Source: an optimization exercise on an open RTL-to-GDS flow (aim: small area). Production flows keep margins and buffers that such runs may drop.
At most, simulation tests tie the RTL to the original design; equivalence was not proved.
The series may have gaps, and a smaller design here may also do less where the tests do not look.
The RTL of runs 4 to 6 was laid out without a check of its function.
Power is estimated from default activity; no workload was simulated.

==> run_1/pinout.png <==
Pins as bars across the die edge, other pins in grey.
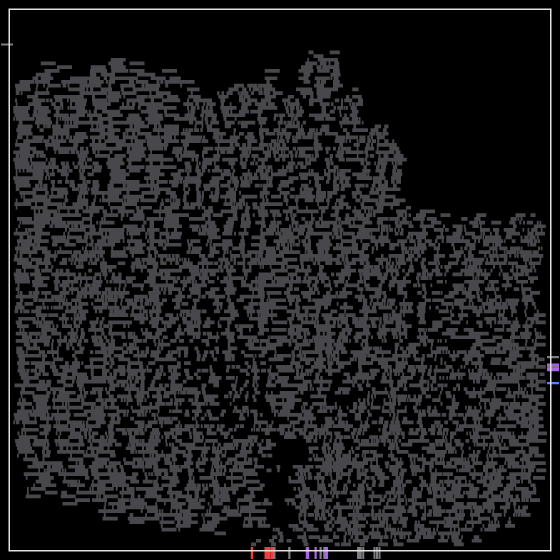
==> run_1/class_map.png <==
Scale bar: 100 um. Fill, decap, tap and diode cells in grey.
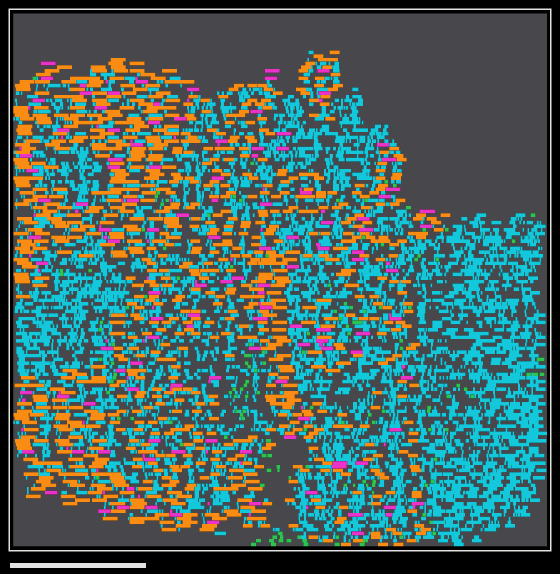
==> run_1/ir_map.png <==
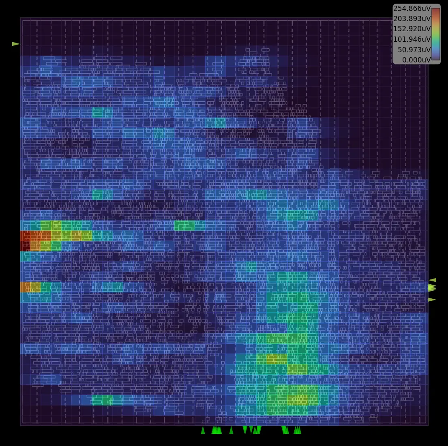
[run.sh]
#!/bin/bash
# synth_recipe.tcl (not shown) runs the flow's synth.tcl, then flattens the netlist and writes it again
# the make line also repeats each setting of config.mk as NAME=value (left out here)
make -C /OpenROAD-flow-scripts/flow DESIGN_CONFIG=/design/flow/config.mk WORK_HOME=/design/flow/orfs CLKGATE_MAP_FILE= SYNTH_SCRIPT=/design/flow/synth_recipe.tcl finish
[config.mk]
export PLATFORM = sky130hd
export DESIGN_NAME = sid_top
export DESIGN_NICKNAME = sid_top
export VERILOG_FILES = /design/flow/design.v
export SDC_FILE = /design/flow/constraint.sdc
export NUM_CORES = 4
export LEC_CHECK = 0
export CAP_MARGIN = 20
export CORE_MARGIN = 2
export CORE_UTILIZATION = 40
export SLEW_MARGIN = 20
[constraint.sdc]
create_clock -name core_clock -period 15.0 [get_ports {clk}]
set_input_delay 3.0000 -clock core_clock [delete_from_list [all_inputs] [get_ports {clk}]]
set_output_delay 3.0000 -clock core_clock [all_outputs]
set_load 0.01 [all_outputs]
[design.v]
module SID_channels(
	input [15:0] freq1,
	input [15:0] freq2,
	input [15:0] freq3,
	input [11:0] pw1,
	input [11:0] pw2,
	input [11:0] pw3,
	input [7:0] ctrl_reg1,
	input [7:0] ctrl_reg2,
	input [7:0] ctrl_reg3,
	input [7:0] atk_dec1,
	input [7:0] atk_dec2,
	input [7:0] atk_dec3,
	input [7:0] sus_rel1,
	input [7:0] sus_rel2,
	input [7:0] sus_rel3,
	input clk,
	input clk_enable,
	input rst,
	output [11:0] sample1,
	output [11:0] sample2,
	output [11:0] sample3,
	output [7:0] ch3_env
);
reg [11:0] samples [2:0];
assign sample1 = samples[0];
assign sample2 = samples[1];
assign sample3 = samples[2];
reg ring_outs [2:0];
reg sync_outs [2:0];
reg [15:0] curr_freq;
reg [11:0] curr_pw;
reg [7:0] curr_ctrl_reg;
reg [7:0] curr_atk_dec;
reg [7:0] curr_sus_rel;
reg curr_ring_in;
reg curr_sync_in;
always @(*) begin
	case(curr_channel)
		0: begin
			curr_freq = freq1;
			curr_pw = pw1;
			curr_ctrl_reg = ctrl_reg1;
			curr_atk_dec = atk_dec1;
			curr_sus_rel = sus_rel1;
			curr_ring_in = ring_outs[2];
			curr_sync_in = sync_outs[2];
		end
		1: begin
			curr_freq = freq2;
			curr_pw = pw2;
			curr_ctrl_reg = ctrl_reg2;
			curr_atk_dec = atk_dec2;
			curr_sus_rel = sus_rel2;
			curr_ring_in = ring_outs[0];
			curr_sync_in = sync_outs[0];
		end
		2: begin
			curr_freq = freq3;
			curr_pw = pw3;
			curr_ctrl_reg = ctrl_reg3;
			curr_atk_dec = atk_dec3;
			curr_sus_rel = sus_rel3;
			curr_ring_in = ring_outs[1];
			curr_sync_in = sync_outs[1];
		end
		3: begin
			curr_freq = 0;
			curr_pw = 0;
			curr_ctrl_reg = 0;
			curr_atk_dec = 0;
			curr_sus_rel = 0;
			curr_ring_in = 0;
			curr_sync_in = 0;
		end
	endcase
end
wire noise    = curr_ctrl_reg[7];
wire square   = curr_ctrl_reg[6];
wire sawtooth = curr_ctrl_reg[5];
wire triangle = curr_ctrl_reg[4];
wire test     = curr_ctrl_reg[3];
wire ringm    = curr_ctrl_reg[2];
wire sync     = curr_ctrl_reg[1];
wire gate     = curr_ctrl_reg[0];
wire [3:0] attack  = curr_atk_dec[7:4];
wire [3:0] decay   = curr_atk_dec[3:0];
wire [3:0] sustain = curr_sus_rel[7:4];
wire [3:0] releas  = curr_sus_rel[3:0];
reg [22:0] lfsr [2:0];
reg [23:0] accum [2:0];
wire lfsr_next = (lfsr[curr_channel][22] ^ lfsr[curr_channel][17]) | test;
wire [23:0] accum_next = accum[curr_channel] + {8'h00, curr_freq};
wire [7:0] noise_sample = {lfsr[curr_channel][20], lfsr[curr_channel][18], lfsr[curr_channel][14], lfsr[curr_channel][11], lfsr[curr_channel][9], lfsr[curr_channel][5], lfsr[curr_channel][2], lfsr[curr_channel][0]};
wire pulse_sample = accum[curr_channel][23:12] >= curr_pw;
wire [11:0] saw_sample = accum[curr_channel][23:12];
wire [11:0] triangle_sample = {accum[curr_channel][22:12], 1'b0} ^ {12{accum[curr_channel][23]}} ^ {12{ringm && curr_ring_in}};
wire [11:0] osc_sample = 
	(square ? {12{pulse_sample}} : 12'hFFF) &
	(sawtooth ? saw_sample : 12'hFFF) &
	(triangle ? triangle_sample : 12'hFFF) &
	(noise ? {noise_sample, 4'b0} : 12'hFFF);
reg [7:0] env_vol [2:0];
reg [4:0] exp_counter [2:0];
reg [14:0] env_counter [2:0];
reg [1:0] adsr_state [2:0];
assign ch3_env = env_vol[2];
wire [7:0] env_vol_curr = env_vol[curr_channel];
reg [4:0] exp_periods [2:0];
wire [4:0] exp_period = exp_periods[curr_channel];
wire [3:0] table_ptr = adsr_state[curr_channel] == 'b01 ? attack : (adsr_state[curr_channel] == 'b10 ? decay : releas);
reg [14:0] adsr_table;
always @(*) begin
	case(table_ptr)
	0:  adsr_table = 8;
	1:  adsr_table = 31;
	2:  adsr_table = 62;
	3:  adsr_table = 94;
	4:  adsr_table = 148;
	5:  adsr_table = 219;
	6:  adsr_table = 266;
	7:  adsr_table = 312;
	8:  adsr_table = 391;
	9:  adsr_table = 976;
	10: adsr_table = 1953;
	11: adsr_table = 3125;
	12: adsr_table = 3906;
	13: adsr_table = 11719;
	14: adsr_table = 19531;
	15: adsr_table = 31250;
	endcase
end
wire [19:0] mul_sample = osc_sample * env_vol[curr_channel]; 
reg [2:0] clk_div;
wire [1:0] curr_channel = clk_div[2:1];
wire env_top = env_counter[curr_channel] == adsr_table;
always @(posedge clk) begin
	if(rst) begin
		lfsr[0]        <= 23'h7fffff;
		lfsr[1]        <= 23'h7fffff;
		lfsr[2]        <= 23'h7fffff;
		accum[0]       <= 24'h555555;
		accum[1]       <= 24'h555555;
		accum[2]       <= 24'h555555;
		adsr_state[0]  <= 'b11;
		adsr_state[1]  <= 'b11;
		adsr_state[2]  <= 'b11;
		exp_counter[0] <= 0;
		exp_counter[1] <= 0;
		exp_counter[2] <= 0;
		env_counter[0] <= 0;
		env_counter[1] <= 0;
		env_counter[2] <= 0;
		env_vol[0]     <= 0;
		env_vol[1]     <= 0;
		env_vol[2]     <= 0;
		ring_outs[0]   <= 0;
		ring_outs[1]   <= 0;
		ring_outs[2]   <= 0;
		sync_outs[0]   <= 0;
		sync_outs[1]   <= 0;
		sync_outs[2]   <= 0;
		samples[0]     <= 0;
		samples[1]     <= 0;
		samples[2]     <= 0;
		clk_div        <= 3'h0;
		exp_periods[0] <= 5'h01;
		exp_periods[1] <= 5'h01;
		exp_periods[2] <= 5'h01;
	end else if(clk_enable) begin
		clk_div <= clk_div + 1;
		if(curr_channel != 3 && clk_div[0] == 1'b0) begin
			sync_outs[curr_channel] <= !accum[curr_channel][23] && accum_next[23];
			ring_outs[curr_channel] <= accum[curr_channel][23];
			samples[curr_channel] <= mul_sample[19:8];
			accum[curr_channel]  <= (sync && curr_sync_in) || test ? 0 : accum_next;
			if(!test && !accum[curr_channel][19] && accum_next[19]) begin
				lfsr[curr_channel][22:1] <= lfsr[curr_channel][21:0];
				lfsr[curr_channel][0] <= lfsr_next;
			end
			exp_counter[curr_channel] <= exp_counter[curr_channel] == exp_period ? 0 : exp_counter[curr_channel] + 1;
			if(exp_counter[curr_channel] == 0 || adsr_state[curr_channel] == 'b01) begin
				env_counter[curr_channel] <= env_counter[curr_channel] + 1;
			end
			if(env_top) env_counter[curr_channel] <= 0;
			if(!gate) adsr_state[curr_channel] <= 'b11;
			case(adsr_state[curr_channel])
				'b01: begin
					if(env_top) env_vol[curr_channel] <= env_vol[curr_channel] + 1;
					if(env_vol[curr_channel] == 255) adsr_state[curr_channel] <= 'b10;
				end
				'b10: begin
					if(env_top && env_vol[curr_channel] != {sustain, sustain}) env_vol[curr_channel] <= env_vol[curr_channel] - 1;
				end
				'b11: begin
					if(env_top && env_vol[curr_channel] != 0) env_vol[curr_channel] <= env_vol[curr_channel] - 1;
					if(gate) begin
						adsr_state[curr_channel] <= 'b01;
					end
				end
			endcase
		end else if(curr_channel != 3 && clk_div[0] == 1'b1) begin
			case(env_vol[curr_channel])
				8'hFF: exp_periods[curr_channel] <= 5'h01;
				8'h5D: exp_periods[curr_channel] <= 5'h02;
				8'h36: exp_periods[curr_channel] <= 5'h04;
				8'h1A: exp_periods[curr_channel] <= 5'h08;
				8'h0E: exp_periods[curr_channel] <= 5'h10;
				8'h06: exp_periods[curr_channel] <= 5'h1E;
				8'h00: exp_periods[curr_channel] <= 5'h01;
				default: exp_periods[curr_channel] <= exp_periods[curr_channel];
			endcase
		end
	end
end
endmodule
module SID_filter(
	output [14:0] sample_out,
	input [11:0] sample_1,
	input [11:0] sample_2,
	input [11:0] sample_3,
	input [10:0] reg_fc,
	input [7:0] res_filt,
	input [7:0] mode_vol,
	input clk,
	input clk_enable,
	input rst,
	output sample_ready
);
wire [16:0] cutoff_lut = {reg_fc, 6'h00};
reg [10:0] res_lut;
always @(*) begin
	case(res_filt[7:4])
		0: res_lut = 11'h5a8;
		1: res_lut = 11'h52b;
		2: res_lut = 11'h4c2;
		3: res_lut = 11'h468;
		4: res_lut = 11'h41b;
		5: res_lut = 11'h3d8;
		6: res_lut = 11'h39d;
		7: res_lut = 11'h368;
		8: res_lut = 11'h339;
		9: res_lut = 11'h30f;
		10: res_lut = 11'h2e9;
		11: res_lut = 11'h2c6;
		12: res_lut = 11'h2a7;
		13: res_lut = 11'h28a;
		14: res_lut = 11'h270;
		15: res_lut = 11'h257;
	endcase
end
wire filt_1 = res_filt[0];
wire filt_2 = res_filt[1];
wire filt_3 = res_filt[2];
wire three_off = mode_vol[7];
wire hp = mode_vol[6];
wire bp = mode_vol[5];
wire lp = mode_vol[4];
wire [3:0] vol = mode_vol[3:0];
reg [14:0] sample_buff;
assign sample_out = sample_buff;
wire [14:0] filt_in_add = (filt_1 ? {3'b000, sample_1} : 15'h0000) + (filt_2 ? {3'b000, sample_2} : 15'h0000) + (filt_3 ? {3'b000, sample_3} : 15'h0000);
wire [15:0] filt_in = {filt_in_add, 1'b0};
reg signed [31:0] high;
reg signed [31:0] band;
reg signed [31:0] low;
reg [2:0] filter_step;
wire signed [31:0] temp1 = (filter_step == 0 ? {6'h00, res_lut} : cutoff_lut) * (filter_step == 2 ? high : band);
wire signed [31:0] temp2 = temp1 >>> 20;
wire signed [31:0] band_low_next = (filter_step == 2 ? band : low) - temp2;
wire signed [31:0] temp4 = temp1 >>> 10;
wire signed [31:0] high_next = temp4 - low - {16'h0000, filt_in};
reg signed [31:0] sample_filtered;
wire signed [31:0] sample_filtered_next = sample_filtered + (filter_step == 1 ? high : (filter_step == 2 ? low : band));
wire signed [31:0] sample_filtered_adj = sample_filtered >>> 1;
assign sample_ready = filter_step == 0;
wire [14:0] sample_buff_next = sample_buff + (filter_step == 1 ? sample_1 : (filter_step == 2 ? sample_2 : (filter_step == 7 ? sample_filtered_adj : sample_3)));
always @(posedge clk) begin
	if(rst) begin
		high        <= 0;
		band        <= 0;
		low         <= 0;
		sample_buff <= 0;
		filter_step <= 0;
	end else if(clk_enable) begin
		filter_step <= filter_step + 1;
		case(filter_step)
			0: begin
				high <= high_next;
				sample_filtered <= 0;
				sample_buff <= 16384;
			end
			1: begin
				low <= band_low_next;
				if(hp) sample_filtered <= sample_filtered_next;
				if(!filt_1) sample_buff <= sample_buff_next;
			end
			2: begin
				band <= band_low_next;
				if(lp) sample_filtered <= sample_filtered_next;
				if(!filt_2) sample_buff <= sample_buff_next;
			end
			3: begin
				if(bp) sample_filtered <= sample_filtered_next;
				if(!filt_3 && !three_off) sample_buff <= sample_buff_next;
			end
			4: begin
			end
			5: begin
			end
			6: begin
			end
			7: begin
				sample_buff <= sample_buff_next;
			end
		endcase
	end
end
endmodule
`default_nettype none
module spi_dac_i(
	input [11:0] sample_in_1,
	input [11:0] sample_in_2,
	input clk,
	input rst,
	output reg spi_le,
	output reg spi_clk,
	output reg spi_dat_1,
	output reg spi_dat_2,
	input sample_ready
);
reg [11:0] spi_dat_buff_0;
reg [11:0] spi_dat_buff_1;
reg [5:0] counter;
always @(posedge clk) begin
	if(rst) begin
		spi_le <= 1;
		spi_clk <= 0;
		spi_dat_1 <= 0;
		spi_dat_2 <= 0;
		counter <= 0;
		spi_dat_buff_0 <= 0;
		spi_dat_buff_1 <= 0;
	end else begin
		if(counter[4] && counter[3]) begin
			spi_dat_buff_0 <= sample_in_1;
			spi_dat_buff_1 <= sample_in_2;
			if(sample_ready) counter <= 0;
			spi_clk <= 0;
			spi_le <= 0;
		end else begin
			spi_le <= 1;
			counter <= counter + 1;
			if(counter[0]) begin
				spi_clk <= 1;
			end else begin
				spi_dat_1 <= spi_dat_buff_0[11];
				spi_dat_2 <= spi_dat_buff_1[11];
				spi_dat_buff_0 <= {spi_dat_buff_0[10:0], 1'b0};
				spi_dat_buff_1 <= {spi_dat_buff_1[10:0], 1'b0};
				spi_clk <= 0;
			end
		end
	end
end
endmodule
/*verilator lint_off WIDTH*/
`default_nettype none
module tt_um_rejunity_sn76489 #( parameter CHANNEL_OUTPUT_BITS = 10,
                                 parameter MASTER_OUTPUT_BITS = 8,
                                 parameter SPI_MASTER_OUTPUT_BITS = 12
) (
    input clk,
    input rst,
    input [7:0] data,
    input we,
    output [SPI_MASTER_OUTPUT_BITS-1:0] spi_master,
    input clk_enable
);
    localparam NUM_TONES = 3;
    localparam NUM_NOISES = 1;
    localparam ATTENUATION_CONTROL_BITS = 4;
    localparam FREQUENCY_COUNTER_BITS = 10;
    localparam NOISE_CONTROL_BITS = 3;
    reg [$clog2(32)-1:0] clk_counter;
    wire clk_master_strobe = clk_counter == 0;
    localparam NUM_CHANNELS = NUM_TONES + NUM_NOISES;    
    reg [ATTENUATION_CONTROL_BITS-1:0]  control_attn[NUM_CHANNELS-1:0];
    reg [FREQUENCY_COUNTER_BITS-1:0]    control_tone_freq[NUM_TONES-1:0];
    reg [NOISE_CONTROL_BITS-1:0]        control_noise[NUM_NOISES-1:0];
    reg [2:0] latch_control_reg;
    reg restart_noise;
    always @(posedge clk) begin
        if (rst) begin
            clk_counter <= 0;
            control_attn[0] <= 4'b1111;
            control_attn[1] <= 4'b1111;
            control_attn[2] <= 4'b1111;
            control_attn[3] <= 4'b1111;
            control_tone_freq[0] <= 1;
            control_tone_freq[1] <= 1;
            control_tone_freq[2] <= 1;
            control_noise[0] <= 3'b100;
            latch_control_reg <= 0;
            restart_noise <= 0;
        end else if(clk_enable) begin
            clk_counter <= clk_counter + 1;                                  
            restart_noise <= 0;
            if (we) begin
                if (data[7] == 1'b1) begin
                    case(data[6:4])
                        3'b000 : control_tone_freq[0][3:0] <= data[3:0];
                        3'b010 : control_tone_freq[1][3:0] <= data[3:0];
                        3'b100 : control_tone_freq[2][3:0] <= data[3:0];
                        3'b110 : 
                            begin 
                                control_noise[0] <= data[2:0];
                                restart_noise <= 1;
                            end
                        3'b001 : control_attn[0] <= data[3:0];
                        3'b011 : control_attn[1] <= data[3:0];
                        3'b101 : control_attn[2] <= data[3:0];
                        3'b111 : control_attn[3] <= data[3:0];
                        default : begin end
                    endcase
                    latch_control_reg <= data[6:4];
                end else begin
                    case(latch_control_reg)
                        3'b000 : control_tone_freq[0][9:4] <= data[5:0];
                        3'b010 : control_tone_freq[1][9:4] <= data[5:0];
                        3'b100 : control_tone_freq[2][9:4] <= data[5:0];
                        3'b001 : control_attn[0] <= data[3:0];
                        3'b011 : control_attn[1] <= data[3:0];
                        3'b101 : control_attn[2] <= data[3:0];
                        3'b111 : control_attn[3] <= data[3:0];
                        default : begin end
                    endcase
                end
            end
        end
    end
    wire                           channels [NUM_CHANNELS-1:0];
    wire [CHANNEL_OUTPUT_BITS-1:0] volumes  [NUM_CHANNELS-1:0];
    genvar i;
    generate
        for (i = 0; i < NUM_TONES; i = i + 1) begin : tone
            tone #(.COUNTER_BITS(FREQUENCY_COUNTER_BITS)) gen (
                .clk(clk),
                .enable(clk_master_strobe),
                .reset(rst),
                .compare(control_tone_freq[i]),
                .out(channels[i])
                );
        end
        for (i = 0; i < NUM_NOISES; i = i + 1) begin : noise
            noise #(.COUNTER_BITS(FREQUENCY_COUNTER_BITS)) gen (
                .clk(clk),
                .enable(clk_master_strobe),
                .reset(rst),
                .restart_noise(restart_noise),
                .control(control_noise[i]),
                .driven_by_tone(channels[NUM_TONES-1]),  
                .out(channels[NUM_TONES+i])
                );
        end
        for (i = 0; i < NUM_CHANNELS; i = i + 1) begin : chan
            attenuation #(.VOLUME_BITS(CHANNEL_OUTPUT_BITS)) attenuation (
                .in(channels[i]),
                .control(control_attn[i]),
                .out(volumes[i])
                );
        end
    endgenerate
    assign spi_master = volumes[0] + volumes[1] + volumes[2] + volumes[3];
endmodule
module attenuation #( parameter CONTROL_BITS = 4, parameter VOLUME_BITS = 14 ) (
    input  wire in,
    input  wire [CONTROL_BITS-1:0] control,
    output reg  [VOLUME_BITS-1:0] out
);
    always @(*) begin
        case(in ? control : 15)  
            0:  out = 1023;
            1:  out = 812;
            2:  out = 645;
            3:  out = 512;
            4:  out = 407;
            5:  out = 323;
            6:  out = 256;
            7:  out = 204;
            8:  out = 162;
            9:  out = 128;
            10: out = 102;
            11: out = 81;
            12: out = 64;
            13: out = 51;
            14: out = 40;
                default:
                    out = 0;
        endcase
    end
endmodule
/*verilator lint_off WIDTH*/
module noise #( parameter LFSR_BITS = 15, LFSR_TAP0 = 0, LFSR_TAP1 = 1, parameter COUNTER_BITS = 10 ) (
    input  wire clk,
    input  wire enable,
    input  wire reset,
    input  wire restart_noise,
    input  wire [2:0] control,
    input  wire driven_by_tone,
    output wire  out
);
    localparam SHIFT_RATE_0 = 16;  
    localparam SHIFT_RATE_1 = 32;  
    localparam SHIFT_RATE_2 = 64;  
    localparam SHIFT_RATE_MAX = SHIFT_RATE_2;
    wire is_white_noise = control[2];
    reg trigger;
    always @(*) begin
        case(control[1:0])
            2'b00:  trigger = counter[$clog2(SHIFT_RATE_0)];
            2'b01:  trigger = counter[$clog2(SHIFT_RATE_1)];
            2'b10:  trigger = counter[$clog2(SHIFT_RATE_2)];
            2'b11:  trigger = driven_by_tone;
        endcase
    end
    reg [$clog2(SHIFT_RATE_MAX):0] counter;
    always @(posedge clk) begin
        if (reset)
            counter <= 0;
        else
            if (enable)
                counter <= counter + 1'b1;
    end
    wire trigger_edge;
    signal_edge signal_edge(
        .clk(clk),
        .reset(reset),
        .signal(trigger),
        .on_posedge(trigger_edge)
    );
    wire reset_lfsr = reset | restart_noise;
    reg [LFSR_BITS-1:0] lfsr;
    always @(posedge clk) begin
        if (reset_lfsr)
            lfsr <= 1'b1 << (LFSR_BITS-1);
        else begin
            if (trigger_edge) begin
                if (is_white_noise) begin
                    lfsr <= {lfsr[LFSR_TAP0] ^ lfsr[LFSR_TAP1], lfsr[LFSR_BITS-1:1]};
                end else begin
                    lfsr <= {lfsr[LFSR_TAP0]                  , lfsr[LFSR_BITS-1:1]};
                end
            end
        end
    end
    assign out = lfsr[0];
endmodule
module signal_edge(
    input  wire clk,
    input  wire reset,
    input  wire signal,
    output wire on_posedge,
    output wire on_negedge,
    output wire on_edge
);
    reg previous_signal_state_0;
    reg previous_signal_state_1;
    always @(posedge clk) begin
        if (reset) begin
            previous_signal_state_0 <= 0;  
            previous_signal_state_1 <= 1;  
        end else begin
            previous_signal_state_0 <= signal;
            previous_signal_state_1 <= signal;
        end
    end
    assign on_edge    = on_posedge | on_negedge;
    assign on_posedge = (previous_signal_state_0 != signal &&  signal);
    assign on_negedge = (previous_signal_state_1 != signal && !signal);
endmodule
module tone #( parameter COUNTER_BITS = 10 ) (
    input  wire clk,
    input  wire enable,
    input  wire reset,
    input  wire [COUNTER_BITS-1:0]  compare,
    output wire out
);
    reg [COUNTER_BITS-1:0] counter;
    reg state;
    always @(posedge clk) begin
        if (reset) begin
            counter <= 0;
            state <= 0;
        end else begin
            if (enable) begin
                if (counter == 0) begin
                    counter <= compare - 1'b1;   
                    state <= ~state;             
                end else begin
                    counter <= counter - 1'b1;
                end
             end
        end
    end
    assign out = state;
endmodule
`default_nettype none
module sid_top(
	output DAC_clk,
	output DAC_le,
	output DAC_dat_1,
	output DAC_dat_2,
	input [5:0] addr,
	input [7:0] bus_in,
	output reg [7:0] bus_out,
	input bus_cyc,
	input bus_we,
	input clk,
	input rst
);
reg [7:0] read_res;
always @(*) begin
	case(addr)
		default: read_res = 8'h00;
		0: read_res = freq_1[7:0];
		1: read_res = freq_1[15:8];
		2: read_res = pw_1[7:0];
		3: read_res = {4'h0, pw_1[11:8]};
		4: read_res = ctrl_1;
		5: read_res = atk_dec_1;
		6: read_res = sus_rel_1;
		7: read_res = freq_2[7:0];
		8: read_res = freq_2[15:8];
		9: read_res = pw_2[7:0];
		10: read_res = {4'h0, pw_2[11:8]};
		11: read_res = ctrl_2;
		12: read_res = atk_dec_2;
		13: read_res = sus_rel_2;
		14: read_res = freq_3[7:0];
		15: read_res = freq_3[15:8];
		16: read_res = pw_3[7:0];
		17: read_res = {4'h0, pw_3[11:8]};
		18: read_res = ctrl_3;
		19: read_res = atk_dec_3;
		20: read_res = sus_rel_3;
		21: read_res = {5'h00, fc[2:0]};
		22: read_res = fc[10:3];
		23: read_res = res_filt;
		24: read_res = mode_vol;
		25: read_res = {6'h20, clk_trg};
		27: read_res = sample_3[11:4];
		28: read_res = ch3_env;
	endcase
end
reg [15:0] freq_1;
reg [11:0] pw_1;
reg [7:0]  ctrl_1;
reg [7:0]  atk_dec_1;
reg [7:0]  sus_rel_1;
reg [15:0] freq_2;
reg [11:0] pw_2;
reg [7:0]  ctrl_2;
reg [7:0]  atk_dec_2;
reg [7:0]  sus_rel_2;
reg [15:0] freq_3;
reg [11:0] pw_3;
reg [7:0]  ctrl_3;
reg [7:0]  atk_dec_3;
reg [7:0]  sus_rel_3;
reg [10:0] fc;
reg [7:0]  res_filt;
reg [7:0]  mode_vol;
wire [11:0] sample_1;
wire [11:0] sample_2;
wire [11:0] sample_3;
wire [7:0] ch3_env;
reg [1:0] clk_ctr;
reg [1:0] clk_trg;
wire enable = clk_trg == 0 || clk_ctr == clk_trg;
always @(posedge clk) begin
    if(rst) begin
        clk_ctr   <= 0;
        clk_trg   <= 0;
        freq_1    <= 0;
        pw_1      <= 12'h800;
        ctrl_1    <= 0;
        atk_dec_1 <= 0;
        sus_rel_1 <= 0;
        freq_2    <= 0;
        pw_2      <= 12'h800;
        ctrl_2    <= 0;
        atk_dec_2 <= 0;
        sus_rel_2 <= 0;
        freq_3    <= 0;
        pw_3      <= 12'h800;
        ctrl_3    <= 0;
        atk_dec_3 <= 0;
        sus_rel_3 <= 0;
        fc        <= 0;
        res_filt  <= 0;
        mode_vol  <= 0;
        bus_out   <= 0;
    end else begin
        if(enable) clk_ctr <= 0;
        else clk_ctr <= clk_ctr + 1;
        if(bus_cyc) bus_out <= read_res;
        if(bus_cyc && bus_we) begin
            case(addr)
                0:  freq_1[7:0]  <= bus_in;
                1:  freq_1[15:8] <= bus_in;
                2:  pw_1[7:0]    <= bus_in;
                3:  pw_1[11:8]   <= bus_in[3:0];
                4:  ctrl_1       <= bus_in;
                5:  atk_dec_1    <= bus_in;
                6:  sus_rel_1    <= bus_in;
                7:  freq_2[7:0]  <= bus_in;
                8:  freq_2[15:8] <= bus_in;
                9:  pw_2[7:0]    <= bus_in;
                10: pw_2[11:8]   <= bus_in[3:0];
                11: ctrl_2       <= bus_in;
                12: atk_dec_2    <= bus_in;
                13: sus_rel_2    <= bus_in;
                14: freq_3[7:0]  <= bus_in;
                15: freq_3[15:8] <= bus_in;
                16: pw_3[7:0]    <= bus_in;
                17: pw_3[11:8]   <= bus_in[3:0];
                18: ctrl_3       <= bus_in;
                19: atk_dec_3    <= bus_in;
                20: sus_rel_3    <= bus_in;
                21: fc[2:0]      <= bus_in[2:0];
                22: fc[10:3]     <= bus_in;
                23: res_filt     <= bus_in;
                24: mode_vol     <= bus_in;
                25: clk_trg      <= bus_in[1:0];
                default: begin
                end
            endcase
        end
    end
end
SID_channels channels(
    .freq1(freq_1),
    .freq2(freq_2),
    .freq3(freq_3),
    .pw1(pw_1),
    .pw2(pw_2),
    .pw3(pw_3),
    .ctrl_reg1(ctrl_1),
    .ctrl_reg2(ctrl_2),
    .ctrl_reg3(ctrl_3),
    .atk_dec1(atk_dec_1),
    .atk_dec2(atk_dec_2),
    .atk_dec3(atk_dec_3),
    .sus_rel1(sus_rel_1),
    .sus_rel2(sus_rel_2),
    .sus_rel3(sus_rel_3),
    .clk(clk),
    .clk_enable(enable),
    .rst(rst),
    .sample1(sample_1),
    .sample2(sample_2),
    .sample3(sample_3),
    .ch3_env(ch3_env)
);
wire [14:0] full_sample_1;
wire sample_ready;
SID_filter filters(
    .sample_out(full_sample_1),
    .sample_1(sample_1),
    .sample_2(sample_2),
    .sample_3(sample_3),
    .reg_fc(fc),
    .res_filt(res_filt),
    .mode_vol(mode_vol),
    .clk(clk),
    .clk_enable(enable),
    .rst(rst),
    .sample_ready(sample_ready)
);
wire [11:0] full_sample_2;
spi_dac_i spi_dac_i(
    .sample_in_1(full_sample_1[14:3]),
    .sample_in_2(full_sample_2),
    .clk(clk),
    .rst(rst),
    .spi_le(DAC_le),
    .spi_clk(DAC_clk),
    .spi_dat_1(DAC_dat_1),
    .spi_dat_2(DAC_dat_2),
    .sample_ready(sample_ready)
);
tt_um_rejunity_sn76489 tt_um_rejunity_sn76489(
    .clk(clk),
    .rst(rst),
    .data(bus_in),
    .we(bus_cyc && bus_we && addr == 31),
    .spi_master(full_sample_2),
    .clk_enable(enable)
);
endmodule
==> metrics.yaml, run 1 <==
outcome: "no timing/DRC/antenna violations"
power.leakage_uw: 0.0250
max_slew_margin_pct: 18.7
yosys_warnings: 15
ys_seq_area_share_pct: 34.1
period_share_pct: 79.5
antenna_found_initial: 3
layout_commonest_cell: "nand2_1"
detailed_place_hpwl_um: 142000
seq_share_pct: 31.0
clock-sinks: 858
nFillCells: 14900
final-seq-area_mm2: 0.0211
die_area_mm2: 0.158
cp.arrival_ps: 12560
hp-start: "filters.high[21]"
grt_pass1_vias: 48900
clkbuf_count: 136
timing.final.crit_period_ps: 11930
tap_cells: 2044
synth-async-reset-ratio_pct: 0
buffers_excl_clock: 140
path_clk_slew_ps: 60
syn-instance-count: 6781
critical_path_peak_fanout: 29
reg2reg_slack_ps: 3070
final_nets: 7482
worstReg2RegStart: "filters.filter_step[0]"
rr_worst_depth: 39
synth_seq_cells: 858
viasPerCell: 5.56
post_cts_resized: 0
whs_endpoint: "filters.high[21]"
grt_use_total_pct: 24.3
use_met2_pct: 39.9
multi_input_area_mm2: 0.0379
top_register: "channels.accum"
hold_violations: 0
skew_ps: 28.8
htreeDepth: 3
clock_area_share_pct: 4.80
cts_buffers: 95
path_depth: 39
hold_buffers: 0
design.seq.count: 858
clk_path_buf_depth: 3
globalRouteMet3Util_pct: 3.83
grt_max_degree: 95
pin_count: 30
cts_tree: "built"
clock_latency_ps: 720
core-area_mm2: 0.154
tns_ps: 0
wirelength_um: 193000
end_kind: "flop"
grt-busiest-layer: "met2"
start_util_pct: 40.2
largest_register_ff_count: 96
post_cts_buffers: 0
final_cell_mix: "1053 x nand2_1, 778 x nor2_1, 500 x inv_1, 477 x a21oi_1, 468 x dfxtp_1"
slowest_delay_ps: 760
multi_input_area_share_pct: 56.0
met1_usage_pct: 31.8
area_growth_pct: 9.79
vias: 49300
finalSetupViolCount: 0
critPathSlowestCell: "and2_1"
crit_top_cell: "fa_1"
r2r_end: "filters.low[31]"
layout-drive-gt1-share_pct: 7.44
rsz0062_at_grt: "false"
grt_pass1_wl_um: 296000
gp_congestion: 0.989
synth-edff-count: 386
path_class: "flop to flop"
drc: 0
crit_path_start_kind: "flop"
hold_depth: 2
hold_path_class: "flop to flop"
required_ps: 15630
## Picture notes: pinout.png
[purple] bus_out | pins: 8 | direction: output | edge: 5 bottom, 3 right
[blue] DAC_dat_2 | pins: 1 | direction: output | edge: right
[red] addr | pins: 6 | direction: input | edge: bottom
die height: 397 um
die width: 397 um
IO buf count: 29

## Picture notes: class_map.png
[magenta] clock drivers and dummy loads | cells: 179 | share of their area: 5.0%
[orange] registers | cells: 858 | share of their area: 32%
[green] remaining buffers and delay cells | cells: 140 | share of their area: 1.7%
[cyan] remaining logic cells | cells: 5653 | share of their area: 61%

## Picture notes: ir_map.png
P_sw: 5280 uW
internal power: 6600 uW
Power Dens Cells: 175 mW/mm2

## run 1: synth_stat cells (23+ instances only)
cell         n  area (um2)
and2_1     110         688
nor2_1     785        2950
mux4_2      84        1890
o22ai_1     42         263
inv_1      500        1880
ha_1       297        3720
nor3_1      80         400
nand2_1   1059        3980
dfxtp_1    472        9450
a22o_1      23         201
xnor2_1    179        1570
nand4_1     35         219
a31oi_1     24         150
o21a_1      26         195
or2_2       94         588
edfxtp_1   386       11600
and3_1      50         313
xor2_1      88         771
o21bai_1    55         413
a21oi_1    478        2390
a21o_1      63         473
fa_1       419        8390
clkbuf_1   301        1130
a22oi_1    103         773
o21ai_0    187         936
nor2b_1     36         225
nor4_1      33         206
a211oi_1    94         706
buf_1       41         154
nand2b_1    69         432
mux2i_1    193        1930
a211o_1     26         228
nand3_1    131         656
## run 1: worst max-delay path by stage
stage	startpoint	end	slack [ps]
3_3_place_gp	filters.filter_step[0]	filters.band[31]	3300
6_report	filters.filter_step[0]	filters.low[31]	3070
3_5_place_dp	filters.filter_step[0]	filters.band[31]	3210
4_1_cts	filters.filter_step[0]	filters.band[31]	3150
5_1_grt	filters.filter_step[0]	filters.low[31]	2450
2_1_floorplan	filters.filter_step[0]	filters.band[26]	3480
## run 1: logic make-up (layout without fill, tap and decap cells)
family                   Yosys count  after routing  share of synthesized area [%]
AND/OR/NAND/NOR                 2543           2543                           18.0
AO/OA/AOI/OAI                   1247           1247                           12.7
flip-flops                       858            858                           34.1
buffers and inverters            855            823                           5.24
adder cells (fa/ha/maj)          717            717                           19.6
multiplexers                     287            287                           6.41
XOR/XNOR                         273            273                           4.00
other                              1             82                        0.00607
## run 1: power by group
part	total (uW)	switching (uW)	internal, uW
clock	2450	1030	1420
sequential	2880	189	2690
combinational	6560	4070	2490
## run 1: metal layers
layer	routed length [um]	share of wire, %	up-vias
met3	13100	6.8	407
met2	90500	47	1676
met4	9140	4.7	4
li1	-	-	22900
met5	21	0.011	-
met1	80500	42	24300
## run 1: metrics by stage
step	cells	hold WS, ps	power, uW	instance area (um2)	utilization (%)
6_report	8874	451	11900	67800	44.1
4_1_cts	8874	454	11800	67800	44.1
2_1_floorplan	6862	431	7510	62100	-
3_5_place_dp	8695	447	9320	64600	42.0
5_1_grt	8874	474	12700	67800	44.1
3_3_place_gp	8694	438	9240	64500	42.0
## Run 2: files that changed since run 1, shown whole
==> design.v <==
module SID_channels(
	input [15:0] freq1,
	input [15:0] freq2,
	input [15:0] freq3,
	input [11:0] pw1,
	input [11:0] pw2,
	input [11:0] pw3,
	input [7:0] ctrl_reg1,
	input [7:0] ctrl_reg2,
	input [7:0] ctrl_reg3,
	input [7:0] atk_dec1,
	input [7:0] atk_dec2,
	input [7:0] atk_dec3,
	input [7:0] sus_rel1,
	input [7:0] sus_rel2,
	input [7:0] sus_rel3,
	input clk,
	input clk_enable,
	input rst,
	input [2:0] clk_div,
	output reg [11:0] sample1,
	output reg [11:0] sample2,
	output reg [11:0] sample3,
	output reg [7:0] ch3_env
);
wire [1:0] curr_channel = clk_div[2:1];
reg [15:0] curr_freq;
reg [11:0] curr_pw;
reg [7:0] curr_ctrl_reg;
reg [7:0] curr_atk_dec;
reg [7:0] curr_sus_rel;
always @(*) begin
	case(curr_channel)
		0: begin
			curr_freq = freq1;
			curr_pw = pw1;
			curr_ctrl_reg = ctrl_reg1;
			curr_atk_dec = atk_dec1;
			curr_sus_rel = sus_rel1;
		end
		1: begin
			curr_freq = freq2;
			curr_pw = pw2;
			curr_ctrl_reg = ctrl_reg2;
			curr_atk_dec = atk_dec2;
			curr_sus_rel = sus_rel2;
		end
		default: begin
			curr_freq = freq3;
			curr_pw = pw3;
			curr_ctrl_reg = ctrl_reg3;
			curr_atk_dec = atk_dec3;
			curr_sus_rel = sus_rel3;
		end
	endcase
end
wire noise    = curr_ctrl_reg[7];
wire square   = curr_ctrl_reg[6];
wire sawtooth = curr_ctrl_reg[5];
wire triangle = curr_ctrl_reg[4];
wire test     = curr_ctrl_reg[3];
wire ringm    = curr_ctrl_reg[2];
wire sync     = curr_ctrl_reg[1];
wire gate     = curr_ctrl_reg[0];
wire [3:0] attack  = curr_atk_dec[7:4];
wire [3:0] decay   = curr_atk_dec[3:0];
wire [3:0] sustain = curr_sus_rel[7:4];
wire [3:0] releas  = curr_sus_rel[3:0];
reg [22:0] lfsr0, lfsr1, lfsr2;
reg [23:0] accum0, accum1, accum2;
reg [7:0]  env0, env1, env2;
reg [4:0]  expc0, expc1, expc2;
reg [14:0] envc0, envc1, envc2;
reg [1:0]  adsr0, adsr1, adsr2;
reg [4:0]  expp0, expp1, expp2;
reg ring_out;
reg sync_out;
wire [23:0] accum_next = accum0 + {8'h00, curr_freq};
wire lfsr_next = (lfsr0[22] ^ lfsr0[17]) | test;
wire [7:0] noise_sample = {lfsr0[20], lfsr0[18], lfsr0[14], lfsr0[11], lfsr0[9], lfsr0[5], lfsr0[2], lfsr0[0]};
wire pulse_sample = accum0[23:12] >= curr_pw;
wire [11:0] saw_sample = accum0[23:12];
wire [11:0] triangle_sample = {accum0[22:12], 1'b0} ^ {12{accum0[23]}} ^ {12{ringm && ring_out}};
wire [11:0] osc_sample = 
	(square ? {12{pulse_sample}} : 12'hFFF) &
	(sawtooth ? saw_sample : 12'hFFF) &
	(triangle ? triangle_sample : 12'hFFF) &
	(noise ? {noise_sample, 4'b0} : 12'hFFF);
wire [3:0] table_ptr = adsr0 == 'b01 ? attack : (adsr0 == 'b10 ? decay : releas);
reg [14:0] adsr_table;
always @(*) begin
	case(table_ptr)
	0:  adsr_table = 8;
	1:  adsr_table = 31;
	2:  adsr_table = 62;
	3:  adsr_table = 94;
	4:  adsr_table = 148;
	5:  adsr_table = 219;
	6:  adsr_table = 266;
	7:  adsr_table = 312;
	8:  adsr_table = 391;
	9:  adsr_table = 976;
	10: adsr_table = 1953;
	11: adsr_table = 3125;
	12: adsr_table = 3906;
	13: adsr_table = 11719;
	14: adsr_table = 19531;
	15: adsr_table = 31250;
	endcase
end
wire [19:0] mul_sample = osc_sample * env0;
wire env_top = envc0 == adsr_table;
wire [23:0] n_accum = (sync && sync_out) || test ? 24'h0 : accum_next;
wire [22:0] n_lfsr = (!test && !accum0[19] && accum_next[19]) ? {lfsr0[21:0], lfsr_next} : lfsr0;
wire [4:0] n_expc = expc0 == expp0 ? 5'h0 : expc0 + 5'h1;
reg [14:0] n_envc;
reg [1:0] n_adsr;
reg [7:0] n_env;
always @(*) begin
	n_envc = envc0;
	if(expc0 == 0 || adsr0 == 'b01) n_envc = envc0 + 1;
	if(env_top) n_envc = 0;
	n_adsr = adsr0;
	if(!gate) n_adsr = 'b11;
	n_env = env0;
	case(adsr0)
		'b01: begin
			if(env_top) n_env = env0 + 1;
			if(env0 == 255) n_adsr = 'b10;
		end
		'b10: begin
			if(env_top && env0 != {sustain, sustain}) n_env = env0 - 1;
		end
		'b11: begin
			if(env_top && env0 != 0) n_env = env0 - 1;
			if(gate) n_adsr = 'b01;
		end
		default: begin
		end
	endcase
end
reg [4:0] n_expp2;
always @(*) begin
	case(env2)
		8'hFF: n_expp2 = 5'h01;
		8'h5D: n_expp2 = 5'h02;
		8'h36: n_expp2 = 5'h04;
		8'h1A: n_expp2 = 5'h08;
		8'h0E: n_expp2 = 5'h10;
		8'h06: n_expp2 = 5'h1E;
		8'h00: n_expp2 = 5'h01;
		default: n_expp2 = expp2;
	endcase
end
always @(*) begin
	case(clk_div)
		1, 2: ch3_env = env1;
		3, 4: ch3_env = env0;
		default: ch3_env = env2;
	endcase
end
wire active = clk_enable && curr_channel != 3;
wire rotate = active && !clk_div[0];
wire upd_exp = active && clk_div[0];
always @(posedge clk) begin
	if(rst) begin
		lfsr0 <= 23'h7fffff; lfsr1 <= 23'h7fffff; lfsr2 <= 23'h7fffff;
		accum0 <= 24'h555555; accum1 <= 24'h555555; accum2 <= 24'h555555;
		adsr0 <= 'b11; adsr1 <= 'b11; adsr2 <= 'b11;
		expc0 <= 0; expc1 <= 0; expc2 <= 0;
		envc0 <= 0; envc1 <= 0; envc2 <= 0;
		env0 <= 0; env1 <= 0; env2 <= 0;
		expp0 <= 5'h01; expp1 <= 5'h01; expp2 <= 5'h01;
		ring_out <= 0;
		sync_out <= 0;
		sample1 <= 0;
		sample2 <= 0;
		sample3 <= 0;
	end else begin
		if(rotate) begin
			lfsr0 <= lfsr1; lfsr1 <= lfsr2; lfsr2 <= n_lfsr;
			accum0 <= accum1; accum1 <= accum2; accum2 <= n_accum;
			adsr0 <= adsr1; adsr1 <= adsr2; adsr2 <= n_adsr;
			expc0 <= expc1; expc1 <= expc2; expc2 <= n_expc;
			envc0 <= envc1; envc1 <= envc2; envc2 <= n_envc;
			env0 <= env1; env1 <= env2; env2 <= n_env;
			expp0 <= expp1; expp1 <= expp2; expp2 <= expp0;
			ring_out <= accum0[23];
			sync_out <= !accum0[23] && accum_next[23];
			case(curr_channel)
				0: sample1 <= mul_sample[19:8];
				1: sample2 <= mul_sample[19:8];
				default: sample3 <= mul_sample[19:8];
			endcase
		end
		if(upd_exp) expp2 <= n_expp2;
	end
end
endmodule
module SID_filter(
	output [14:0] sample_out,
	input [11:0] sample_1,
	input [11:0] sample_2,
	input [11:0] sample_3,
	input [10:0] reg_fc,
	input [7:0] res_filt,
	input [7:0] mode_vol,
	input clk,
	input clk_enable,
	input rst,
	input [2:0] filter_step,
	output sample_ready
);
reg [10:0] res_lut;
always @(*) begin
	case(res_filt[7:4])
		0: res_lut = 11'h5a8;
		1: res_lut = 11'h52b;
		2: res_lut = 11'h4c2;
		3: res_lut = 11'h468;
		4: res_lut = 11'h41b;
		5: res_lut = 11'h3d8;
		6: res_lut = 11'h39d;
		7: res_lut = 11'h368;
		8: res_lut = 11'h339;
		9: res_lut = 11'h30f;
		10: res_lut = 11'h2e9;
		11: res_lut = 11'h2c6;
		12: res_lut = 11'h2a7;
		13: res_lut = 11'h28a;
		14: res_lut = 11'h270;
		15: res_lut = 11'h257;
	endcase
end
wire filt_1 = res_filt[0];
wire filt_2 = res_filt[1];
wire filt_3 = res_filt[2];
wire three_off = mode_vol[7];
wire hp = mode_vol[6];
wire bp = mode_vol[5];
wire lp = mode_vol[4];
reg [14:0] sample_buff;
assign sample_out = sample_buff;
wire [14:0] filt_in = (filt_1 ? {3'b000, sample_1} : 15'h0000) + (filt_2 ? {3'b000, sample_2} : 15'h0000) + (filt_3 ? {3'b000, sample_3} : 15'h0000);
reg [25:0] high;
reg [31:0] band;
reg [25:0] low;
reg [15:0] sample_filtered;
wire step0 = filter_step == 0;
wire step2 = filter_step == 2;
wire [10:0] mul_a = step0 ? res_lut : reg_fc;
wire [31:0] mul_b = {band[31:26], step2 ? high : band[25:0]};
wire [31:0] prod = mul_a * mul_b;
wire [25:0] high_next = {{4{prod[31]}}, prod[31:10]} - low - {10'h000, filt_in, 1'b0};
wire [31:0] bl_in = step2 ? band : {6'h00, low};
wire [31:0] band_low_next = bl_in - {{20{prod[25]}}, prod[25:14]};
reg [15:0] sf_add;
always @(*) begin
	case(filter_step)
		1: sf_add = high[15:0];
		2: sf_add = low[15:0];
		default: sf_add = band[15:0];
	endcase
end
wire [15:0] sample_filtered_next = sample_filtered + sf_add;
assign sample_ready = step0;
wire [14:0] sample_buff_next = sample_buff + (filter_step == 1 ? {3'b000, sample_1} : (filter_step == 2 ? {3'b000, sample_2} : (filter_step == 7 ? sample_filtered[15:1] : {3'b000, sample_3})));
always @(posedge clk) begin
	if(rst) begin
		high        <= 0;
		band        <= 0;
		low         <= 0;
		sample_buff <= 0;
	end else if(clk_enable) begin
		case(filter_step)
			0: begin
				high <= high_next;
				sample_filtered <= 0;
				sample_buff <= 16384;
			end
			1: begin
				low <= band_low_next[25:0];
				if(hp) sample_filtered <= sample_filtered_next;
				if(!filt_1) sample_buff <= sample_buff_next;
			end
			2: begin
				band <= band_low_next;
				if(lp) sample_filtered <= sample_filtered_next;
				if(!filt_2) sample_buff <= sample_buff_next;
			end
			3: begin
				if(bp) sample_filtered <= sample_filtered_next;
				if(!filt_3 && !three_off) sample_buff <= sample_buff_next;
			end
			7: begin
				sample_buff <= sample_buff_next;
			end
			default: begin
			end
		endcase
	end
end
endmodule
`default_nettype none
module spi_dac_i(
	input [11:0] sample_in_1,
	input [11:0] sample_in_2,
	input clk,
	input rst,
	output reg spi_le,
	output reg spi_clk,
	output reg spi_dat_1,
	output reg spi_dat_2,
	input sample_ready
);
reg [11:0] spi_dat_buff_0;
reg [11:0] spi_dat_buff_1;
reg [4:0] counter;
wire wait_st = counter[4] && counter[3];
always @(posedge clk) begin
	if(rst) begin
		spi_le <= 1;
		spi_clk <= 0;
		spi_dat_1 <= 0;
		spi_dat_2 <= 0;
		counter <= 0;
		spi_dat_buff_0 <= 0;
		spi_dat_buff_1 <= 0;
	end else begin
		spi_le <= !wait_st;
		spi_clk <= !wait_st && counter[0];
		if(wait_st) begin
			spi_dat_buff_0 <= sample_in_1;
			spi_dat_buff_1 <= sample_in_2;
			if(sample_ready) counter <= 0;
		end else begin
			counter <= counter + 1;
			if(!counter[0]) begin
				spi_dat_1 <= spi_dat_buff_0[11];
				spi_dat_2 <= spi_dat_buff_1[11];
				spi_dat_buff_0 <= {spi_dat_buff_0[10:0], 1'b0};
				spi_dat_buff_1 <= {spi_dat_buff_1[10:0], 1'b0};
			end
		end
	end
end
endmodule
/*verilator lint_off WIDTH*/
`default_nettype none
module tt_um_rejunity_sn76489 #( parameter CHANNEL_OUTPUT_BITS = 10,
                                 parameter MASTER_OUTPUT_BITS = 8,
                                 parameter SPI_MASTER_OUTPUT_BITS = 12
) (
    input clk,
    input rst,
    input [7:0] data,
    input we,
    output [SPI_MASTER_OUTPUT_BITS-1:0] spi_master,
    input clk_enable,
    input clk_master_strobe
);
    localparam NUM_TONES = 3;
    localparam NUM_NOISES = 1;
    localparam ATTENUATION_CONTROL_BITS = 4;
    localparam FREQUENCY_COUNTER_BITS = 10;
    localparam NOISE_CONTROL_BITS = 3;
    localparam NUM_CHANNELS = NUM_TONES + NUM_NOISES;    
    reg [ATTENUATION_CONTROL_BITS-1:0]  control_attn[NUM_CHANNELS-1:0];
    reg [FREQUENCY_COUNTER_BITS-1:0]    control_tone_freq[NUM_TONES-1:0];
    reg [NOISE_CONTROL_BITS-1:0]        control_noise[NUM_NOISES-1:0];
    reg [2:0] latch_control_reg;
    reg restart_noise;
    always @(posedge clk) begin
        if (rst) begin
            control_attn[0] <= 4'b1111;
            control_attn[1] <= 4'b1111;
            control_attn[2] <= 4'b1111;
            control_attn[3] <= 4'b1111;
            control_tone_freq[0] <= 1;
            control_tone_freq[1] <= 1;
            control_tone_freq[2] <= 1;
            control_noise[0] <= 3'b100;
            latch_control_reg <= 0;
            restart_noise <= 0;
        end else if(clk_enable) begin
            restart_noise <= 0;
            if (we) begin
                if (data[7] == 1'b1) begin
                    case(data[6:4])
                        3'b000 : control_tone_freq[0][3:0] <= data[3:0];
                        3'b010 : control_tone_freq[1][3:0] <= data[3:0];
                        3'b100 : control_tone_freq[2][3:0] <= data[3:0];
                        3'b110 : 
                            begin 
                                control_noise[0] <= data[2:0];
                                restart_noise <= 1;
                            end
                        3'b001 : control_attn[0] <= data[3:0];
                        3'b011 : control_attn[1] <= data[3:0];
                        3'b101 : control_attn[2] <= data[3:0];
                        3'b111 : control_attn[3] <= data[3:0];
                        default : begin end
                    endcase
                    latch_control_reg <= data[6:4];
                end else begin
                    case(latch_control_reg)
                        3'b000 : control_tone_freq[0][9:4] <= data[5:0];
                        3'b010 : control_tone_freq[1][9:4] <= data[5:0];
                        3'b100 : control_tone_freq[2][9:4] <= data[5:0];
                        3'b001 : control_attn[0] <= data[3:0];
                        3'b011 : control_attn[1] <= data[3:0];
                        3'b101 : control_attn[2] <= data[3:0];
                        3'b111 : control_attn[3] <= data[3:0];
                        default : begin end
                    endcase
                end
            end
        end
    end
    wire                           channels [NUM_CHANNELS-1:0];
    wire [CHANNEL_OUTPUT_BITS-1:0] volumes  [NUM_CHANNELS-1:0];
    genvar i;
    generate
        for (i = 0; i < NUM_TONES; i = i + 1) begin : tone
            tone #(.COUNTER_BITS(FREQUENCY_COUNTER_BITS)) gen (
                .clk(clk),
                .enable(clk_master_strobe),
                .reset(rst),
                .compare(control_tone_freq[i]),
                .out(channels[i])
                );
        end
        for (i = 0; i < NUM_NOISES; i = i + 1) begin : noise
            noise #(.COUNTER_BITS(FREQUENCY_COUNTER_BITS)) gen (
                .clk(clk),
                .enable(clk_master_strobe),
                .reset(rst),
                .restart_noise(restart_noise),
                .control(control_noise[i]),
                .driven_by_tone(channels[NUM_TONES-1]),  
                .out(channels[NUM_TONES+i])
                );
        end
        for (i = 0; i < NUM_CHANNELS; i = i + 1) begin : chan
            attenuation #(.VOLUME_BITS(CHANNEL_OUTPUT_BITS)) attenuation (
                .in(channels[i]),
                .control(control_attn[i]),
                .out(volumes[i])
                );
        end
    endgenerate
    assign spi_master = volumes[0] + volumes[1] + volumes[2] + volumes[3];
endmodule
module attenuation #( parameter CONTROL_BITS = 4, parameter VOLUME_BITS = 14 ) (
    input  wire in,
    input  wire [CONTROL_BITS-1:0] control,
    output reg  [VOLUME_BITS-1:0] out
);
    always @(*) begin
        case(in ? control : 15)  
            0:  out = 1023;
            1:  out = 812;
            2:  out = 645;
            3:  out = 512;
            4:  out = 407;
            5:  out = 323;
            6:  out = 256;
            7:  out = 204;
            8:  out = 162;
            9:  out = 128;
            10: out = 102;
            11: out = 81;
            12: out = 64;
            13: out = 51;
            14: out = 40;
                default:
                    out = 0;
        endcase
    end
endmodule
/*verilator lint_off WIDTH*/
module noise #( parameter LFSR_BITS = 15, LFSR_TAP0 = 0, LFSR_TAP1 = 1, parameter COUNTER_BITS = 10 ) (
    input  wire clk,
    input  wire enable,
    input  wire reset,
    input  wire restart_noise,
    input  wire [2:0] control,
    input  wire driven_by_tone,
    output wire  out
);
    localparam SHIFT_RATE_0 = 16;  
    localparam SHIFT_RATE_1 = 32;  
    localparam SHIFT_RATE_2 = 64;  
    localparam SHIFT_RATE_MAX = SHIFT_RATE_2;
    wire is_white_noise = control[2];
    reg trigger;
    always @(*) begin
        case(control[1:0])
            2'b00:  trigger = counter[$clog2(SHIFT_RATE_0)];
            2'b01:  trigger = counter[$clog2(SHIFT_RATE_1)];
            2'b10:  trigger = counter[$clog2(SHIFT_RATE_2)];
            2'b11:  trigger = driven_by_tone;
        endcase
    end
    reg [$clog2(SHIFT_RATE_MAX):0] counter;
    always @(posedge clk) begin
        if (reset)
            counter <= 0;
        else
            if (enable)
                counter <= counter + 1'b1;
    end
    wire trigger_edge;
    signal_edge signal_edge(
        .clk(clk),
        .reset(reset),
        .signal(trigger),
        .on_posedge(trigger_edge)
    );
    wire reset_lfsr = reset | restart_noise;
    reg [LFSR_BITS-1:0] lfsr;
    always @(posedge clk) begin
        if (reset_lfsr)
            lfsr <= 1'b1 << (LFSR_BITS-1);
        else begin
            if (trigger_edge) begin
                if (is_white_noise) begin
                    lfsr <= {lfsr[LFSR_TAP0] ^ lfsr[LFSR_TAP1], lfsr[LFSR_BITS-1:1]};
                end else begin
                    lfsr <= {lfsr[LFSR_TAP0]                  , lfsr[LFSR_BITS-1:1]};
                end
            end
        end
    end
    assign out = lfsr[0];
endmodule
module signal_edge(
    input  wire clk,
    input  wire reset,
    input  wire signal,
    output wire on_posedge,
    output wire on_negedge,
    output wire on_edge
);
    reg previous_signal_state_0;
    reg previous_signal_state_1;
    always @(posedge clk) begin
        if (reset) begin
            previous_signal_state_0 <= 0;  
            previous_signal_state_1 <= 1;  
        end else begin
            previous_signal_state_0 <= signal;
            previous_signal_state_1 <= signal;
        end
    end
    assign on_edge    = on_posedge | on_negedge;
    assign on_posedge = (previous_signal_state_0 != signal &&  signal);
    assign on_negedge = (previous_signal_state_1 != signal && !signal);
endmodule
module tone #( parameter COUNTER_BITS = 10 ) (
    input  wire clk,
    input  wire enable,
    input  wire reset,
    input  wire [COUNTER_BITS-1:0]  compare,
    output wire out
);
    reg [COUNTER_BITS-1:0] counter;
    reg state;
    always @(posedge clk) begin
        if (reset) begin
            counter <= 1;
            state <= 0;
        end else begin
            if (enable) begin
                if (counter == 1) begin
                    counter <= compare;          
                    state <= ~state;             
                end else begin
                    counter <= counter - 1'b1;
                end
             end
        end
    end
    assign out = state;
endmodule
`default_nettype none
module sid_top(
	output DAC_clk,
	output DAC_le,
	output DAC_dat_1,
	output DAC_dat_2,
	input [5:0] addr,
	input [7:0] bus_in,
	output reg [7:0] bus_out,
	input bus_cyc,
	input bus_we,
	input clk,
	input rst
);
reg [7:0] read_res;
always @(*) begin
	case(addr)
		default: read_res = 8'h00;
		0: read_res = freq_1[7:0];
		1: read_res = freq_1[15:8];
		2: read_res = pw_1[7:0];
		3: read_res = {4'h0, pw_1[11:8]};
		4: read_res = ctrl_1;
		5: read_res = atk_dec_1;
		6: read_res = sus_rel_1;
		7: read_res = freq_2[7:0];
		8: read_res = freq_2[15:8];
		9: read_res = pw_2[7:0];
		10: read_res = {4'h0, pw_2[11:8]};
		11: read_res = ctrl_2;
		12: read_res = atk_dec_2;
		13: read_res = sus_rel_2;
		14: read_res = freq_3[7:0];
		15: read_res = freq_3[15:8];
		16: read_res = pw_3[7:0];
		17: read_res = {4'h0, pw_3[11:8]};
		18: read_res = ctrl_3;
		19: read_res = atk_dec_3;
		20: read_res = sus_rel_3;
		21: read_res = {5'h00, fc[2:0]};
		22: read_res = fc[10:3];
		23: read_res = res_filt;
		24: read_res = mode_vol;
		25: read_res = {6'h20, clk_trg};
		27: read_res = sample_3[11:4];
		28: read_res = ch3_env;
	endcase
end
reg [15:0] freq_1;
reg [11:0] pw_1;
reg [7:0]  ctrl_1;
reg [7:0]  atk_dec_1;
reg [7:0]  sus_rel_1;
reg [15:0] freq_2;
reg [11:0] pw_2;
reg [7:0]  ctrl_2;
reg [7:0]  atk_dec_2;
reg [7:0]  sus_rel_2;
reg [15:0] freq_3;
reg [11:0] pw_3;
reg [7:0]  ctrl_3;
reg [7:0]  atk_dec_3;
reg [7:0]  sus_rel_3;
reg [10:0] fc;
reg [7:0]  res_filt;
reg [7:0]  mode_vol;
wire [11:0] sample_1;
wire [11:0] sample_2;
wire [11:0] sample_3;
wire [7:0] ch3_env;
reg [1:0] clk_ctr;
reg [1:0] clk_trg;
reg [4:0] step_ctr;
wire enable = clk_trg == 0 || clk_ctr == clk_trg;
always @(posedge clk) begin
    if(rst) begin
        clk_ctr   <= 0;
        clk_trg   <= 0;
        step_ctr  <= 0;
        freq_1    <= 0;
        pw_1      <= 12'h800;
        ctrl_1    <= 0;
        atk_dec_1 <= 0;
        sus_rel_1 <= 0;
        freq_2    <= 0;
        pw_2      <= 12'h800;
        ctrl_2    <= 0;
        atk_dec_2 <= 0;
        sus_rel_2 <= 0;
        freq_3    <= 0;
        pw_3      <= 12'h800;
        ctrl_3    <= 0;
        atk_dec_3 <= 0;
        sus_rel_3 <= 0;
        fc        <= 0;
        res_filt  <= 0;
        mode_vol  <= 0;
        bus_out   <= 0;
    end else begin
        if(enable) clk_ctr <= 0;
        else clk_ctr <= clk_ctr + 1;
        if(enable) step_ctr <= step_ctr + 1;
        if(bus_cyc) bus_out <= read_res;
        if(bus_cyc && bus_we) begin
            case(addr)
                0:  freq_1[7:0]  <= bus_in;
                1:  freq_1[15:8] <= bus_in;
                2:  pw_1[7:0]    <= bus_in;
                3:  pw_1[11:8]   <= bus_in[3:0];
                4:  ctrl_1       <= bus_in;
                5:  atk_dec_1    <= bus_in;
                6:  sus_rel_1    <= bus_in;
                7:  freq_2[7:0]  <= bus_in;
                8:  freq_2[15:8] <= bus_in;
                9:  pw_2[7:0]    <= bus_in;
                10: pw_2[11:8]   <= bus_in[3:0];
                11: ctrl_2       <= bus_in;
                12: atk_dec_2    <= bus_in;
                13: sus_rel_2    <= bus_in;
                14: freq_3[7:0]  <= bus_in;
                15: freq_3[15:8] <= bus_in;
                16: pw_3[7:0]    <= bus_in;
                17: pw_3[11:8]   <= bus_in[3:0];
                18: ctrl_3       <= bus_in;
                19: atk_dec_3    <= bus_in;
                20: sus_rel_3    <= bus_in;
                21: fc[2:0]      <= bus_in[2:0];
                22: fc[10:3]     <= bus_in;
                23: res_filt     <= bus_in;
                24: mode_vol     <= bus_in;
                25: clk_trg      <= bus_in[1:0];
                default: begin
                end
            endcase
        end
    end
end
SID_channels channels(
    .freq1(freq_1),
    .freq2(freq_2),
    .freq3(freq_3),
    .pw1(pw_1),
    .pw2(pw_2),
    .pw3(pw_3),
    .ctrl_reg1(ctrl_1),
    .ctrl_reg2(ctrl_2),
    .ctrl_reg3(ctrl_3),
    .atk_dec1(atk_dec_1),
    .atk_dec2(atk_dec_2),
    .atk_dec3(atk_dec_3),
    .sus_rel1(sus_rel_1),
    .sus_rel2(sus_rel_2),
    .sus_rel3(sus_rel_3),
    .clk(clk),
    .clk_enable(enable),
    .rst(rst),
    .clk_div(step_ctr[2:0]),
    .sample1(sample_1),
    .sample2(sample_2),
    .sample3(sample_3),
    .ch3_env(ch3_env)
);
wire [14:0] full_sample_1;
wire sample_ready;
SID_filter filters(
    .sample_out(full_sample_1),
    .sample_1(sample_1),
    .sample_2(sample_2),
    .sample_3(sample_3),
    .reg_fc(fc),
    .res_filt(res_filt),
    .mode_vol(mode_vol),
    .clk(clk),
    .clk_enable(enable),
    .rst(rst),
    .filter_step(step_ctr[2:0]),
    .sample_ready(sample_ready)
);
wire [11:0] full_sample_2;
spi_dac_i spi_dac_i(
    .sample_in_1(full_sample_1[14:3]),
    .sample_in_2(full_sample_2),
    .clk(clk),
    .rst(rst),
    .spi_le(DAC_le),
    .spi_clk(DAC_clk),
    .spi_dat_1(DAC_dat_1),
    .spi_dat_2(DAC_dat_2),
    .sample_ready(sample_ready)
);
tt_um_rejunity_sn76489 tt_um_rejunity_sn76489(
    .clk(clk),
    .rst(rst),
    .data(bus_in),
    .we(bus_cyc && bus_we && addr == 31),
    .spi_master(full_sample_2),
    .clk_enable(enable),
    .clk_master_strobe(step_ctr == 0)
);
endmodule
==> config.mk <==
export PLATFORM = sky130hd
export DESIGN_NAME = sid_top
export DESIGN_NICKNAME = sid_top
export VERILOG_FILES = /design/flow/design.v
export SDC_FILE = /design/flow/constraint.sdc
export NUM_CORES = 4
export LEC_CHECK = 0
export CAP_MARGIN = 20
export CORE_MARGIN = 2
export CORE_UTILIZATION = 55
export CTS_BUF_LIST = sky130_fd_sc_hd__clkbuf_8
export CTS_CLUSTER_DIAMETER = 50
export CTS_CLUSTER_SIZE = 12
export GPL_TIMING_DRIVEN = 0
export SLEW_MARGIN = 20
==> run_2/port_trees.png <==
Scale bar: 100 um.
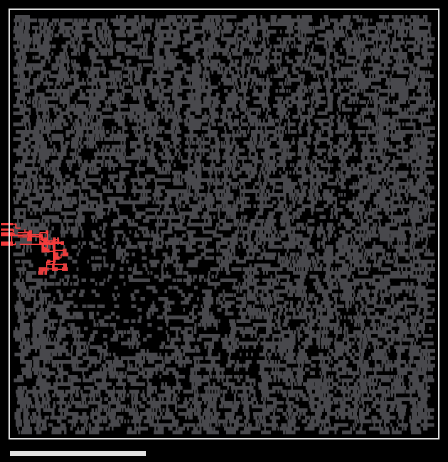
[red] addr | bits: 6 | direction: input | end cells: 30 | buffers: 8 | wire: 367 um

==> run 2 against run 1 <==
  * Die area fell by 38%
  * Clock skew increased by 28 ps
  * Largest power group unchanged
  * Global-route usage increased by 15 points
  * Clock power down 28%
  * Via count rose by 1.1%
  * Power is 33% lower
  * Synthesized cell count fell by 1.5%
  * Utilization is 16 points higher
  * Sequential power shrank 19%
  * Sequential share of layout area down 4.3 points
  * Critical path type unchanged
  * Worst hold slack got worse by 2.0 ps
==> metrics.yaml, run 2 <==
cp.arrival_ps: 14840  # was 12560 ps
crit_top_cell: "fa_1"  # unchanged
grt_pass1_wl_um: 292000  # was 296000 um
whs_ps: 449  # was 451 ps
io_buffer_count: 23  # was 29
reg.largest.list: "filters.band: 32 flops, tt_um_rejunity_sn76489.control_tone_freq: 30 flops, tt_um_rejunity_sn76489.tone.gen.counter: 30 flops"  # was channels.accum: 96 flops, channels.lfsr: 92 flops, channels.env_counter: 60 flops
critPathSlowestCell: "buf_1"  # was and2_1
synthTopCellsByArea: "dfxtp_1 28%, fa_1 12%, nand2_1 11%"  # was edfxtp_1 19%, dfxtp_1 15%, fa_1 14%
synth-async-reset-ratio_pct: 0  # unchanged
skew_ps: 57.3  # was 28.8 ps
syn-instance-count: 6677  # was 6781
post-synth-top-count-cell: "nand2_1"  # unchanged
drt_iter0_markers: 5567  # was 4466
slowest_delay_ps: 850  # was 760 ps
grt_use_total_pct: 39.2  # was 24.3%
outcome: "no timing/DRC/antenna violations"  # unchanged
yosys_warnings: 15  # unchanged
wl_per_cell_um: 24.1  # was 21.8 um
post_cts_resized: 0  # unchanged
rsz0062_at_grt: "false"  # unchanged
synth_top_flop_cell: "dfxtp_1"  # unchanged
end_kind: "flop"  # unchanged
grt-ovfl-total: 0  # unchanged
vias: 49800  # was 49300
area_growth_pct: 7.84  # was 9.79%
netlist.area_leader.share_pct: 27.9  # was 18.8%
power_uw: 7960  # was 11900 uW
post_cts_buffers: 0  # unchanged
drc: 0  # unchanged
layout_commonest_cell: "nand2_1"  # unchanged
clock_latency_ps: 810  # was 720 ps
final_nets: 7415  # was 7482
finalSetupViolCount: 0  # unchanged
dr.pass1.iters: 8  # was 6
viasPerCell: 6.12  # was 5.56
synth_common_cells: "1553 x nand2_1, 736 x dfxtp_1, 613 x a21oi_1"  # was 1059 x nand2_1, 785 x nor2_1, 500 x inv_1
die-width_um: 314  # was 397 um
die_area_mm2: 0.0984  # was 0.158 mm2
route.antenna.remaining_nets: 0  # unchanged
required_ps: 15690  # was 15630 ps
final_core_util_pct: 59.9  # was 44.1%
max_slew_margin_pct: 12.5  # was 18.7%
clock-sinks: 752  # was 858
hold_violations: 0  # unchanged
synth_area_mm2: 0.0527  # was 0.0618 mm2
cts_buffers: 95  # unchanged
core-area_mm2: 0.0950  # was 0.154 mm2
power_density_mw_per_mm2: 140  # was 175 mW/mm2
gp_congestion: 1.05  # was 0.989
tightest_slew_ps: 1310  # was 1220 ps
grt_pass1_vias: 46400  # was 48900
start_util_pct: 55.5  # was 40.2%
power.leakage_uw: 0.0234  # was 0.0250 uW
cts_tree: "built"  # unchanged
hold_buffers: 0  # unchanged
slew_viol_final: 0  # unchanged
largest_register_ff_count: 32  # was 96
worst_ir_drop_vdd_uv: 101  # was 524 uV
path_class: "flop to flop"  # unchanged
dp_cells: 7971  # was 8695
final_cell_mix: "1553 x nand2_1, 736 x dfxtp_1, 613 x a21oi_1, 505 x nor2_1, 440 x inv_1"  # was 1053 x nand2_1, 778 x nor2_1, 500 x inv_1, 477 x a21oi_1, 468 x dfxtp_1
maxCapViolations: 0  # unchanged
ys_seq_area_share_pct: 28.8  # was 34.1%
num_rows: 113  # was 144
top_register: "filters.band"  # was channels.accum
detailed_place_hpwl_um: 152000  # was 142000 um
synth-edff-count: 16  # was 386
syn_area_per_cell_um2: 7.90  # was 9.11 um2
cts_root_buf: "clkbuf_8"  # was clkbuf_16
nFillCells: 8991  # was 14900
hold_path_class: "flop to flop"  # unchanged
pin_count: 30  # unchanged
layout-drive-gt1-share_pct: 4.14  # was 7.44%
period_share_pct: 94.3  # was 79.5%
synth_seq_cells: 752  # was 858
grt_max_degree: 15  # was 95
max_freq_ghz: 0.0707  # was 0.0838 GHz
antenna_found_initial: 6  # was 3
synth.largest_area_cell: "dfxtp_1"  # was edfxtp_1
clk_path_buf_depth: 3  # unchanged
critical_path_peak_fanout: 10  # was 29
htreeDepth: 3  # unchanged
crit_path_start_kind: "flop"  # unchanged
wirelength_um: 196000  # was 193000 um
die_height_um: 314  # was 397 um
synth_cell_types: 93  # was 94
path_clk_slew_ps: 100  # was 60 ps
==> run_2/critical_path.png <==
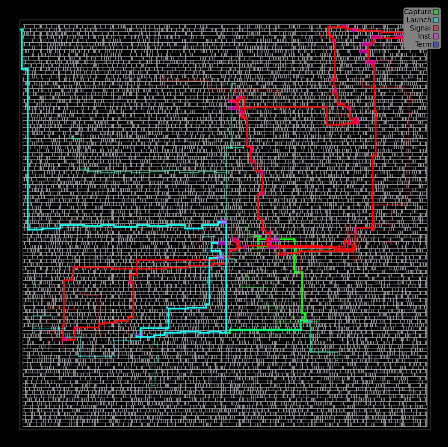
final cell count without fillers: 8142
worst setup margin: 848 ps
minimum clock period: 14150 ps
TNS Setup: 0 ps

==> run 2: changes by cell type after synthesis, sizes merged, moves of 44 or more <==
cell / previous run / this run
and2: 110 / 60
inv: 500 / 440
nand3: 131 / 175
a21oi: 479 / 615
nor2: 786 / 507
or2: 95 / 18
edfxtp: 386 / 16
mux2i: 195 / 241
nand2: 1059 / 1553
dfxtp: 472 / 736
fa: 419 / 320
mux4: 84 / 9
==> run 2: stage by stage <==
step	setup slack (ps)	cell area (um2)
6_report	848	56900
5_1_grt	199	56900
4_1_cts	1160	56800
3_5_place_dp	1210	54700
3_3_place_gp	1230	54600
2_1_floorplan	4270	52700
==> run 2: final timing paths <==
kind                                           to  slack (ps)  cells after the start         startpoint
worst max-delay path             filters.high[25]         850                     47        step_ctr[1]
worst min-delay path            channels.expc0[4]         450                      2  channels.expc1[4]
worst max register to register   filters.high[25]         850                     47        step_ctr[1]
worst min register to register  channels.expc0[4]         450                      2  channels.expc1[4]
==> run 2: cell type report <==
type                            instances  area (um2)  share of cell area, %
Tap cell                             1265        1580                   2.78
Timing Repair Buffer                   30         297                  0.521
Inverter                              441        1660                   2.91
Sequential cell                       752       15200                   26.8
Clock buffer                          103        1420                   2.49
Multi-Input combinational cell       5108       34500                   60.7
Antenna cell                            9        22.5                 0.0396
Buffer                                376        1470                   2.58
Clock inverter                         58         712                   1.25
==> run 2: logic make-up after synthesis <==
family,Yosys count,share of synthesized area (%)
AND/OR/NAND/NOR,2664,21.3
AO/OA/AOI/OAI,1335,15.6
buffers and inverters,817,5.91
flip-flops,752,28.8
adder cells (fa/ha/maj),593,18.6
multiplexers,282,5.73
XOR/XNOR,234,3.93
==> run 2: worst max-delay path, delay by kind of cell (launching register included) <==
family                   cells  cell delay, ps
adder cells (fa/ha/maj)      9            3850
AO/OA/AOI/OAI               15            3450
buffers and inverters       10            3260
AND/OR/NAND/NOR             11            2340
XOR/XNOR                     2             610
flip-flops                   1             510
==> run 2: report_power, final <==
part,leakage [uW],internal [uW],switching [uW]
Combinational,0.0162,1480,2390
Clock,0.00108,866,896
Sequential,0.00613,2160,168
Total,0.0234,4510,3460
==> run 2: layer usage <==
layer / track usage (%) / part of all wire (%) / up-vias
li1: - / - / 22700
met1: 55.4 / 42 / 24100
met2: 58.5 / 42 / 2592
met3: 7.37 / 10 / 479
met4: 17.1 / 4.9 / 6
met5: 0 / 0.044 / -
--- run 3 (diff from run 2) ---
--- a/config.mk
+++ b/config.mk
@@ -9,7 +9,3 @@
 export CORE_MARGIN = 2
-export CORE_UTILIZATION = 55
-export CTS_BUF_LIST = sky130_fd_sc_hd__clkbuf_8
-export CTS_CLUSTER_DIAMETER = 50
-export CTS_CLUSTER_SIZE = 12
-export GPL_TIMING_DRIVEN = 0
+export CORE_UTILIZATION = 40
 export SLEW_MARGIN = 20
==> run_3/clock_wires.png <==
Scale bar: 100 um.
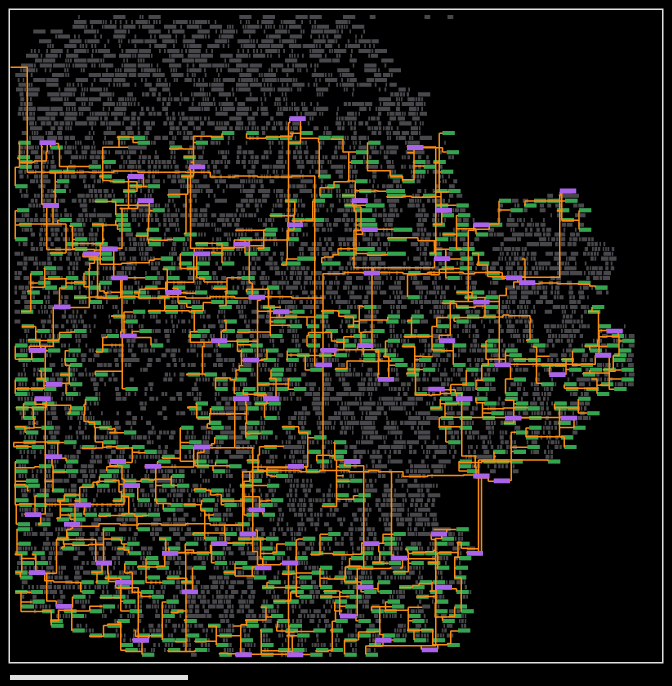
[orange] clock wires | length: 10900 um
[purple] clock-net drivers | count: 83
[green] flip-flops | count: 752
flops lie: widely spread
routed clock nets: 84

==> run 3 against run 2 <==
  * Power increased by 4.2%
  * Combinational power down 5%
  * Utilization decreased by 16 points
  * Sequential power about the same
  * Wire length shrank 19%
  * Die area rose by 37%
  * Clock-buffer cell count increased by 17
  * Via count decreased by 7.8%
  * First-iteration DRC count shrank 25%
  * Critical endpoint is now filters.band[25]
  * Largest cell class unchanged
  * Largest power group unchanged
==> metrics.yaml, run 3 <==
synth.largest_area_cell: "dfxtp_1"  # unchanged
crit_start: "step_ctr[1]"  # unchanged
route.antenna.remaining_nets: 0  # unchanged
syn-instance-count: 6677  # unchanged
slew_viol_final: 0  # unchanged
timing.final.crit_period_ps: 11850  # was 14150 ps
wirelength_um: 160000  # was 196000 um
start_util_pct: 40.2  # was 55.5%
grt-busiest-layer: "met2"  # unchanged
synth-edff-count: 16  # unchanged
globalRouteMet3Util_pct: 3.80  # was 7.37%
power.leakage_uw: 0.0237  # was 0.0234 uW
max_freq_ghz: 0.0844  # was 0.0707 GHz
max_slew_margin_pct: 19.3  # was 12.5%
clock_latency_ps: 690  # was 810 ps
clock-sinks: 752  # unchanged
gp_congestion: 0.988  # was 1.05
final_cell_mix: "1552 x nand2_1, 734 x dfxtp_1, 613 x a21oi_1, 502 x nor2_1, 436 x inv_1"  # was 1553 x nand2_1, 736 x dfxtp_1, 613 x a21oi_1, 505 x nor2_1, 440 x inv_1
path_class: "flop to flop"  # unchanged
nFillCells: 13300  # was 8991
layout_commonest_cell: "nand2_1"  # unchanged
use_met2_pct: 36.3  # was 58.5%
synth-async-reset-ratio_pct: 0  # unchanged
area_growth_pct: 8.92  # was 7.84%
layout-drive-gt1-share_pct: 4.95  # was 4.14%
drc: 0  # unchanged
post_cts_resized: 0  # unchanged
cts_root_buf: "clkbuf_16"  # was clkbuf_8
whs_ps: 433  # was 449 ps
vias: 45900  # was 49800
outcome: "no timing/DRC/antenna violations"  # unchanged
rsz0062_at_grt: "false"  # unchanged
yosys_warnings: 15  # unchanged
grt_max_degree: 119  # was 15
synth_area_mm2: 0.0527  # unchanged
syn_area_per_cell_um2: 7.90  # unchanged
top_register: "filters.band"  # unchanged
hold_depth: 2  # unchanged
grt_use_total_pct: 23.3  # was 39.2%
reg.largest.list: "filters.band: 32 flops, tt_um_rejunity_sn76489.control_tone_freq: 30 flops, tt_um_rejunity_sn76489.tone.gen.counter: 30 flops"  # unchanged
grt_pass1_wl_um: 251000  # was 292000 um
fin_area_mm2: 0.0574  # was 0.0569 mm2
reg2reg_slack_ps: 3150  # was 850 ps
synthTopCellsByArea: "dfxtp_1 28%, fa_1 12%, nand2_1 11%"  # unchanged
maxCapViolations: 0  # unchanged
cts_tree: "built"  # unchanged
rr_worst_depth: 36  # was 47
core-area_mm2: 0.131  # was 0.0950 mm2
antenna_found_initial: 4  # was 6
period_share_pct: 79.0  # was 94.3%
required_ps: 15610  # was 15690 ps
drt_iter0_markers: 4198  # was 5567
hold_path_class: "flop to flop"  # unchanged
io_buffer_count: 29  # was 23
r2r_end: "filters.band[25]"  # was filters.high[25]
die-width_um: 367  # was 314 um
grt-ovfl-total: 0  # unchanged
hold_violations: 0  # unchanged
synth_top_flop_cell: "dfxtp_1"  # unchanged
met1_usage_pct: 32.3  # was 55.4%
synth_cell_types: 93  # unchanged
dp_cells: 8165  # was 7971
pin_count: 30  # unchanged
cts_buffers: 83  # was 95
tightest_slew_ps: 1200  # was 1310 ps
largest_register_ff_count: 32  # unchanged
cp.arrival_ps: 12460  # was 14840 ps
hold_buffers: 0  # unchanged
detailed_place_hpwl_um: 117000  # was 152000 um
dpl_cell_area_mm2: 0.0544  # was 0.0547 mm2
netlist.area_leader.share_pct: 27.9  # unchanged
post_cts_buffers: 0  # unchanged
htreeDepth: 3  # unchanged
grt_pass1_vias: 43500  # was 46400
synth_seq_cells: 752  # unchanged
end_kind: "flop"  # unchanged
clk_path_buf_depth: 3  # unchanged
dr.pass1.iters: 8  # unchanged
path_clk_slew_ps: 60  # was 100 ps
synth_common_cells: "1553 x nand2_1, 736 x dfxtp_1, 613 x a21oi_1"  # unchanged
final_nets: 7106  # was 7415
viasPerCell: 5.52  # was 6.12
die_height_um: 367  # was 314 um
worstReg2RegStart: "step_ctr[1]"  # unchanged
ys_seq_area_share_pct: 28.8  # unchanged
tns_ps: 0  # unchanged
finalSetupViolCount: 0  # unchanged
post-synth-top-count-cell: "nand2_1"  # unchanged
power_density_mw_per_mm2: 144  # was 140 mW/mm2
whs_endpoint: "channels.expc1[3]"  # was channels.expc0[4]
worst_ir_drop_vdd_uv: 160  # was 101 uV
die_area_mm2: 0.135  # was 0.0984 mm2
critical_path_peak_fanout: 31  # was 10
num_rows: 133  # was 113
critPathSlowestCell: "dfxtp_2"  # was buf_1
crit_top_cell: "fa_1"  # unchanged
slowest_delay_ps: 1020  # was 850 ps
hp-start: "channels.expc2[3]"  # was channels.expc1[4]
skew_ps: 50.9  # was 57.3 ps
wl_per_cell_um: 19.2  # was 24.1 um
crit_path_start_kind: "flop"  # unchanged
==> run_3/critical_path.png <==
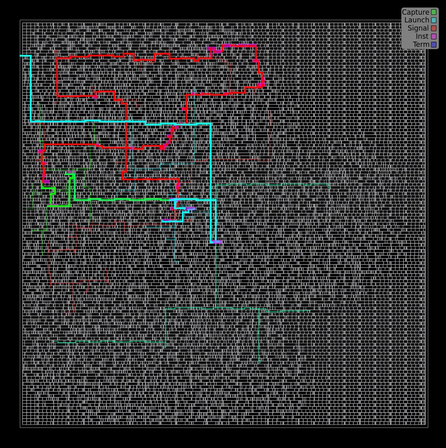
Final Core Density: 43.8%
worst setup margin: 3150 ps
final cell count without fillers: 8319

==> run 3: cell counts after synthesis <==
No cell type changed its count.
==> run 3: per-layer routing <==
layer	vias up	share of wire, %
met5	-	0.0081
met4	2	3.8
met3	321	6.9
met2	1421	44
met1	22100	45
li1	22100	-
==> run 3: kinds of logic after synthesis <==
logic type	synth area share, %
XOR/XNOR	3.93
buffers and inverters	5.91
flip-flops	28.8
adder cells (fa/ha/maj)	18.6
multiplexers	5.73
AO/OA/AOI/OAI	15.6
AND/OR/NAND/NOR	21.3
==> run 3: power breakdown <==
group          internal [uW]  switching (uW)
registers               2160             183
clock network           1360             907
logic                   1470            2220
total                   4980            3310
==> run 3: layout make-up <==
cell class | count | area [um2] | share of cell area [%]
flip-flops and latches | 752 | 15200 | 26.5
repair buffers | 109 | 870 | 1.51
clock inverters | 33 | 554 | 0.965
inverters | 441 | 1660 | 2.89
clock buffers | 120 | 2460 | 4.28
multi-input cells | 5108 | 34500 | 60.0
diodes | 1 | 2.50 | 0.00436
well taps | 1755 | 2200 | 3.82
==> run 3: critical path: cells and delay by family, from the launching register on <==
family | cells | cell delay [ps]
multiplexers | 1 | 720
buffers and inverters | 3 | 600
XOR/XNOR | 1 | 230
AND/OR/NAND/NOR | 9 | 2000
adder cells (fa/ha/maj) | 8 | 3410
flip-flops | 1 | 1020
AO/OA/AOI/OAI | 14 | 3710
==> run 3: worst max path at each step <==
stage	cells past startpoint	endpoint
floorplan	46	filters.high[25]
global placement	40	filters.high[25]
detailed placement	36	filters.band[25]
CTS	36	filters.band[25]
global route	40	filters.high[25]
finish	36	filters.band[25]
==> run 3: through the flow <==
step	total power (uW)	setup slack, ps
4_1_cts	8300	3350
2_1_floorplan	5150	4270
3_3_place_gp	5990	3500
6_report	8300	3150
3_5_place_dp	6010	3400
5_1_grt	8870	2530
--- run 4 (diff from run 3) ---
--- a/design.v
+++ b/design.v
@@ -74,11 +74,19 @@
 reg [1:0]  adsr0, adsr1, adsr2;
-reg [4:0]  expp0, expp1, expp2;
+reg [2:0]  expp0, expp1, expp2;
+reg rf0, rf1, rf2;
+wire [22:0] c_lfsr  = rf0 ? 23'h7fffff : lfsr0;
+wire [23:0] c_accum = rf0 ? 24'h555555 : accum0;
+wire [7:0]  c_env   = rf0 ? 8'h00 : env0;
+wire [4:0]  c_expc  = rf0 ? 5'h00 : expc0;
+wire [14:0] c_envc  = rf0 ? 15'h0000 : envc0;
+wire [1:0]  c_adsr  = rf0 ? 'b11 : adsr0;
+wire [2:0]  c_expp  = rf0 ? 3'd0 : expp0;
 reg ring_out;
 reg sync_out;
-wire [23:0] accum_next = accum0 + {8'h00, curr_freq};
-wire lfsr_next = (lfsr0[22] ^ lfsr0[17]) | test;
-wire [7:0] noise_sample = {lfsr0[20], lfsr0[18], lfsr0[14], lfsr0[11], lfsr0[9], lfsr0[5], lfsr0[2], lfsr0[0]};
-wire pulse_sample = accum0[23:12] >= curr_pw;
-wire [11:0] saw_sample = accum0[23:12];
-wire [11:0] triangle_sample = {accum0[22:12], 1'b0} ^ {12{accum0[23]}} ^ {12{ringm && ring_out}};
+wire [23:0] accum_next = c_accum + {8'h00, curr_freq};
+wire lfsr_next = (c_lfsr[22] ^ c_lfsr[17]) | test;
+wire [7:0] noise_sample = {c_lfsr[20], c_lfsr[18], c_lfsr[14], c_lfsr[11], c_lfsr[9], c_lfsr[5], c_lfsr[2], c_lfsr[0]};
+wire pulse_sample = c_accum[23:12] >= curr_pw;
+wire [11:0] saw_sample = c_accum[23:12];
+wire [11:0] triangle_sample = {c_accum[22:12], 1'b0} ^ {12{c_accum[23]}} ^ {12{ringm && ring_out}};
 wire [11:0] osc_sample = 
@@ -88,3 +96,3 @@
 	(noise ? {noise_sample, 4'b0} : 12'hFFF);
-wire [3:0] table_ptr = adsr0 == 'b01 ? attack : (adsr0 == 'b10 ? decay : releas);
+wire [3:0] table_ptr = c_adsr == 'b01 ? attack : (c_adsr == 'b10 ? decay : releas);
 reg [14:0] adsr_table;
@@ -110,7 +118,18 @@
 end
-wire [19:0] mul_sample = osc_sample * env0;
-wire env_top = envc0 == adsr_table;
+wire [19:0] mul_sample = osc_sample * c_env;
+wire env_top = c_envc == adsr_table;
 wire [23:0] n_accum = (sync && sync_out) || test ? 24'h0 : accum_next;
-wire [22:0] n_lfsr = (!test && !accum0[19] && accum_next[19]) ? {lfsr0[21:0], lfsr_next} : lfsr0;
-wire [4:0] n_expc = expc0 == expp0 ? 5'h0 : expc0 + 5'h1;
+wire [22:0] n_lfsr = (!test && !c_accum[19] && accum_next[19]) ? {c_lfsr[21:0], lfsr_next} : c_lfsr;
+reg [4:0] exp_period;
+always @(*) begin
+	case(c_expp)
+		0: exp_period = 5'h01;
+		1: exp_period = 5'h02;
+		2: exp_period = 5'h04;
+		3: exp_period = 5'h08;
+		4: exp_period = 5'h10;
+		default: exp_period = 5'h1E;
+	endcase
+end
+wire [4:0] n_expc = c_expc == exp_period ? 5'h0 : c_expc + 5'h1;
 reg [14:0] n_envc;
@@ -119,18 +138,18 @@
 always @(*) begin
-	n_envc = envc0;
-	if(expc0 == 0 || adsr0 == 'b01) n_envc = envc0 + 1;
+	n_envc = c_envc;
+	if(c_expc == 0 || c_adsr == 'b01) n_envc = c_envc + 1;
 	if(env_top) n_envc = 0;
-	n_adsr = adsr0;
+	n_adsr = c_adsr;
 	if(!gate) n_adsr = 'b11;
-	n_env = env0;
-	case(adsr0)
+	n_env = c_env;
+	case(c_adsr)
 		'b01: begin
-			if(env_top) n_env = env0 + 1;
-			if(env0 == 255) n_adsr = 'b10;
+			if(env_top) n_env = c_env + 1;
+			if(c_env == 255) n_adsr = 'b10;
 		end
 		'b10: begin
-			if(env_top && env0 != {sustain, sustain}) n_env = env0 - 1;
+			if(env_top && c_env != {sustain, sustain}) n_env = c_env - 1;
 		end
 		'b11: begin
-			if(env_top && env0 != 0) n_env = env0 - 1;
+			if(env_top && c_env != 0) n_env = c_env - 1;
 			if(gate) n_adsr = 'b01;
@@ -141,12 +160,12 @@
 end
-reg [4:0] n_expp2;
+reg [2:0] n_expp2;
 always @(*) begin
 	case(env2)
-		8'hFF: n_expp2 = 5'h01;
-		8'h5D: n_expp2 = 5'h02;
-		8'h36: n_expp2 = 5'h04;
-		8'h1A: n_expp2 = 5'h08;
-		8'h0E: n_expp2 = 5'h10;
-		8'h06: n_expp2 = 5'h1E;
-		8'h00: n_expp2 = 5'h01;
+		8'hFF: n_expp2 = 3'd0;
+		8'h5D: n_expp2 = 3'd1;
+		8'h36: n_expp2 = 3'd2;
+		8'h1A: n_expp2 = 3'd3;
+		8'h0E: n_expp2 = 3'd4;
+		8'h06: n_expp2 = 3'd5;
+		8'h00: n_expp2 = 3'd0;
 		default: n_expp2 = expp2;
@@ -156,5 +175,5 @@
 	case(clk_div)
-		1, 2: ch3_env = env1;
-		3, 4: ch3_env = env0;
-		default: ch3_env = env2;
+		1, 2: ch3_env = rf1 ? 8'h00 : env1;
+		3, 4: ch3_env = rf0 ? 8'h00 : env0;
+		default: ch3_env = rf2 ? 8'h00 : env2;
 	endcase
@@ -166,9 +185,3 @@
 	if(rst) begin
-		lfsr0 <= 23'h7fffff; lfsr1 <= 23'h7fffff; lfsr2 <= 23'h7fffff;
-		accum0 <= 24'h555555; accum1 <= 24'h555555; accum2 <= 24'h555555;
-		adsr0 <= 'b11; adsr1 <= 'b11; adsr2 <= 'b11;
-		expc0 <= 0; expc1 <= 0; expc2 <= 0;
-		envc0 <= 0; envc1 <= 0; envc2 <= 0;
-		env0 <= 0; env1 <= 0; env2 <= 0;
-		expp0 <= 5'h01; expp1 <= 5'h01; expp2 <= 5'h01;
+		rf0 <= 1; rf1 <= 1; rf2 <= 1;
 		ring_out <= 0;
@@ -180,2 +193,16 @@
 		if(rotate) begin
+			rf0 <= rf1; rf1 <= rf2; rf2 <= 0;
+			ring_out <= c_accum[23];
+			sync_out <= !c_accum[23] && accum_next[23];
+			case(curr_channel)
+				0: sample1 <= mul_sample[19:8];
+				1: sample2 <= mul_sample[19:8];
+				default: sample3 <= mul_sample[19:8];
+			endcase
+		end
+	end
+end
+always @(posedge clk) begin
+	if(!rst) begin
+		if(rotate) begin
 			lfsr0 <= lfsr1; lfsr1 <= lfsr2; lfsr2 <= n_lfsr;
@@ -186,10 +213,3 @@
 			env0 <= env1; env1 <= env2; env2 <= n_env;
-			expp0 <= expp1; expp1 <= expp2; expp2 <= expp0;
-			ring_out <= accum0[23];
-			sync_out <= !accum0[23] && accum_next[23];
-			case(curr_channel)
-				0: sample1 <= mul_sample[19:8];
-				1: sample2 <= mul_sample[19:8];
-				default: sample3 <= mul_sample[19:8];
-			endcase
+			expp0 <= expp1; expp1 <= expp2; expp2 <= c_expp;
 		end
@@ -213,5 +233,23 @@
 );
+wire filt_1 = res_filt[0];
+wire filt_2 = res_filt[1];
+wire filt_3 = res_filt[2];
+wire three_off = mode_vol[7];
+wire hp = mode_vol[6];
+wire bp = mode_vol[5];
+wire lp = mode_vol[4];
+reg [14:0] sample_buff;
+assign sample_out = sample_buff;
+wire [14:0] filt_in = (filt_1 ? {3'b000, sample_1} : 15'h0000) + (filt_2 ? {3'b000, sample_2} : 15'h0000) + (filt_3 ? {3'b000, sample_3} : 15'h0000);
+reg [25:0] high;
+reg [31:0] band;
+reg [25:0] low;
+reg [15:0] sample_filtered;
+reg [3:0]  res_c;    
+reg [10:0] fc_c;     
+reg hp_c, bp_c;
+reg [25:0] acc;
 reg [10:0] res_lut;
 always @(*) begin
-	case(res_filt[7:4])
+	case(res_c)
 		0: res_lut = 11'h5a8;
@@ -234,34 +272,20 @@
 end
-wire filt_1 = res_filt[0];
-wire filt_2 = res_filt[1];
-wire filt_3 = res_filt[2];
-wire three_off = mode_vol[7];
-wire hp = mode_vol[6];
-wire bp = mode_vol[5];
-wire lp = mode_vol[4];
-reg [14:0] sample_buff;
-assign sample_out = sample_buff;
-wire [14:0] filt_in = (filt_1 ? {3'b000, sample_1} : 15'h0000) + (filt_2 ? {3'b000, sample_2} : 15'h0000) + (filt_3 ? {3'b000, sample_3} : 15'h0000);
-reg [25:0] high;
-reg [31:0] band;
-reg [25:0] low;
-reg [15:0] sample_filtered;
-wire step0 = filter_step == 0;
-wire step2 = filter_step == 2;
-wire [10:0] mul_a = step0 ? res_lut : reg_fc;
-wire [31:0] mul_b = {band[31:26], step2 ? high : band[25:0]};
-wire [31:0] prod = mul_a * mul_b;
-wire [25:0] high_next = {{4{prod[31]}}, prod[31:10]} - low - {10'h000, filt_in, 1'b0};
-wire [31:0] bl_in = step2 ? band : {6'h00, low};
-wire [31:0] band_low_next = bl_in - {{20{prod[25]}}, prod[25:14]};
-reg [15:0] sf_add;
+reg [5:0] digit;
 always @(*) begin
 	case(filter_step)
-		1: sf_add = high[15:0];
-		2: sf_add = low[15:0];
-		default: sf_add = band[15:0];
+		1: digit = {1'b0, reg_fc[10:6]};
+		3: digit = {1'b0, res_lut[10:6]};
+		4: digit = res_lut[5:0];
+		5: digit = {1'b0, fc_c[10:6]};
+		default: digit = fc_c[5:0];
 	endcase
 end
-wire [15:0] sample_filtered_next = sample_filtered + sf_add;
-assign sample_ready = step0;
+wire second = !filter_step[0];    
+wire [31:0] mul_b = {band[31:26], filter_step[2] && filter_step[1] || filter_step == 5 ? high : band[25:0]};
+wire [31:0] prod = (second ? {acc, 6'h00} : 32'h0) + digit * mul_b;
+wire [25:0] high_next = {{4{prod[31]}}, prod[31:10]} - high;
+wire [31:0] bl_in = filter_step[2] ? band : {6'h00, low};
+wire [31:0] band_low_next = bl_in - {{20{prod[25]}}, prod[25:14]};
+wire [15:0] sample_filtered_next = sample_filtered + (filter_step == 4 ? high_next[15:0] : band_low_next[15:0]);
+assign sample_ready = filter_step == 0;
 wire [14:0] sample_buff_next = sample_buff + (filter_step == 1 ? {3'b000, sample_1} : (filter_step == 2 ? {3'b000, sample_2} : (filter_step == 7 ? sample_filtered[15:1] : {3'b000, sample_3})));
@@ -269,10 +293,10 @@
 	if(rst) begin
-		high        <= 0;
 		band        <= 0;
 		low         <= 0;
-		sample_buff <= 0;
 	end else if(clk_enable) begin
+		if(!second) acc <= prod[25:0];
 		case(filter_step)
 			0: begin
-				high <= high_next;
+				high <= {11'h000, filt_in, 1'b0} + low;
+				res_c <= res_filt[7:4];
 				sample_filtered <= 0;
@@ -281,4 +305,4 @@
 			1: begin
-				low <= band_low_next[25:0];
-				if(hp) sample_filtered <= sample_filtered_next;
+				fc_c[5:0] <= reg_fc[5:0];
+				hp_c <= hp;
 				if(!filt_1) sample_buff <= sample_buff_next;
@@ -286,3 +310,4 @@
 			2: begin
-				band <= band_low_next;
+				fc_c <= reg_fc;
+				low <= band_low_next[25:0];
 				if(lp) sample_filtered <= sample_filtered_next;
@@ -291,5 +316,13 @@
 			3: begin
-				if(bp) sample_filtered <= sample_filtered_next;
+				bp_c <= bp;
 				if(!filt_3 && !three_off) sample_buff <= sample_buff_next;
 			end
+			4: begin
+				high <= high_next;
+				if(hp_c) sample_filtered <= sample_filtered_next;
+			end
+			6: begin
+				band <= band_low_next;
+				if(bp_c) sample_filtered <= sample_filtered_next;
+			end
 			7: begin
--- a/config.mk
+++ b/config.mk
@@ -10,2 +10,5 @@
 export CORE_UTILIZATION = 40
+export CTS_BUF_LIST = sky130_fd_sc_hd__clkbuf_8
+export CTS_CLUSTER_DIAMETER = 60
+export CTS_CLUSTER_SIZE = 18
 export SLEW_MARGIN = 20
==> run_4/class_map.png <==
Scale bar: 100 um. Fill, decap, tap and diode cells in grey.
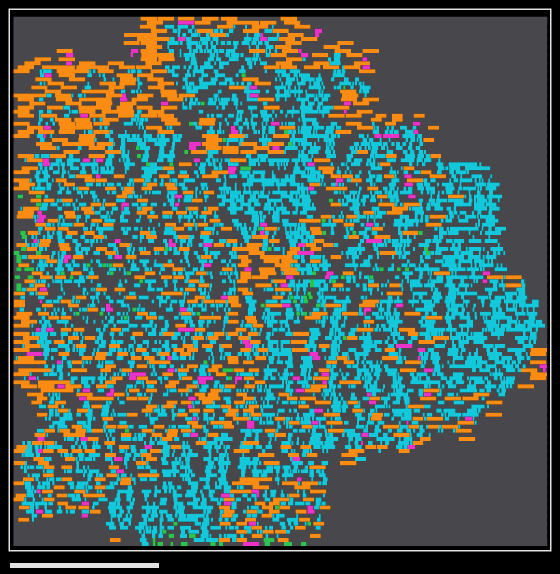
[cyan] remaining logic cells | cells: 4818 | share of their area: 59%
[orange] registers | cells: 792 | share of their area: 36%
[magenta] clock drivers and dummy loads | cells: 159 | share of their area: 3.9%
[green] remaining buffers and delay cells | cells: 97 | share of their area: 1.5%

==> run 4 against run 3 <==
  * Sequential power rose by 6%
  * Highest routed layer is now met4
  * Worst setup slack worse by 54 ps
  * Worst hold slack lost 27 ps
  * Non-clock buffer count down 12
  * Critical path depth is 5 higher
  * Utilization fell by 0.18 points
  * Final cell count is 8.7% lower
  * Still clean on timing, DRC and antenna
  * Flip-flop and latch count up 40
  * Sequential share of layout area rose by 8.0 points
  * Largest cell class unchanged
==> metrics.yaml, run 4 <==
hold_buffers: 0  # unchanged
layoutNonFillerInstCount: 7599  # was 8319
clock-sinks: 792  # was 752
post-synth-top-count-cell: "nand2_1"  # unchanged
synth-edff-count: 340  # was 16
slowest_delay_ps: 930  # was 1020 ps
die_area_mm2: 0.132  # was 0.135 mm2
path_class: "flop to flop"  # unchanged
required_ps: 15520  # was 15610 ps
clk_path_buf_depth: 3  # unchanged
yosys_warnings: 15  # unchanged
synth_area_mm2: 0.0517  # was 0.0527 mm2
grt_pass1_wl_um: 240000  # was 251000 um
synthTopCellsByArea: "edfxtp_1 20%, dfxtp_1 17%, fa_1 8.7%"  # was dfxtp_1 28%, fa_1 12%, nand2_1 11%
antenna_found_initial: 3  # was 4
hold_violations: 0  # unchanged
whs_ps: 406  # was 433 ps
layout_commonest_cell: "nand2_1"  # unchanged
final_cell_mix: "964 x nand2_1, 629 x nor2_1, 540 x a21oi_1, 449 x dfxtp_1, 346 x inv_1"  # was 1552 x nand2_1, 734 x dfxtp_1, 613 x a21oi_1, 502 x nor2_1, 436 x inv_1
clock_latency_ps: 810  # was 690 ps
largest_register_ff_count: 32  # unchanged
critPathSlowestCell: "dfxtp_4"  # was dfxtp_2
nFillCells: 12600  # was 13300
skew_ps: 72.9  # was 50.9 ps
synthAdderAreaFrac_pct: 15.5  # was 18.6%
ys_seq_area_share_pct: 37.2  # was 28.8%
syn_area_per_cell_um2: 8.79  # was 7.90 um2
drt_iter0_markers: 4073  # was 4198
period_share_pct: 79.4  # was 79.0%
drc: 0  # unchanged
top_register: "filters.band"  # unchanged
outcome: "no timing/DRC/antenna violations"  # unchanged
synth_common_cells: "964 x nand2_1, 634 x nor2_1, 540 x a21oi_1"  # was 1553 x nand2_1, 736 x dfxtp_1, 613 x a21oi_1
end_kind: "flop"  # unchanged
cts_buffers: 85  # was 83
num_rows: 131  # was 133
synth_top_family_by_area: "simple AND/OR/NAND/NOR gates"  # unchanged
vias: 42300  # was 45900
path_clk_slew_ps: 110  # was 60 ps
rr_worst_depth: 41  # was 36
critical_path_peak_fanout: 75  # was 31
max_freq_ghz: 0.0840  # was 0.0844 GHz
cp.arrival_ps: 12420  # was 12460 ps
cts_tree: "built"  # unchanged
worst_ir_drop_vdd_uv: 106  # was 160 uV
dpl_cell_area_mm2: 0.0537  # was 0.0544 mm2
timing.final.crit_period_ps: 11910  # was 11850 ps
synth_compound_area_share_pct: 15.6  # about the same
grt_pass1_vias: 40300  # was 43500
dp_cells: 7435  # was 8165
power.leakage_uw: 0.0215  # was 0.0237 uW
syn-instance-count: 5885  # was 6677
fin_area_mm2: 0.0558  # was 0.0574 mm2
finalSetupViolCount: 0  # unchanged
route.antenna.remaining_nets: 0  # unchanged
synth_top_flop_cell: "dfxtp_1"  # unchanged
muxShareOfSynthArea_pct: 4.24  # was 5.73%
hold_depth: 0  # was 2
netlist.area_leader.share_pct: 19.7  # was 27.9%
power_density_mw_per_mm2: 103  # was 144 mW/mm2
io_buffer_count: 29  # unchanged
post_cts_buffers: 0  # unchanged
wirelength_um: 155000  # was 160000 um
hold_path_class: "flop to flop"  # unchanged
synth_xor_xnor_area_share_pct: 3.94  # was 3.93%
grt_use_total_pct: 23.2  # was 23.3%
detailed_place_hpwl_um: 112000  # was 117000 um
synth_cell_types: 96  # was 93
max_slew_margin_pct: 14.8  # was 19.3%
place_ws_ps: 3350  # was 3400 ps
synth.largest_area_cell: "edfxtp_1"  # was dfxtp_1
reg.largest.list: "filters.band: 32 flops, tt_um_rejunity_sn76489.control_tone_freq: 30 flops, tt_um_rejunity_sn76489.tone.gen.counter: 30 flops"  # unchanged
crit_top_cell: "o21ai_0"  # was fa_1
cts_root_buf: "clkbuf_8"  # was clkbuf_16
dr.pass1.iters: 9  # was 8
final_nets: 6320  # was 7106
tightest_slew_ps: 1270  # was 1200 ps
area_growth_pct: 7.97  # was 8.92%
setup_slack_ps: 3090  # was 3150 ps
post_cts_resized: 0  # unchanged
viasPerCell: 5.57  # was 5.52
tns_ps: 0  # unchanged
slew_viol_final: 0  # unchanged
synth-simple-area-share_pct: 18.8  # was 21.3%
die_height_um: 364  # was 367 um
core-area_mm2: 0.128  # was 0.131 mm2
synth-async-reset-ratio_pct: 0  # unchanged
wl_per_cell_um: 20.4  # was 19.2 um
rsz0062_at_grt: "false"  # unchanged
htreeDepth: 3  # unchanged
grt_max_degree: 203  # was 119
layout-drive-gt1-share_pct: 5.93  # was 4.95%
synth_seq_cells: 792  # was 752
start_util_pct: 40.4  # was 40.2%
pin_count: 30  # unchanged
maxCapViolations: 0  # unchanged
grt-ovfl-total: 0  # unchanged
die-width_um: 364  # was 367 um
gp_congestion: 0.955  # was 0.988
crit_path_start_kind: "flop"  # unchanged
==> run_4/clock_wires.png <==
Scale bar: 100 um.
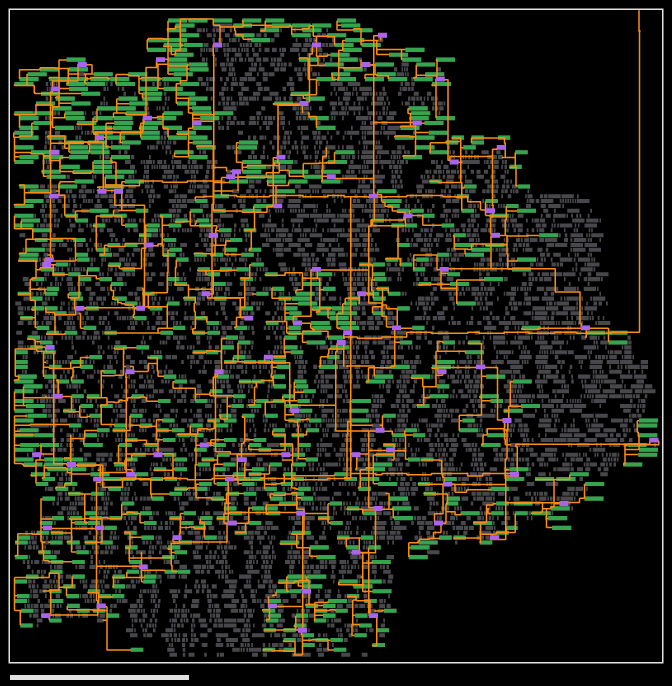
[orange] clock wires | length: 11500 um
[purple] clock-net drivers | count: 85
[green] flip-flops | count: 792
routed clock nets: 86
flops lie: widely spread

-- run 4: final cells by class --
cell class / count / area, um2 / share of cell area, %
diodes: 4 / 10.0 / 0.0179
clock buffers: 88 / 1210 / 2.17
clock inverters: 71 / 872 / 1.56
inverters: 348 / 1310 / 2.34
multi-input cells: 4470 / 30200 / 54.1
flip-flops and latches: 792 / 19300 / 34.5
well taps: 1729 / 2160 / 3.87
repair buffers: 97 / 802 / 1.44
-- run 4: final timing paths --
| kind | startpoint | endpoint | slack, ps |
|---|---|---|---|
| max | step_ctr[2] | filters.sample_filtered[15] | 3090 |
| min | channels.adsr2[0] | channels.adsr1[0] | 410 |
| max reg2reg | step_ctr[2] | filters.sample_filtered[15] | 3090 |
| min reg2reg | channels.adsr2[0] | channels.adsr1[0] | 410 |
-- run 4: kinds of logic (layout without fill, tap and decap cells) --
group,count (synthesis),after routing
muxes,212,212
DFF,792,792
and+or+nand+nor,2230,2230
other,0,4
adders and majority gates,508,508
AOI/OAI and AO/OA,1288,1288
xor gates and xnor gates,232,232
buffers and inverters,623,604
-- run 4: stage by stage --
stage / power [uW] / util, %
after floorplan: 3660 / -
after global placement: 4040 / 42.0
after global routing: 6080 / 43.6
after CTS: 5810 / 43.6
final: 5780 / 43.6
after detailed placement: 4060 / 42.0
-- run 4: worst max-delay path: cells and delay by family, from the launching register on --
family / cells / cell delay [ps]
AND/OR/NAND/NOR: 9 / 1590
multiplexers: 1 / 390
AO/OA/AOI/OAI: 18 / 4330
XOR/XNOR: 4 / 820
buffers and inverters: 2 / 660
adder cells (fa/ha/maj): 7 / 2850
flip-flops: 1 / 930
-- run 4: metal layers --
layer | part of all wire [%] | vias up | GRT usage [%]
met2 | 46 | 1450 | 37.1
li1 | - | 20200 | -
met4 | 3.7 | 0 | 8.23
met1 | 44 | 20400 | 31.6
met3 | 6.6 | 289 | 3.73
met5 | 0 | - | 0
-- run 4: power by group --
part,switching [uW],internal (uW)
clock network,961,782
registers,110,2370
logic,977,575
total,2050,3730
--- run 5 (diff from run 4) ---
--- a/config.mk
+++ b/config.mk
@@ -10,5 +10,5 @@
 export CORE_UTILIZATION = 40
-export CTS_BUF_LIST = sky130_fd_sc_hd__clkbuf_8
-export CTS_CLUSTER_DIAMETER = 60
-export CTS_CLUSTER_SIZE = 18
+export CTS_BUF_LIST = sky130_fd_sc_hd__clkbuf_4
+export CTS_CLUSTER_DIAMETER = 40
+export CTS_CLUSTER_SIZE = 8
 export SLEW_MARGIN = 20
==> run_5/class_map.png <==
Scale bar: 100 um. Fill, decap, tap and diode cells in grey.
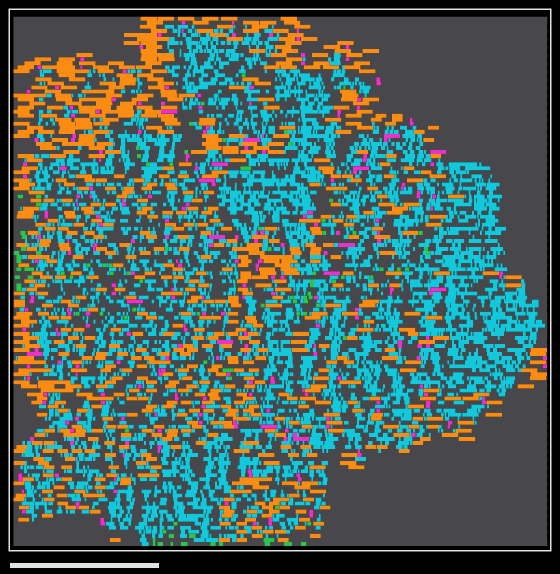
[cyan] remaining logic cells | cells: 4818 | share of their area: 59%
[orange] registers | cells: 792 | share of their area: 36%
[green] remaining buffers and delay cells | cells: 97 | share of their area: 1.5%
[magenta] clock drivers and dummy loads | cells: 261 | share of their area: 4.1%

==> run 5 against run 4 <==
  * Still clean
  * Power is 0.83% higher
  * Synthesized cell count stayed put
  * Register-to-register slack better by 40 ps
  * Via count is 1.3% higher
  * Final cell count is 1.4% higher
  * Wire length is 0.60% higher
  * Flip-flop and latch count stayed put
  * Critical endpoint unchanged
==> metrics.yaml, run 5 <==
outcome: "no timing/DRC/antenna violations"  # unchanged
drt_iter0_markers: 4054  # was 4073
start_util_pct: 40.4  # unchanged
path_class: "flop to flop"  # unchanged
grt_pass1_vias: 41000  # was 40300
critical_path_peak_fanout: 75  # unchanged
clk_path_buf_depth: 3  # unchanged
largest_register_ff_count: 32  # unchanged
maxCapViolations: 0  # unchanged
grt_pass1_wl_um: 240000  # about the same
synth_top_flop_cell: "dfxtp_1"  # unchanged
synth-edff-count: 340  # unchanged
pin_count: 30  # unchanged
ys_seq_area_share_pct: 37.2  # unchanged
drc: 0  # unchanged
cp.arrival_ps: 12700  # was 12420 ps
final_nets: 6385  # was 6320
slowest_delay_ps: 940  # was 930 ps
rsz0062_at_grt: "false"  # unchanged
dr.pass1.iters: 9  # unchanged
die_height_um: 364  # unchanged
post_cts_buffers: 0  # unchanged
p_clk_share_pct: 30.8  # was 30.2%
dpl_cell_area_mm2: 0.0537  # unchanged
wirelength_um: 156000  # was 155000 um
detailed_place_hpwl_um: 112000  # unchanged
viasPerCell: 5.57  # about the same
skew_ps: 89.6  # was 72.9 ps
top_register: "filters.band"  # unchanged
syn-instance-count: 5885  # unchanged
area_growth_pct: 8.18  # was 7.97%
die_area_mm2: 0.132  # unchanged
period_share_pct: 79.1  # was 79.4%
power_density_mw_per_mm2: 104  # was 103 mW/mm2
path_clk_slew_ps: 100  # was 110 ps
synthTopCellsByArea: "edfxtp_1 20%, dfxtp_1 17%, fa_1 8.7%"  # unchanged
end_kind: "flop"  # unchanged
io_buffer_count: 29  # unchanged
power_frac_seq_pct: 42.6  # was 43.0%
synth.largest_area_cell: "edfxtp_1"  # unchanged
slew_viol_final: 0  # unchanged
max_slew_margin_pct: 16.7  # was 14.8%
reg.largest.list: "filters.band: 32 flops, tt_um_rejunity_sn76489.control_tone_freq: 30 flops, tt_um_rejunity_sn76489.tone.gen.counter: 30 flops"  # unchanged
clock-sinks: 792  # unchanged
p_sw_share_pct: 34.6  # was 35.4%
cts_tree: "built"  # unchanged
core-area_mm2: 0.128  # unchanged
cts_buffers: 150  # was 85
gp_congestion: 0.955  # unchanged
power.leakage_uw: 0.0217  # was 0.0215 uW
hold_path_class: "flop to flop"  # unchanged
synth_seq_cells: 792  # unchanged
netlist.area_leader.share_pct: 19.7  # unchanged
layout-drive-gt1-share_pct: 7.26  # was 5.93%
nFillCells: 12600  # about the same
post_cts_resized: 0  # unchanged
hold_violations: 0  # unchanged
syn_area_per_cell_um2: 8.79  # unchanged
critPathSlowestCell: "dfxtp_4"  # unchanged
post-synth-top-count-cell: "nand2_1"  # unchanged
cts_root_buf: "clkbuf_4"  # was clkbuf_8
grt_use_total_pct: 23.4  # was 23.2%
die-width_um: 364  # unchanged
yosys_warnings: 15  # unchanged
hold_buffers: 0  # unchanged
crit_top_cell: "o21ai_0"  # unchanged
final_cell_mix: "964 x nand2_1, 629 x nor2_1, 540 x a21oi_1, 449 x dfxtp_1, 345 x inv_1"  # was 964 x nand2_1, 629 x nor2_1, 540 x a21oi_1, 449 x dfxtp_1, 346 x inv_1
grt_max_degree: 203  # unchanged
route.antenna.remaining_nets: 0  # unchanged
num_rows: 131  # unchanged
synth_common_cells: "964 x nand2_1, 634 x nor2_1, 540 x a21oi_1"  # unchanged
crit_path_start_kind: "flop"  # unchanged
fin_area_mm2: 0.0559  # was 0.0558 mm2
finalSetupViolCount: 0  # unchanged
vias: 42900  # was 42300
htreeDepth: 4  # was 3
max_freq_ghz: 0.0842  # was 0.0840 GHz
p_switching_uw: 2010  # was 2050 uW
internal_power_uw: 3810  # was 3730 uW
wl_per_cell_um: 20.3  # was 20.4 um
timing.final.crit_period_ps: 11870  # was 11910 ps
worst_ir_drop_vdd_uv: 104  # was 106 uV
grt-ovfl-total: 0  # unchanged
final_core_util_pct: 43.7  # was 43.6%
synth_area_mm2: 0.0517  # unchanged
p_comb_share_pct: 26.6  # was 26.9%
antenna_found_initial: 4  # was 3
tns_ps: 0  # unchanged
whs_ps: 362  # was 406 ps
layout_commonest_cell: "nand2_1"  # unchanged
synth-async-reset-ratio_pct: 0  # unchanged
required_ps: 15830  # was 15520 ps
synth_cell_types: 96  # unchanged
tightest_slew_ps: 1240  # was 1270 ps
==> run_5/clock_wires.png <==
Scale bar: 100 um.
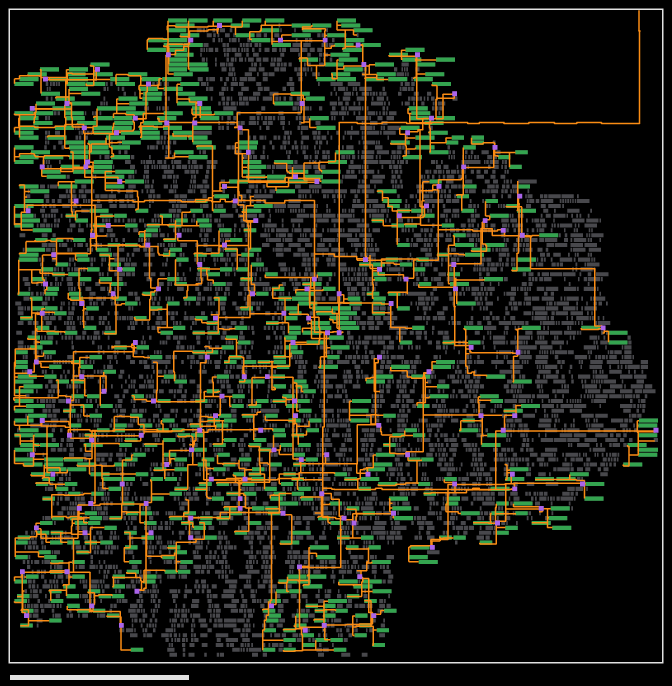
[green] flip-flops | count: 792
[purple] clock-net drivers | count: 150
[orange] clock wires | length: 12200 um
routed clock nets: 151
flops lie: widely spread
Power Clock: 1790 uW
worst skew pair latency: 1160 ps

run 5: kinds of logic after synthesis:
group                      count (synthesis)  share of synthesized area, %
DFF                                      792                          37.2
and+or+nand+nor                         2230                          18.8
adders and majority gates                508                          15.5
buffers and inverters                    623                          4.59
AOI/OAI and AO/OA                       1288                          15.6
muxes                                    212                          4.24
xor gates and xnor gates                 232                          3.94
run 5: layout make-up:
cell class	count	area, um2	share of cell area [%]
multi-input cells	4470	30200	54.0
flip-flops and latches	792	19300	34.4
well taps	1729	2160	3.87
clock buffers	179	1340	2.40
inverters	348	1310	2.33
clock inverters	82	842	1.51
repair buffers	97	802	1.43
diodes	6	15.0	0.0268
run 5: power by group through the flow:
stage,sequential (uW),clock [uW],combinational (uW)
floorplan,2480,0,1180
global placement,2530,0,1510
detailed placement,2530,0,1530
CTS,2480,1840,1540
global route,2500,1930,1720
finish,2480,1790,1550
run 5: worst paths after layout:
| kind | from | end | slack [ps] | depth (start not counted) |
|---|---|---|---|---|
| max | step_ctr[2] | filters.sample_filtered[15] | 3130 | 41 |
| min | channels.accum1[18] | channels.accum0[18] | 360 | 0 |
| max reg2reg | step_ctr[2] | filters.sample_filtered[15] | 3130 | 41 |
| min reg2reg | channels.accum1[18] | channels.accum0[18] | 360 | 0 |
run 5: critical path, delay by kind of cell, from the launching register on:
family | cells | cell delay, ps
compound gates | 18 | 4320
fa+ha+maj | 7 | 2850
simple gates | 9 | 1610
flops | 1 | 940
xor+xnor | 4 | 800
buf+inv | 2 | 650
mux | 1 | 390
run 5: metal layers:
metal | routed length, um | GRT usage (%) | vias up
met3 | 12000 | 4.58 | 334
li1 | - | - | 20400
met2 | 70600 | 36.8 | 1643
met4 | 6320 | 10.0 | 0
met5 | 0 | 0 | -
met1 | 67500 | 31.2 | 20500
run 5: per-stage QoR:
| step | total power (uW) | setup WS, ps | std cells |
|---|---|---|---|
| 2_1_floorplan | 3660 | 1970 | 5885 |
| 3_3_place_gp | 4040 | 3480 | 7435 |
| 3_5_place_dp | 4060 | 3350 | 7435 |
| 4_1_cts | 5860 | 3350 | 7696 |
| 5_1_grt | 6150 | 2460 | 7701 |
| 6_report | 5830 | 3130 | 7703 |
--- run 6 (diff from run 5) ---
--- a/design.v
+++ b/design.v
@@ -242,3 +242,2 @@
 assign sample_out = sample_buff;
-wire [14:0] filt_in = (filt_1 ? {3'b000, sample_1} : 15'h0000) + (filt_2 ? {3'b000, sample_2} : 15'h0000) + (filt_3 ? {3'b000, sample_3} : 15'h0000);
 reg [25:0] high;
@@ -250,2 +249,3 @@
 reg hp_c, bp_c;
+reg f2_c, f3_c;      
 reg [25:0] acc;
@@ -285,6 +285,18 @@
 wire [31:0] prod = (second ? {acc, 6'h00} : 32'h0) + digit * mul_b;
-wire [25:0] high_next = {{4{prod[31]}}, prod[31:10]} - high;
-wire [31:0] bl_in = filter_step[2] ? band : {6'h00, low};
-wire [31:0] band_low_next = bl_in - {{20{prod[25]}}, prod[25:14]};
-wire [15:0] sample_filtered_next = sample_filtered + (filter_step == 4 ? high_next[15:0] : band_low_next[15:0]);
+wire step4 = filter_step == 4;
+wire [31:0] sub_a = step4 ? {6'h00, {4{prod[31]}}, prod[31:10]} : (filter_step[2] ? band : {6'h00, low});
+wire [31:0] sub_b = step4 ? {6'h00, high} : {{20{prod[25]}}, prod[25:14]};
+wire [31:0] sub_out = sub_a - sub_b;
+wire [25:0] high_next = sub_out[25:0];
+wire [31:0] band_low_next = sub_out;
+reg [11:0] filt_add;
+always @(*) begin
+	case(filter_step)
+		0: filt_add = filt_1 ? sample_1 : 12'h000;
+		1: filt_add = f2_c ? sample_2 : 12'h000;
+		default: filt_add = f3_c ? sample_3 : 12'h000;
+	endcase
+end
+wire [25:0] high_prep = (filter_step == 0 ? low : high) + {13'h0000, filt_add, 1'b0};
+wire [15:0] sample_filtered_next = sample_filtered + sub_out[15:0];
 assign sample_ready = filter_step == 0;
@@ -299,3 +311,5 @@
 			0: begin
-				high <= {11'h000, filt_in, 1'b0} + low;
+				high <= high_prep;
+				f2_c <= filt_2;
+				f3_c <= filt_3;
 				res_c <= res_filt[7:4];
@@ -305,2 +319,3 @@
 			1: begin
+				high <= high_prep;
 				fc_c[5:0] <= reg_fc[5:0];
@@ -310,2 +325,3 @@
 			2: begin
+				high <= high_prep;
 				fc_c <= reg_fc;
==> flow/run.sh (new file) <==
#!/bin/bash
# The standard layout, with clock tree synthesis told not to add dummy loads
# (cells that only balance the clock tree) and to use small leaf buffers.
set -euo pipefail
export CTS_ARGS="-sink_clustering_enable -repair_clock_nets -dont_use_dummy_load -buf_list sky130_fd_sc_hd__clkbuf_4 -sink_clustering_size 8 -sink_clustering_max_diameter 40"
bash standard.sh > standard_flow.log 2>&1
==> standard.sh (new file) <==
#!/bin/bash
# synth_recipe.tcl (not shown) runs the flow's synth.tcl, then flattens the netlist and writes it again
# the make line also repeats each setting of config.mk as NAME=value (left out here)
make -C /OpenROAD-flow-scripts/flow DESIGN_CONFIG=/design/flow/config.mk WORK_HOME=/design/flow/orfs CLKGATE_MAP_FILE= SYNTH_SCRIPT=/design/flow/synth_recipe.tcl "${@:-finish}"
==> config.mk (replaced) <==
export PLATFORM = sky130hd
export DESIGN_NAME = sid_top
export DESIGN_NICKNAME = sid_top
export VERILOG_FILES = /design/flow/design.v
export SDC_FILE = /design/flow/constraint.sdc
export NUM_CORES = 4
export LEC_CHECK = 0
export CAP_MARGIN = 0
export CORE_MARGIN = 2
export CORE_UTILIZATION = 40
export SLEW_MARGIN = 0
removed: run.sh
==> run_6/port_trees.png <==
Scale bar: 100 um.
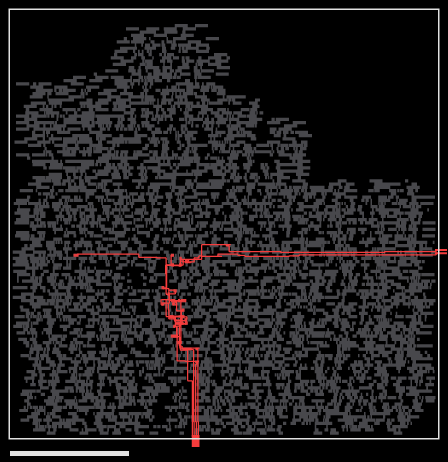
[red] addr | bits: 6 | direction: input | end cells: 30 | buffers: 6 | wire: 1360 um

==> run 6 against run 5 <==
  * Fmax down 1.1%
  * Largest power group unchanged
  * Flip-flop and latch count is 2 higher
  * Highest routed layer unchanged
  * Sequential share of layout area grew 1.5 points
  * Via count fell by 2.6%
  * Utilization decreased by 0.90 points
  * Clock-buffer cell count down 33
  * Die area decreased by 2.0%
  * Power down 4.9%
  * Critical path depth decreased by 10
  * Combinational power increased by 15%
==> metrics.yaml, run 6 <==
start_util_pct: 40.3  # was 40.4%
synthTopCellsByArea: "edfxtp_1 20%, dfxtp_1 18%, fa_1 8.3%"  # was edfxtp_1 20%, dfxtp_1 17%, fa_1 8.7%
period_share_pct: 80.0  # was 79.1%
path_class: "flop to flop"  # unchanged
synth_cell_types: 86  # was 96
synth_top_flop_cell: "dfxtp_1"  # unchanged
p_clk_share_pct: 22.0  # was 30.8%
hold_depth: 0  # unchanged
yosys_warnings: 15  # unchanged
max_freq_ghz: 0.0833  # was 0.0842 GHz
netlist.area_leader.share_pct: 20.3  # was 19.7%
dr.pass1.iters: 9  # unchanged
detailed_place_hpwl_um: 110000  # was 112000 um
vias: 41800  # was 42900
grt_max_degree: 206  # was 203
largest_register_ff_count: 32  # unchanged
required_ps: 15990  # was 15830 ps
maxCapViolations: 0  # unchanged
gp_congestion: 0.978  # was 0.955
cts_buffers: 146  # was 150
slew_viol_final: 0  # unchanged
critPathSlowestCell: "o21a_1"  # was dfxtp_4
drc: 0  # unchanged
io_buffer_count: 29  # unchanged
grt_pass1_vias: 39600  # was 41000
hp-start: "channels.expc1[1]"  # was channels.accum1[18]
skew_ps: 135  # was 89.6 ps
rr_worst_depth: 31  # was 41
post_cts_resized: 0  # unchanged
pin_count: 30  # unchanged
p_switching_uw: 2040  # was 2010 uW
route.antenna.remaining_nets: 0  # unchanged
synth_common_cells: "815 x nand2_1, 665 x nor2_1, 517 x a21oi_1"  # was 964 x nand2_1, 634 x nor2_1, 540 x a21oi_1
hold_buffers: 0  # unchanged
reg.largest.list: "filters.band: 32 flops, tt_um_rejunity_sn76489.control_tone_freq: 30 flops, tt_um_rejunity_sn76489.tone.gen.counter: 30 flops"  # unchanged
die-width_um: 360  # was 364 um
post-synth-top-count-cell: "nand2_1"  # unchanged
synth-async-reset-ratio_pct: 0  # unchanged
reg2reg_slack_ps: 3000  # was 3130 ps
num_rows: 130  # was 131
synth-edff-count: 342  # was 340
syn_area_per_cell_um2: 8.90  # was 8.79 um2
path_clk_slew_ps: 90  # was 100 ps
power_frac_seq_pct: 45.8  # was 42.6%
p_sw_share_pct: 36.8  # was 34.6%
crit_path_start_kind: "flop"  # unchanged
wl_per_cell_um: 21.0  # was 20.3 um
grt_pass1_wl_um: 237000  # was 240000 um
layout-drive-gt1-share_pct: 6.28  # was 7.26%
core-area_mm2: 0.126  # was 0.128 mm2
clock-sinks: 794  # was 792
finalSetupViolCount: 0  # unchanged
die_height_um: 360  # was 364 um
cp.arrival_ps: 12990  # was 12700 ps
synth_area_mm2: 0.0507  # was 0.0517 mm2
ys_seq_area_share_pct: 38.1  # was 37.2%
worst_ir_drop_vdd_uv: 75.9  # was 104 uV
power.leakage_uw: 0.0213  # was 0.0217 uW
tns_ps: 0  # unchanged
p_comb_share_pct: 32.1  # was 26.6%
critical_path_peak_fanout: 68  # was 75
clock_latency_ps: 1120  # was 1160 ps
hold_violations: 0  # unchanged
worstReg2RegStart: "step_ctr[2]"  # unchanged
whs_endpoint: "channels.expc0[1]"  # was channels.accum0[18]
grt_use_total_pct: 23.2  # was 23.4%
layout_commonest_cell: "nand2_1"  # unchanged
syn-instance-count: 5693  # was 5885
final_cell_mix: "815 x nand2_1, 662 x nor2_1, 516 x a21oi_1, 449 x dfxtp_1, 342 x edfxtp_1"  # was 964 x nand2_1, 629 x nor2_1, 540 x a21oi_1, 449 x dfxtp_1, 345 x inv_1
hold_path_class: "flop to flop"  # unchanged
final_nets: 6127  # was 6385
clk_path_buf_depth: 3  # unchanged
antenna_found_initial: 4  # unchanged
cts_root_buf: "clkbuf_4"  # unchanged
slowest_delay_ps: 870  # was 940 ps
end_kind: "flop"  # unchanged
drt_iter0_markers: 4385  # was 4054
area_growth_pct: 6.22  # was 8.18%
wirelength_um: 154000  # was 156000 um
critPathTopFamily: "compound AO/OA/AOI/OAI gates"  # unchanged
power_density_mw_per_mm2: 103  # was 104 mW/mm2
tightest_slew_ps: 1270  # was 1240 ps
synth.largest_area_cell: "edfxtp_1"  # unchanged
r2r_end: "filters.band[31]"  # was filters.sample_filtered[15]
path_buf_inv: 2  # unchanged
nFillCells: 12400  # was 12600
cts_tree: "built"  # unchanged
max_slew_margin_pct: 14.5  # was 16.7%
die_area_mm2: 0.130  # was 0.132 mm2
post_cts_buffers: 0  # unchanged
outcome: "no timing/DRC/antenna violations"  # unchanged
==> run_6/critical_path.png <==
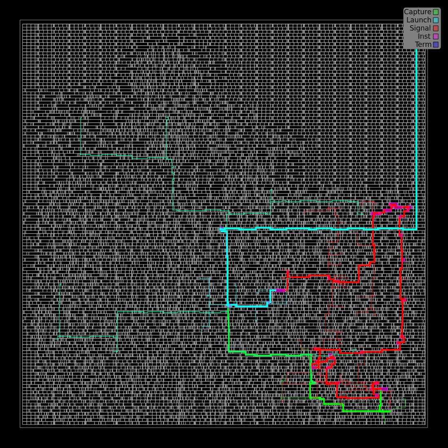
Final Core Density: 42.8%
worst setup margin: 3000 ps
final cell count without fillers: 7312
minimum clock period: 12000 ps

## run 6: metal layers
layer | GRT usage, % | wire (um) | up-vias
met5 | 0 | 0 | -
met4 | 9.33 | 5840 | 0
met3 | 4.37 | 11800 | 339
met2 | 36.0 | 68500 | 1570
met1 | 31.8 | 67600 | 20000
li1 | - | - | 19800
## run 6: metrics by stage
stage / cell area, um2 / cells / setup WS [ps] / power, uW / hold slack [ps]
2_1_floorplan: 50700 / 5693 / 1670 / 3870 / 400
3_3_place_gp: 52700 / 7155 / 3350 / 4310 / 400
3_5_place_dp: 52700 / 7155 / 3200 / 4340 / 405
4_1_cts: 53800 / 7301 / 3190 / 5580 / 377
5_1_grt: 53800 / 7310 / 2250 / 5890 / 375
6_report: 53800 / 7312 / 3000 / 5540 / 374
## run 6: layout make-up
cell class	count	area, um2	area share, %
multi-input cells	4287	29100	54.1
flip-flops and latches	794	19300	35.9
well taps	1650	2060	3.84
inverters	295	1110	2.06
clock buffers	146	1100	2.04
repair buffers	129	1060	1.96
diodes	11	27.5	0.0511
## run 6: how the worst max path moves through the flow
stage,startpoint,endpoint,slack [ps],cells past startpoint
5_1_grt,step_ctr[2],filters.band[31],2250,32
4_1_cts,step_ctr[2],filters.band[31],3190,32
3_3_place_gp,step_ctr[2],filters.band[31],3350,32
6_report,step_ctr[2],filters.band[31],3000,31
3_5_place_dp,step_ctr[2],filters.band[31],3200,32
2_1_floorplan,rst,channels.accum0[0],1670,4
## run 6: kinds of logic after synthesis
| kind of cell | Yosys count | synth area share (%) |
|---|---|---|
| XOR/XNOR | 202 | 3.49 |
| buffers and inverters | 612 | 4.63 |
| flip-flops | 794 | 38.1 |
| multiplexers | 278 | 5.58 |
| AO/OA/AOI/OAI | 1251 | 15.6 |
| adder cells (fa/ha/maj) | 456 | 14.4 |
| AND/OR/NAND/NOR | 2100 | 18.2 |
## run 6: power by group through the flow
stage,sequential (uW),combinational [uW],clock [uW]
after floorplan,2530,1330,0
after global placement,2580,1730,0
after detailed placement,2580,1760,0
after CTS,2540,1770,1270
after global routing,2550,1990,1350
final,2540,1780,1220

==> notes/layouts.md <==
Pictures saved along the way, in no particular order.

Pin map.
Pins as bars across the die edge, other pins in grey.
(a)
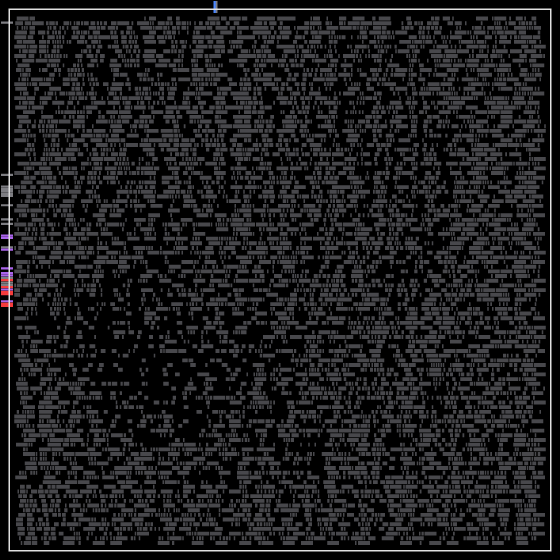
(b)
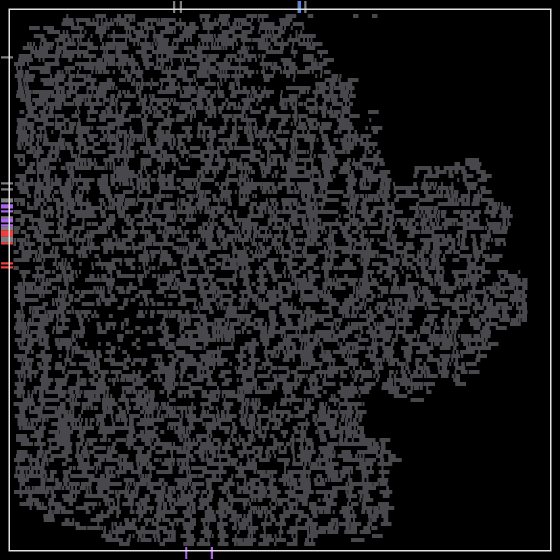
(c)
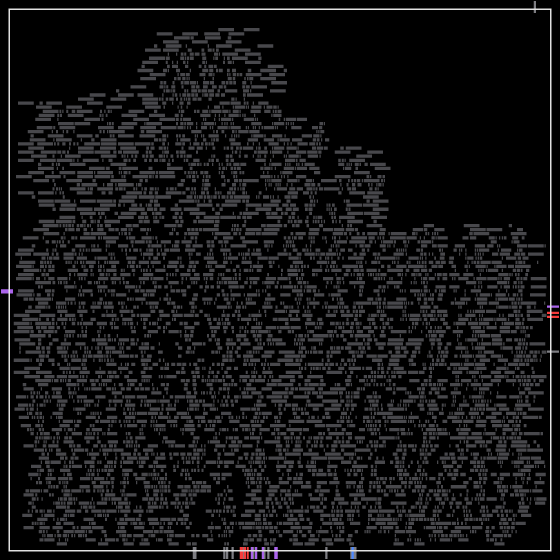
(d)
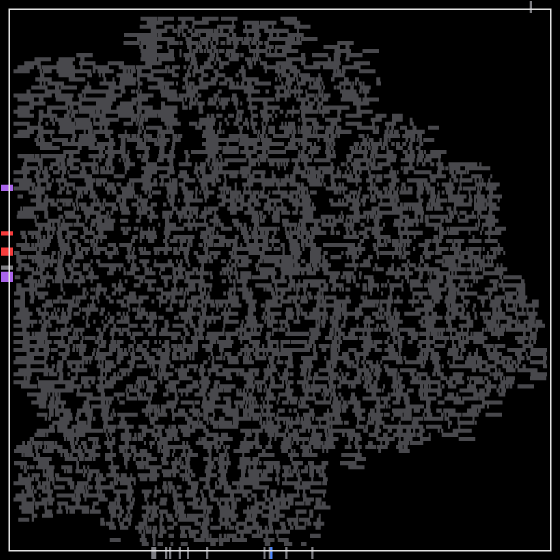
- (d) = run 5
- (a) = run 2
- (c) = run 6
- (b) = run 3


## Gallery

Nets reached from selected ports.
Scale bar: 100 um.
Plate I
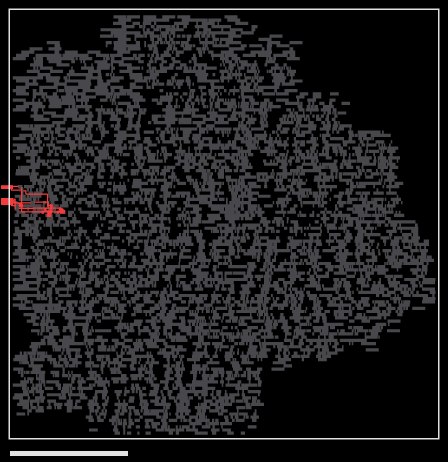
Plate II
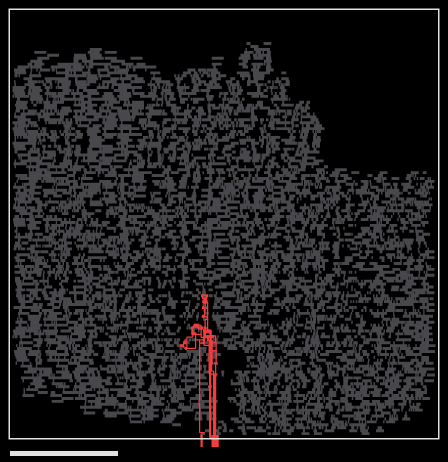
- largest die: Plate II
- most cells: Plate II
Run 4 is Plate I.
Run 1 is Plate II.

Key to Plate II:
[red] addr | bits: 6 | direction: input | end cells: 26 | buffers: 6 | wire: 910 um

[port drivers added, routing unchanged]
No port has a modelled driver above. Below, the same layouts with a new extraction and two added sets of constraints. Step 1 assumes that a clkbuf_16 drives the clock port and a buf_2 every other input. Step 2 adds t to the input delays and takes it off the output delays; t is the mean of the earliest and latest rising clock arrival at the registers after step 1. Input paths then give back, and output paths get back, about the clock's delay inside the block. Three values: no drivers, after step 1, after step 2; two values: the first two.
run | t (ns) | setup slack, ns | worst hold slack (ns) | latest minus earliest clock arrival (ns) | cell pins on the clock port's net
run 1 | 0.778 | 3.070 / 3.070 / 3.070 | 0.451 / 0.451 / 0.451 | 0.031 / 0.030 | 1
run 2 | 0.857 | 0.848 / 0.848 / 0.848 | 0.449 / 0.449 / 0.449 | 0.061 / 0.061 | 1
run 3 | 0.754 | 3.148 / 3.148 / 3.148 | 0.433 / 0.433 / 0.433 | 0.054 / 0.053 | 1
run 4 | 0.853 | 3.094 / 3.094 / 3.094 | 0.406 / 0.406 / 0.406 | 0.086 / 0.086 | 1
run 5 | 1.185 | 3.129 / 3.129 / 3.129 | 0.362 / 0.362 / 0.362 | 0.097 / 0.098 | 1
run 6 | 1.111 | 3.002 / 3.002 / 3.002 | 0.374 / 0.374 / 0.374 | 0.172 / 0.173 | 1
After both steps setup and hold are still met in every run listed.
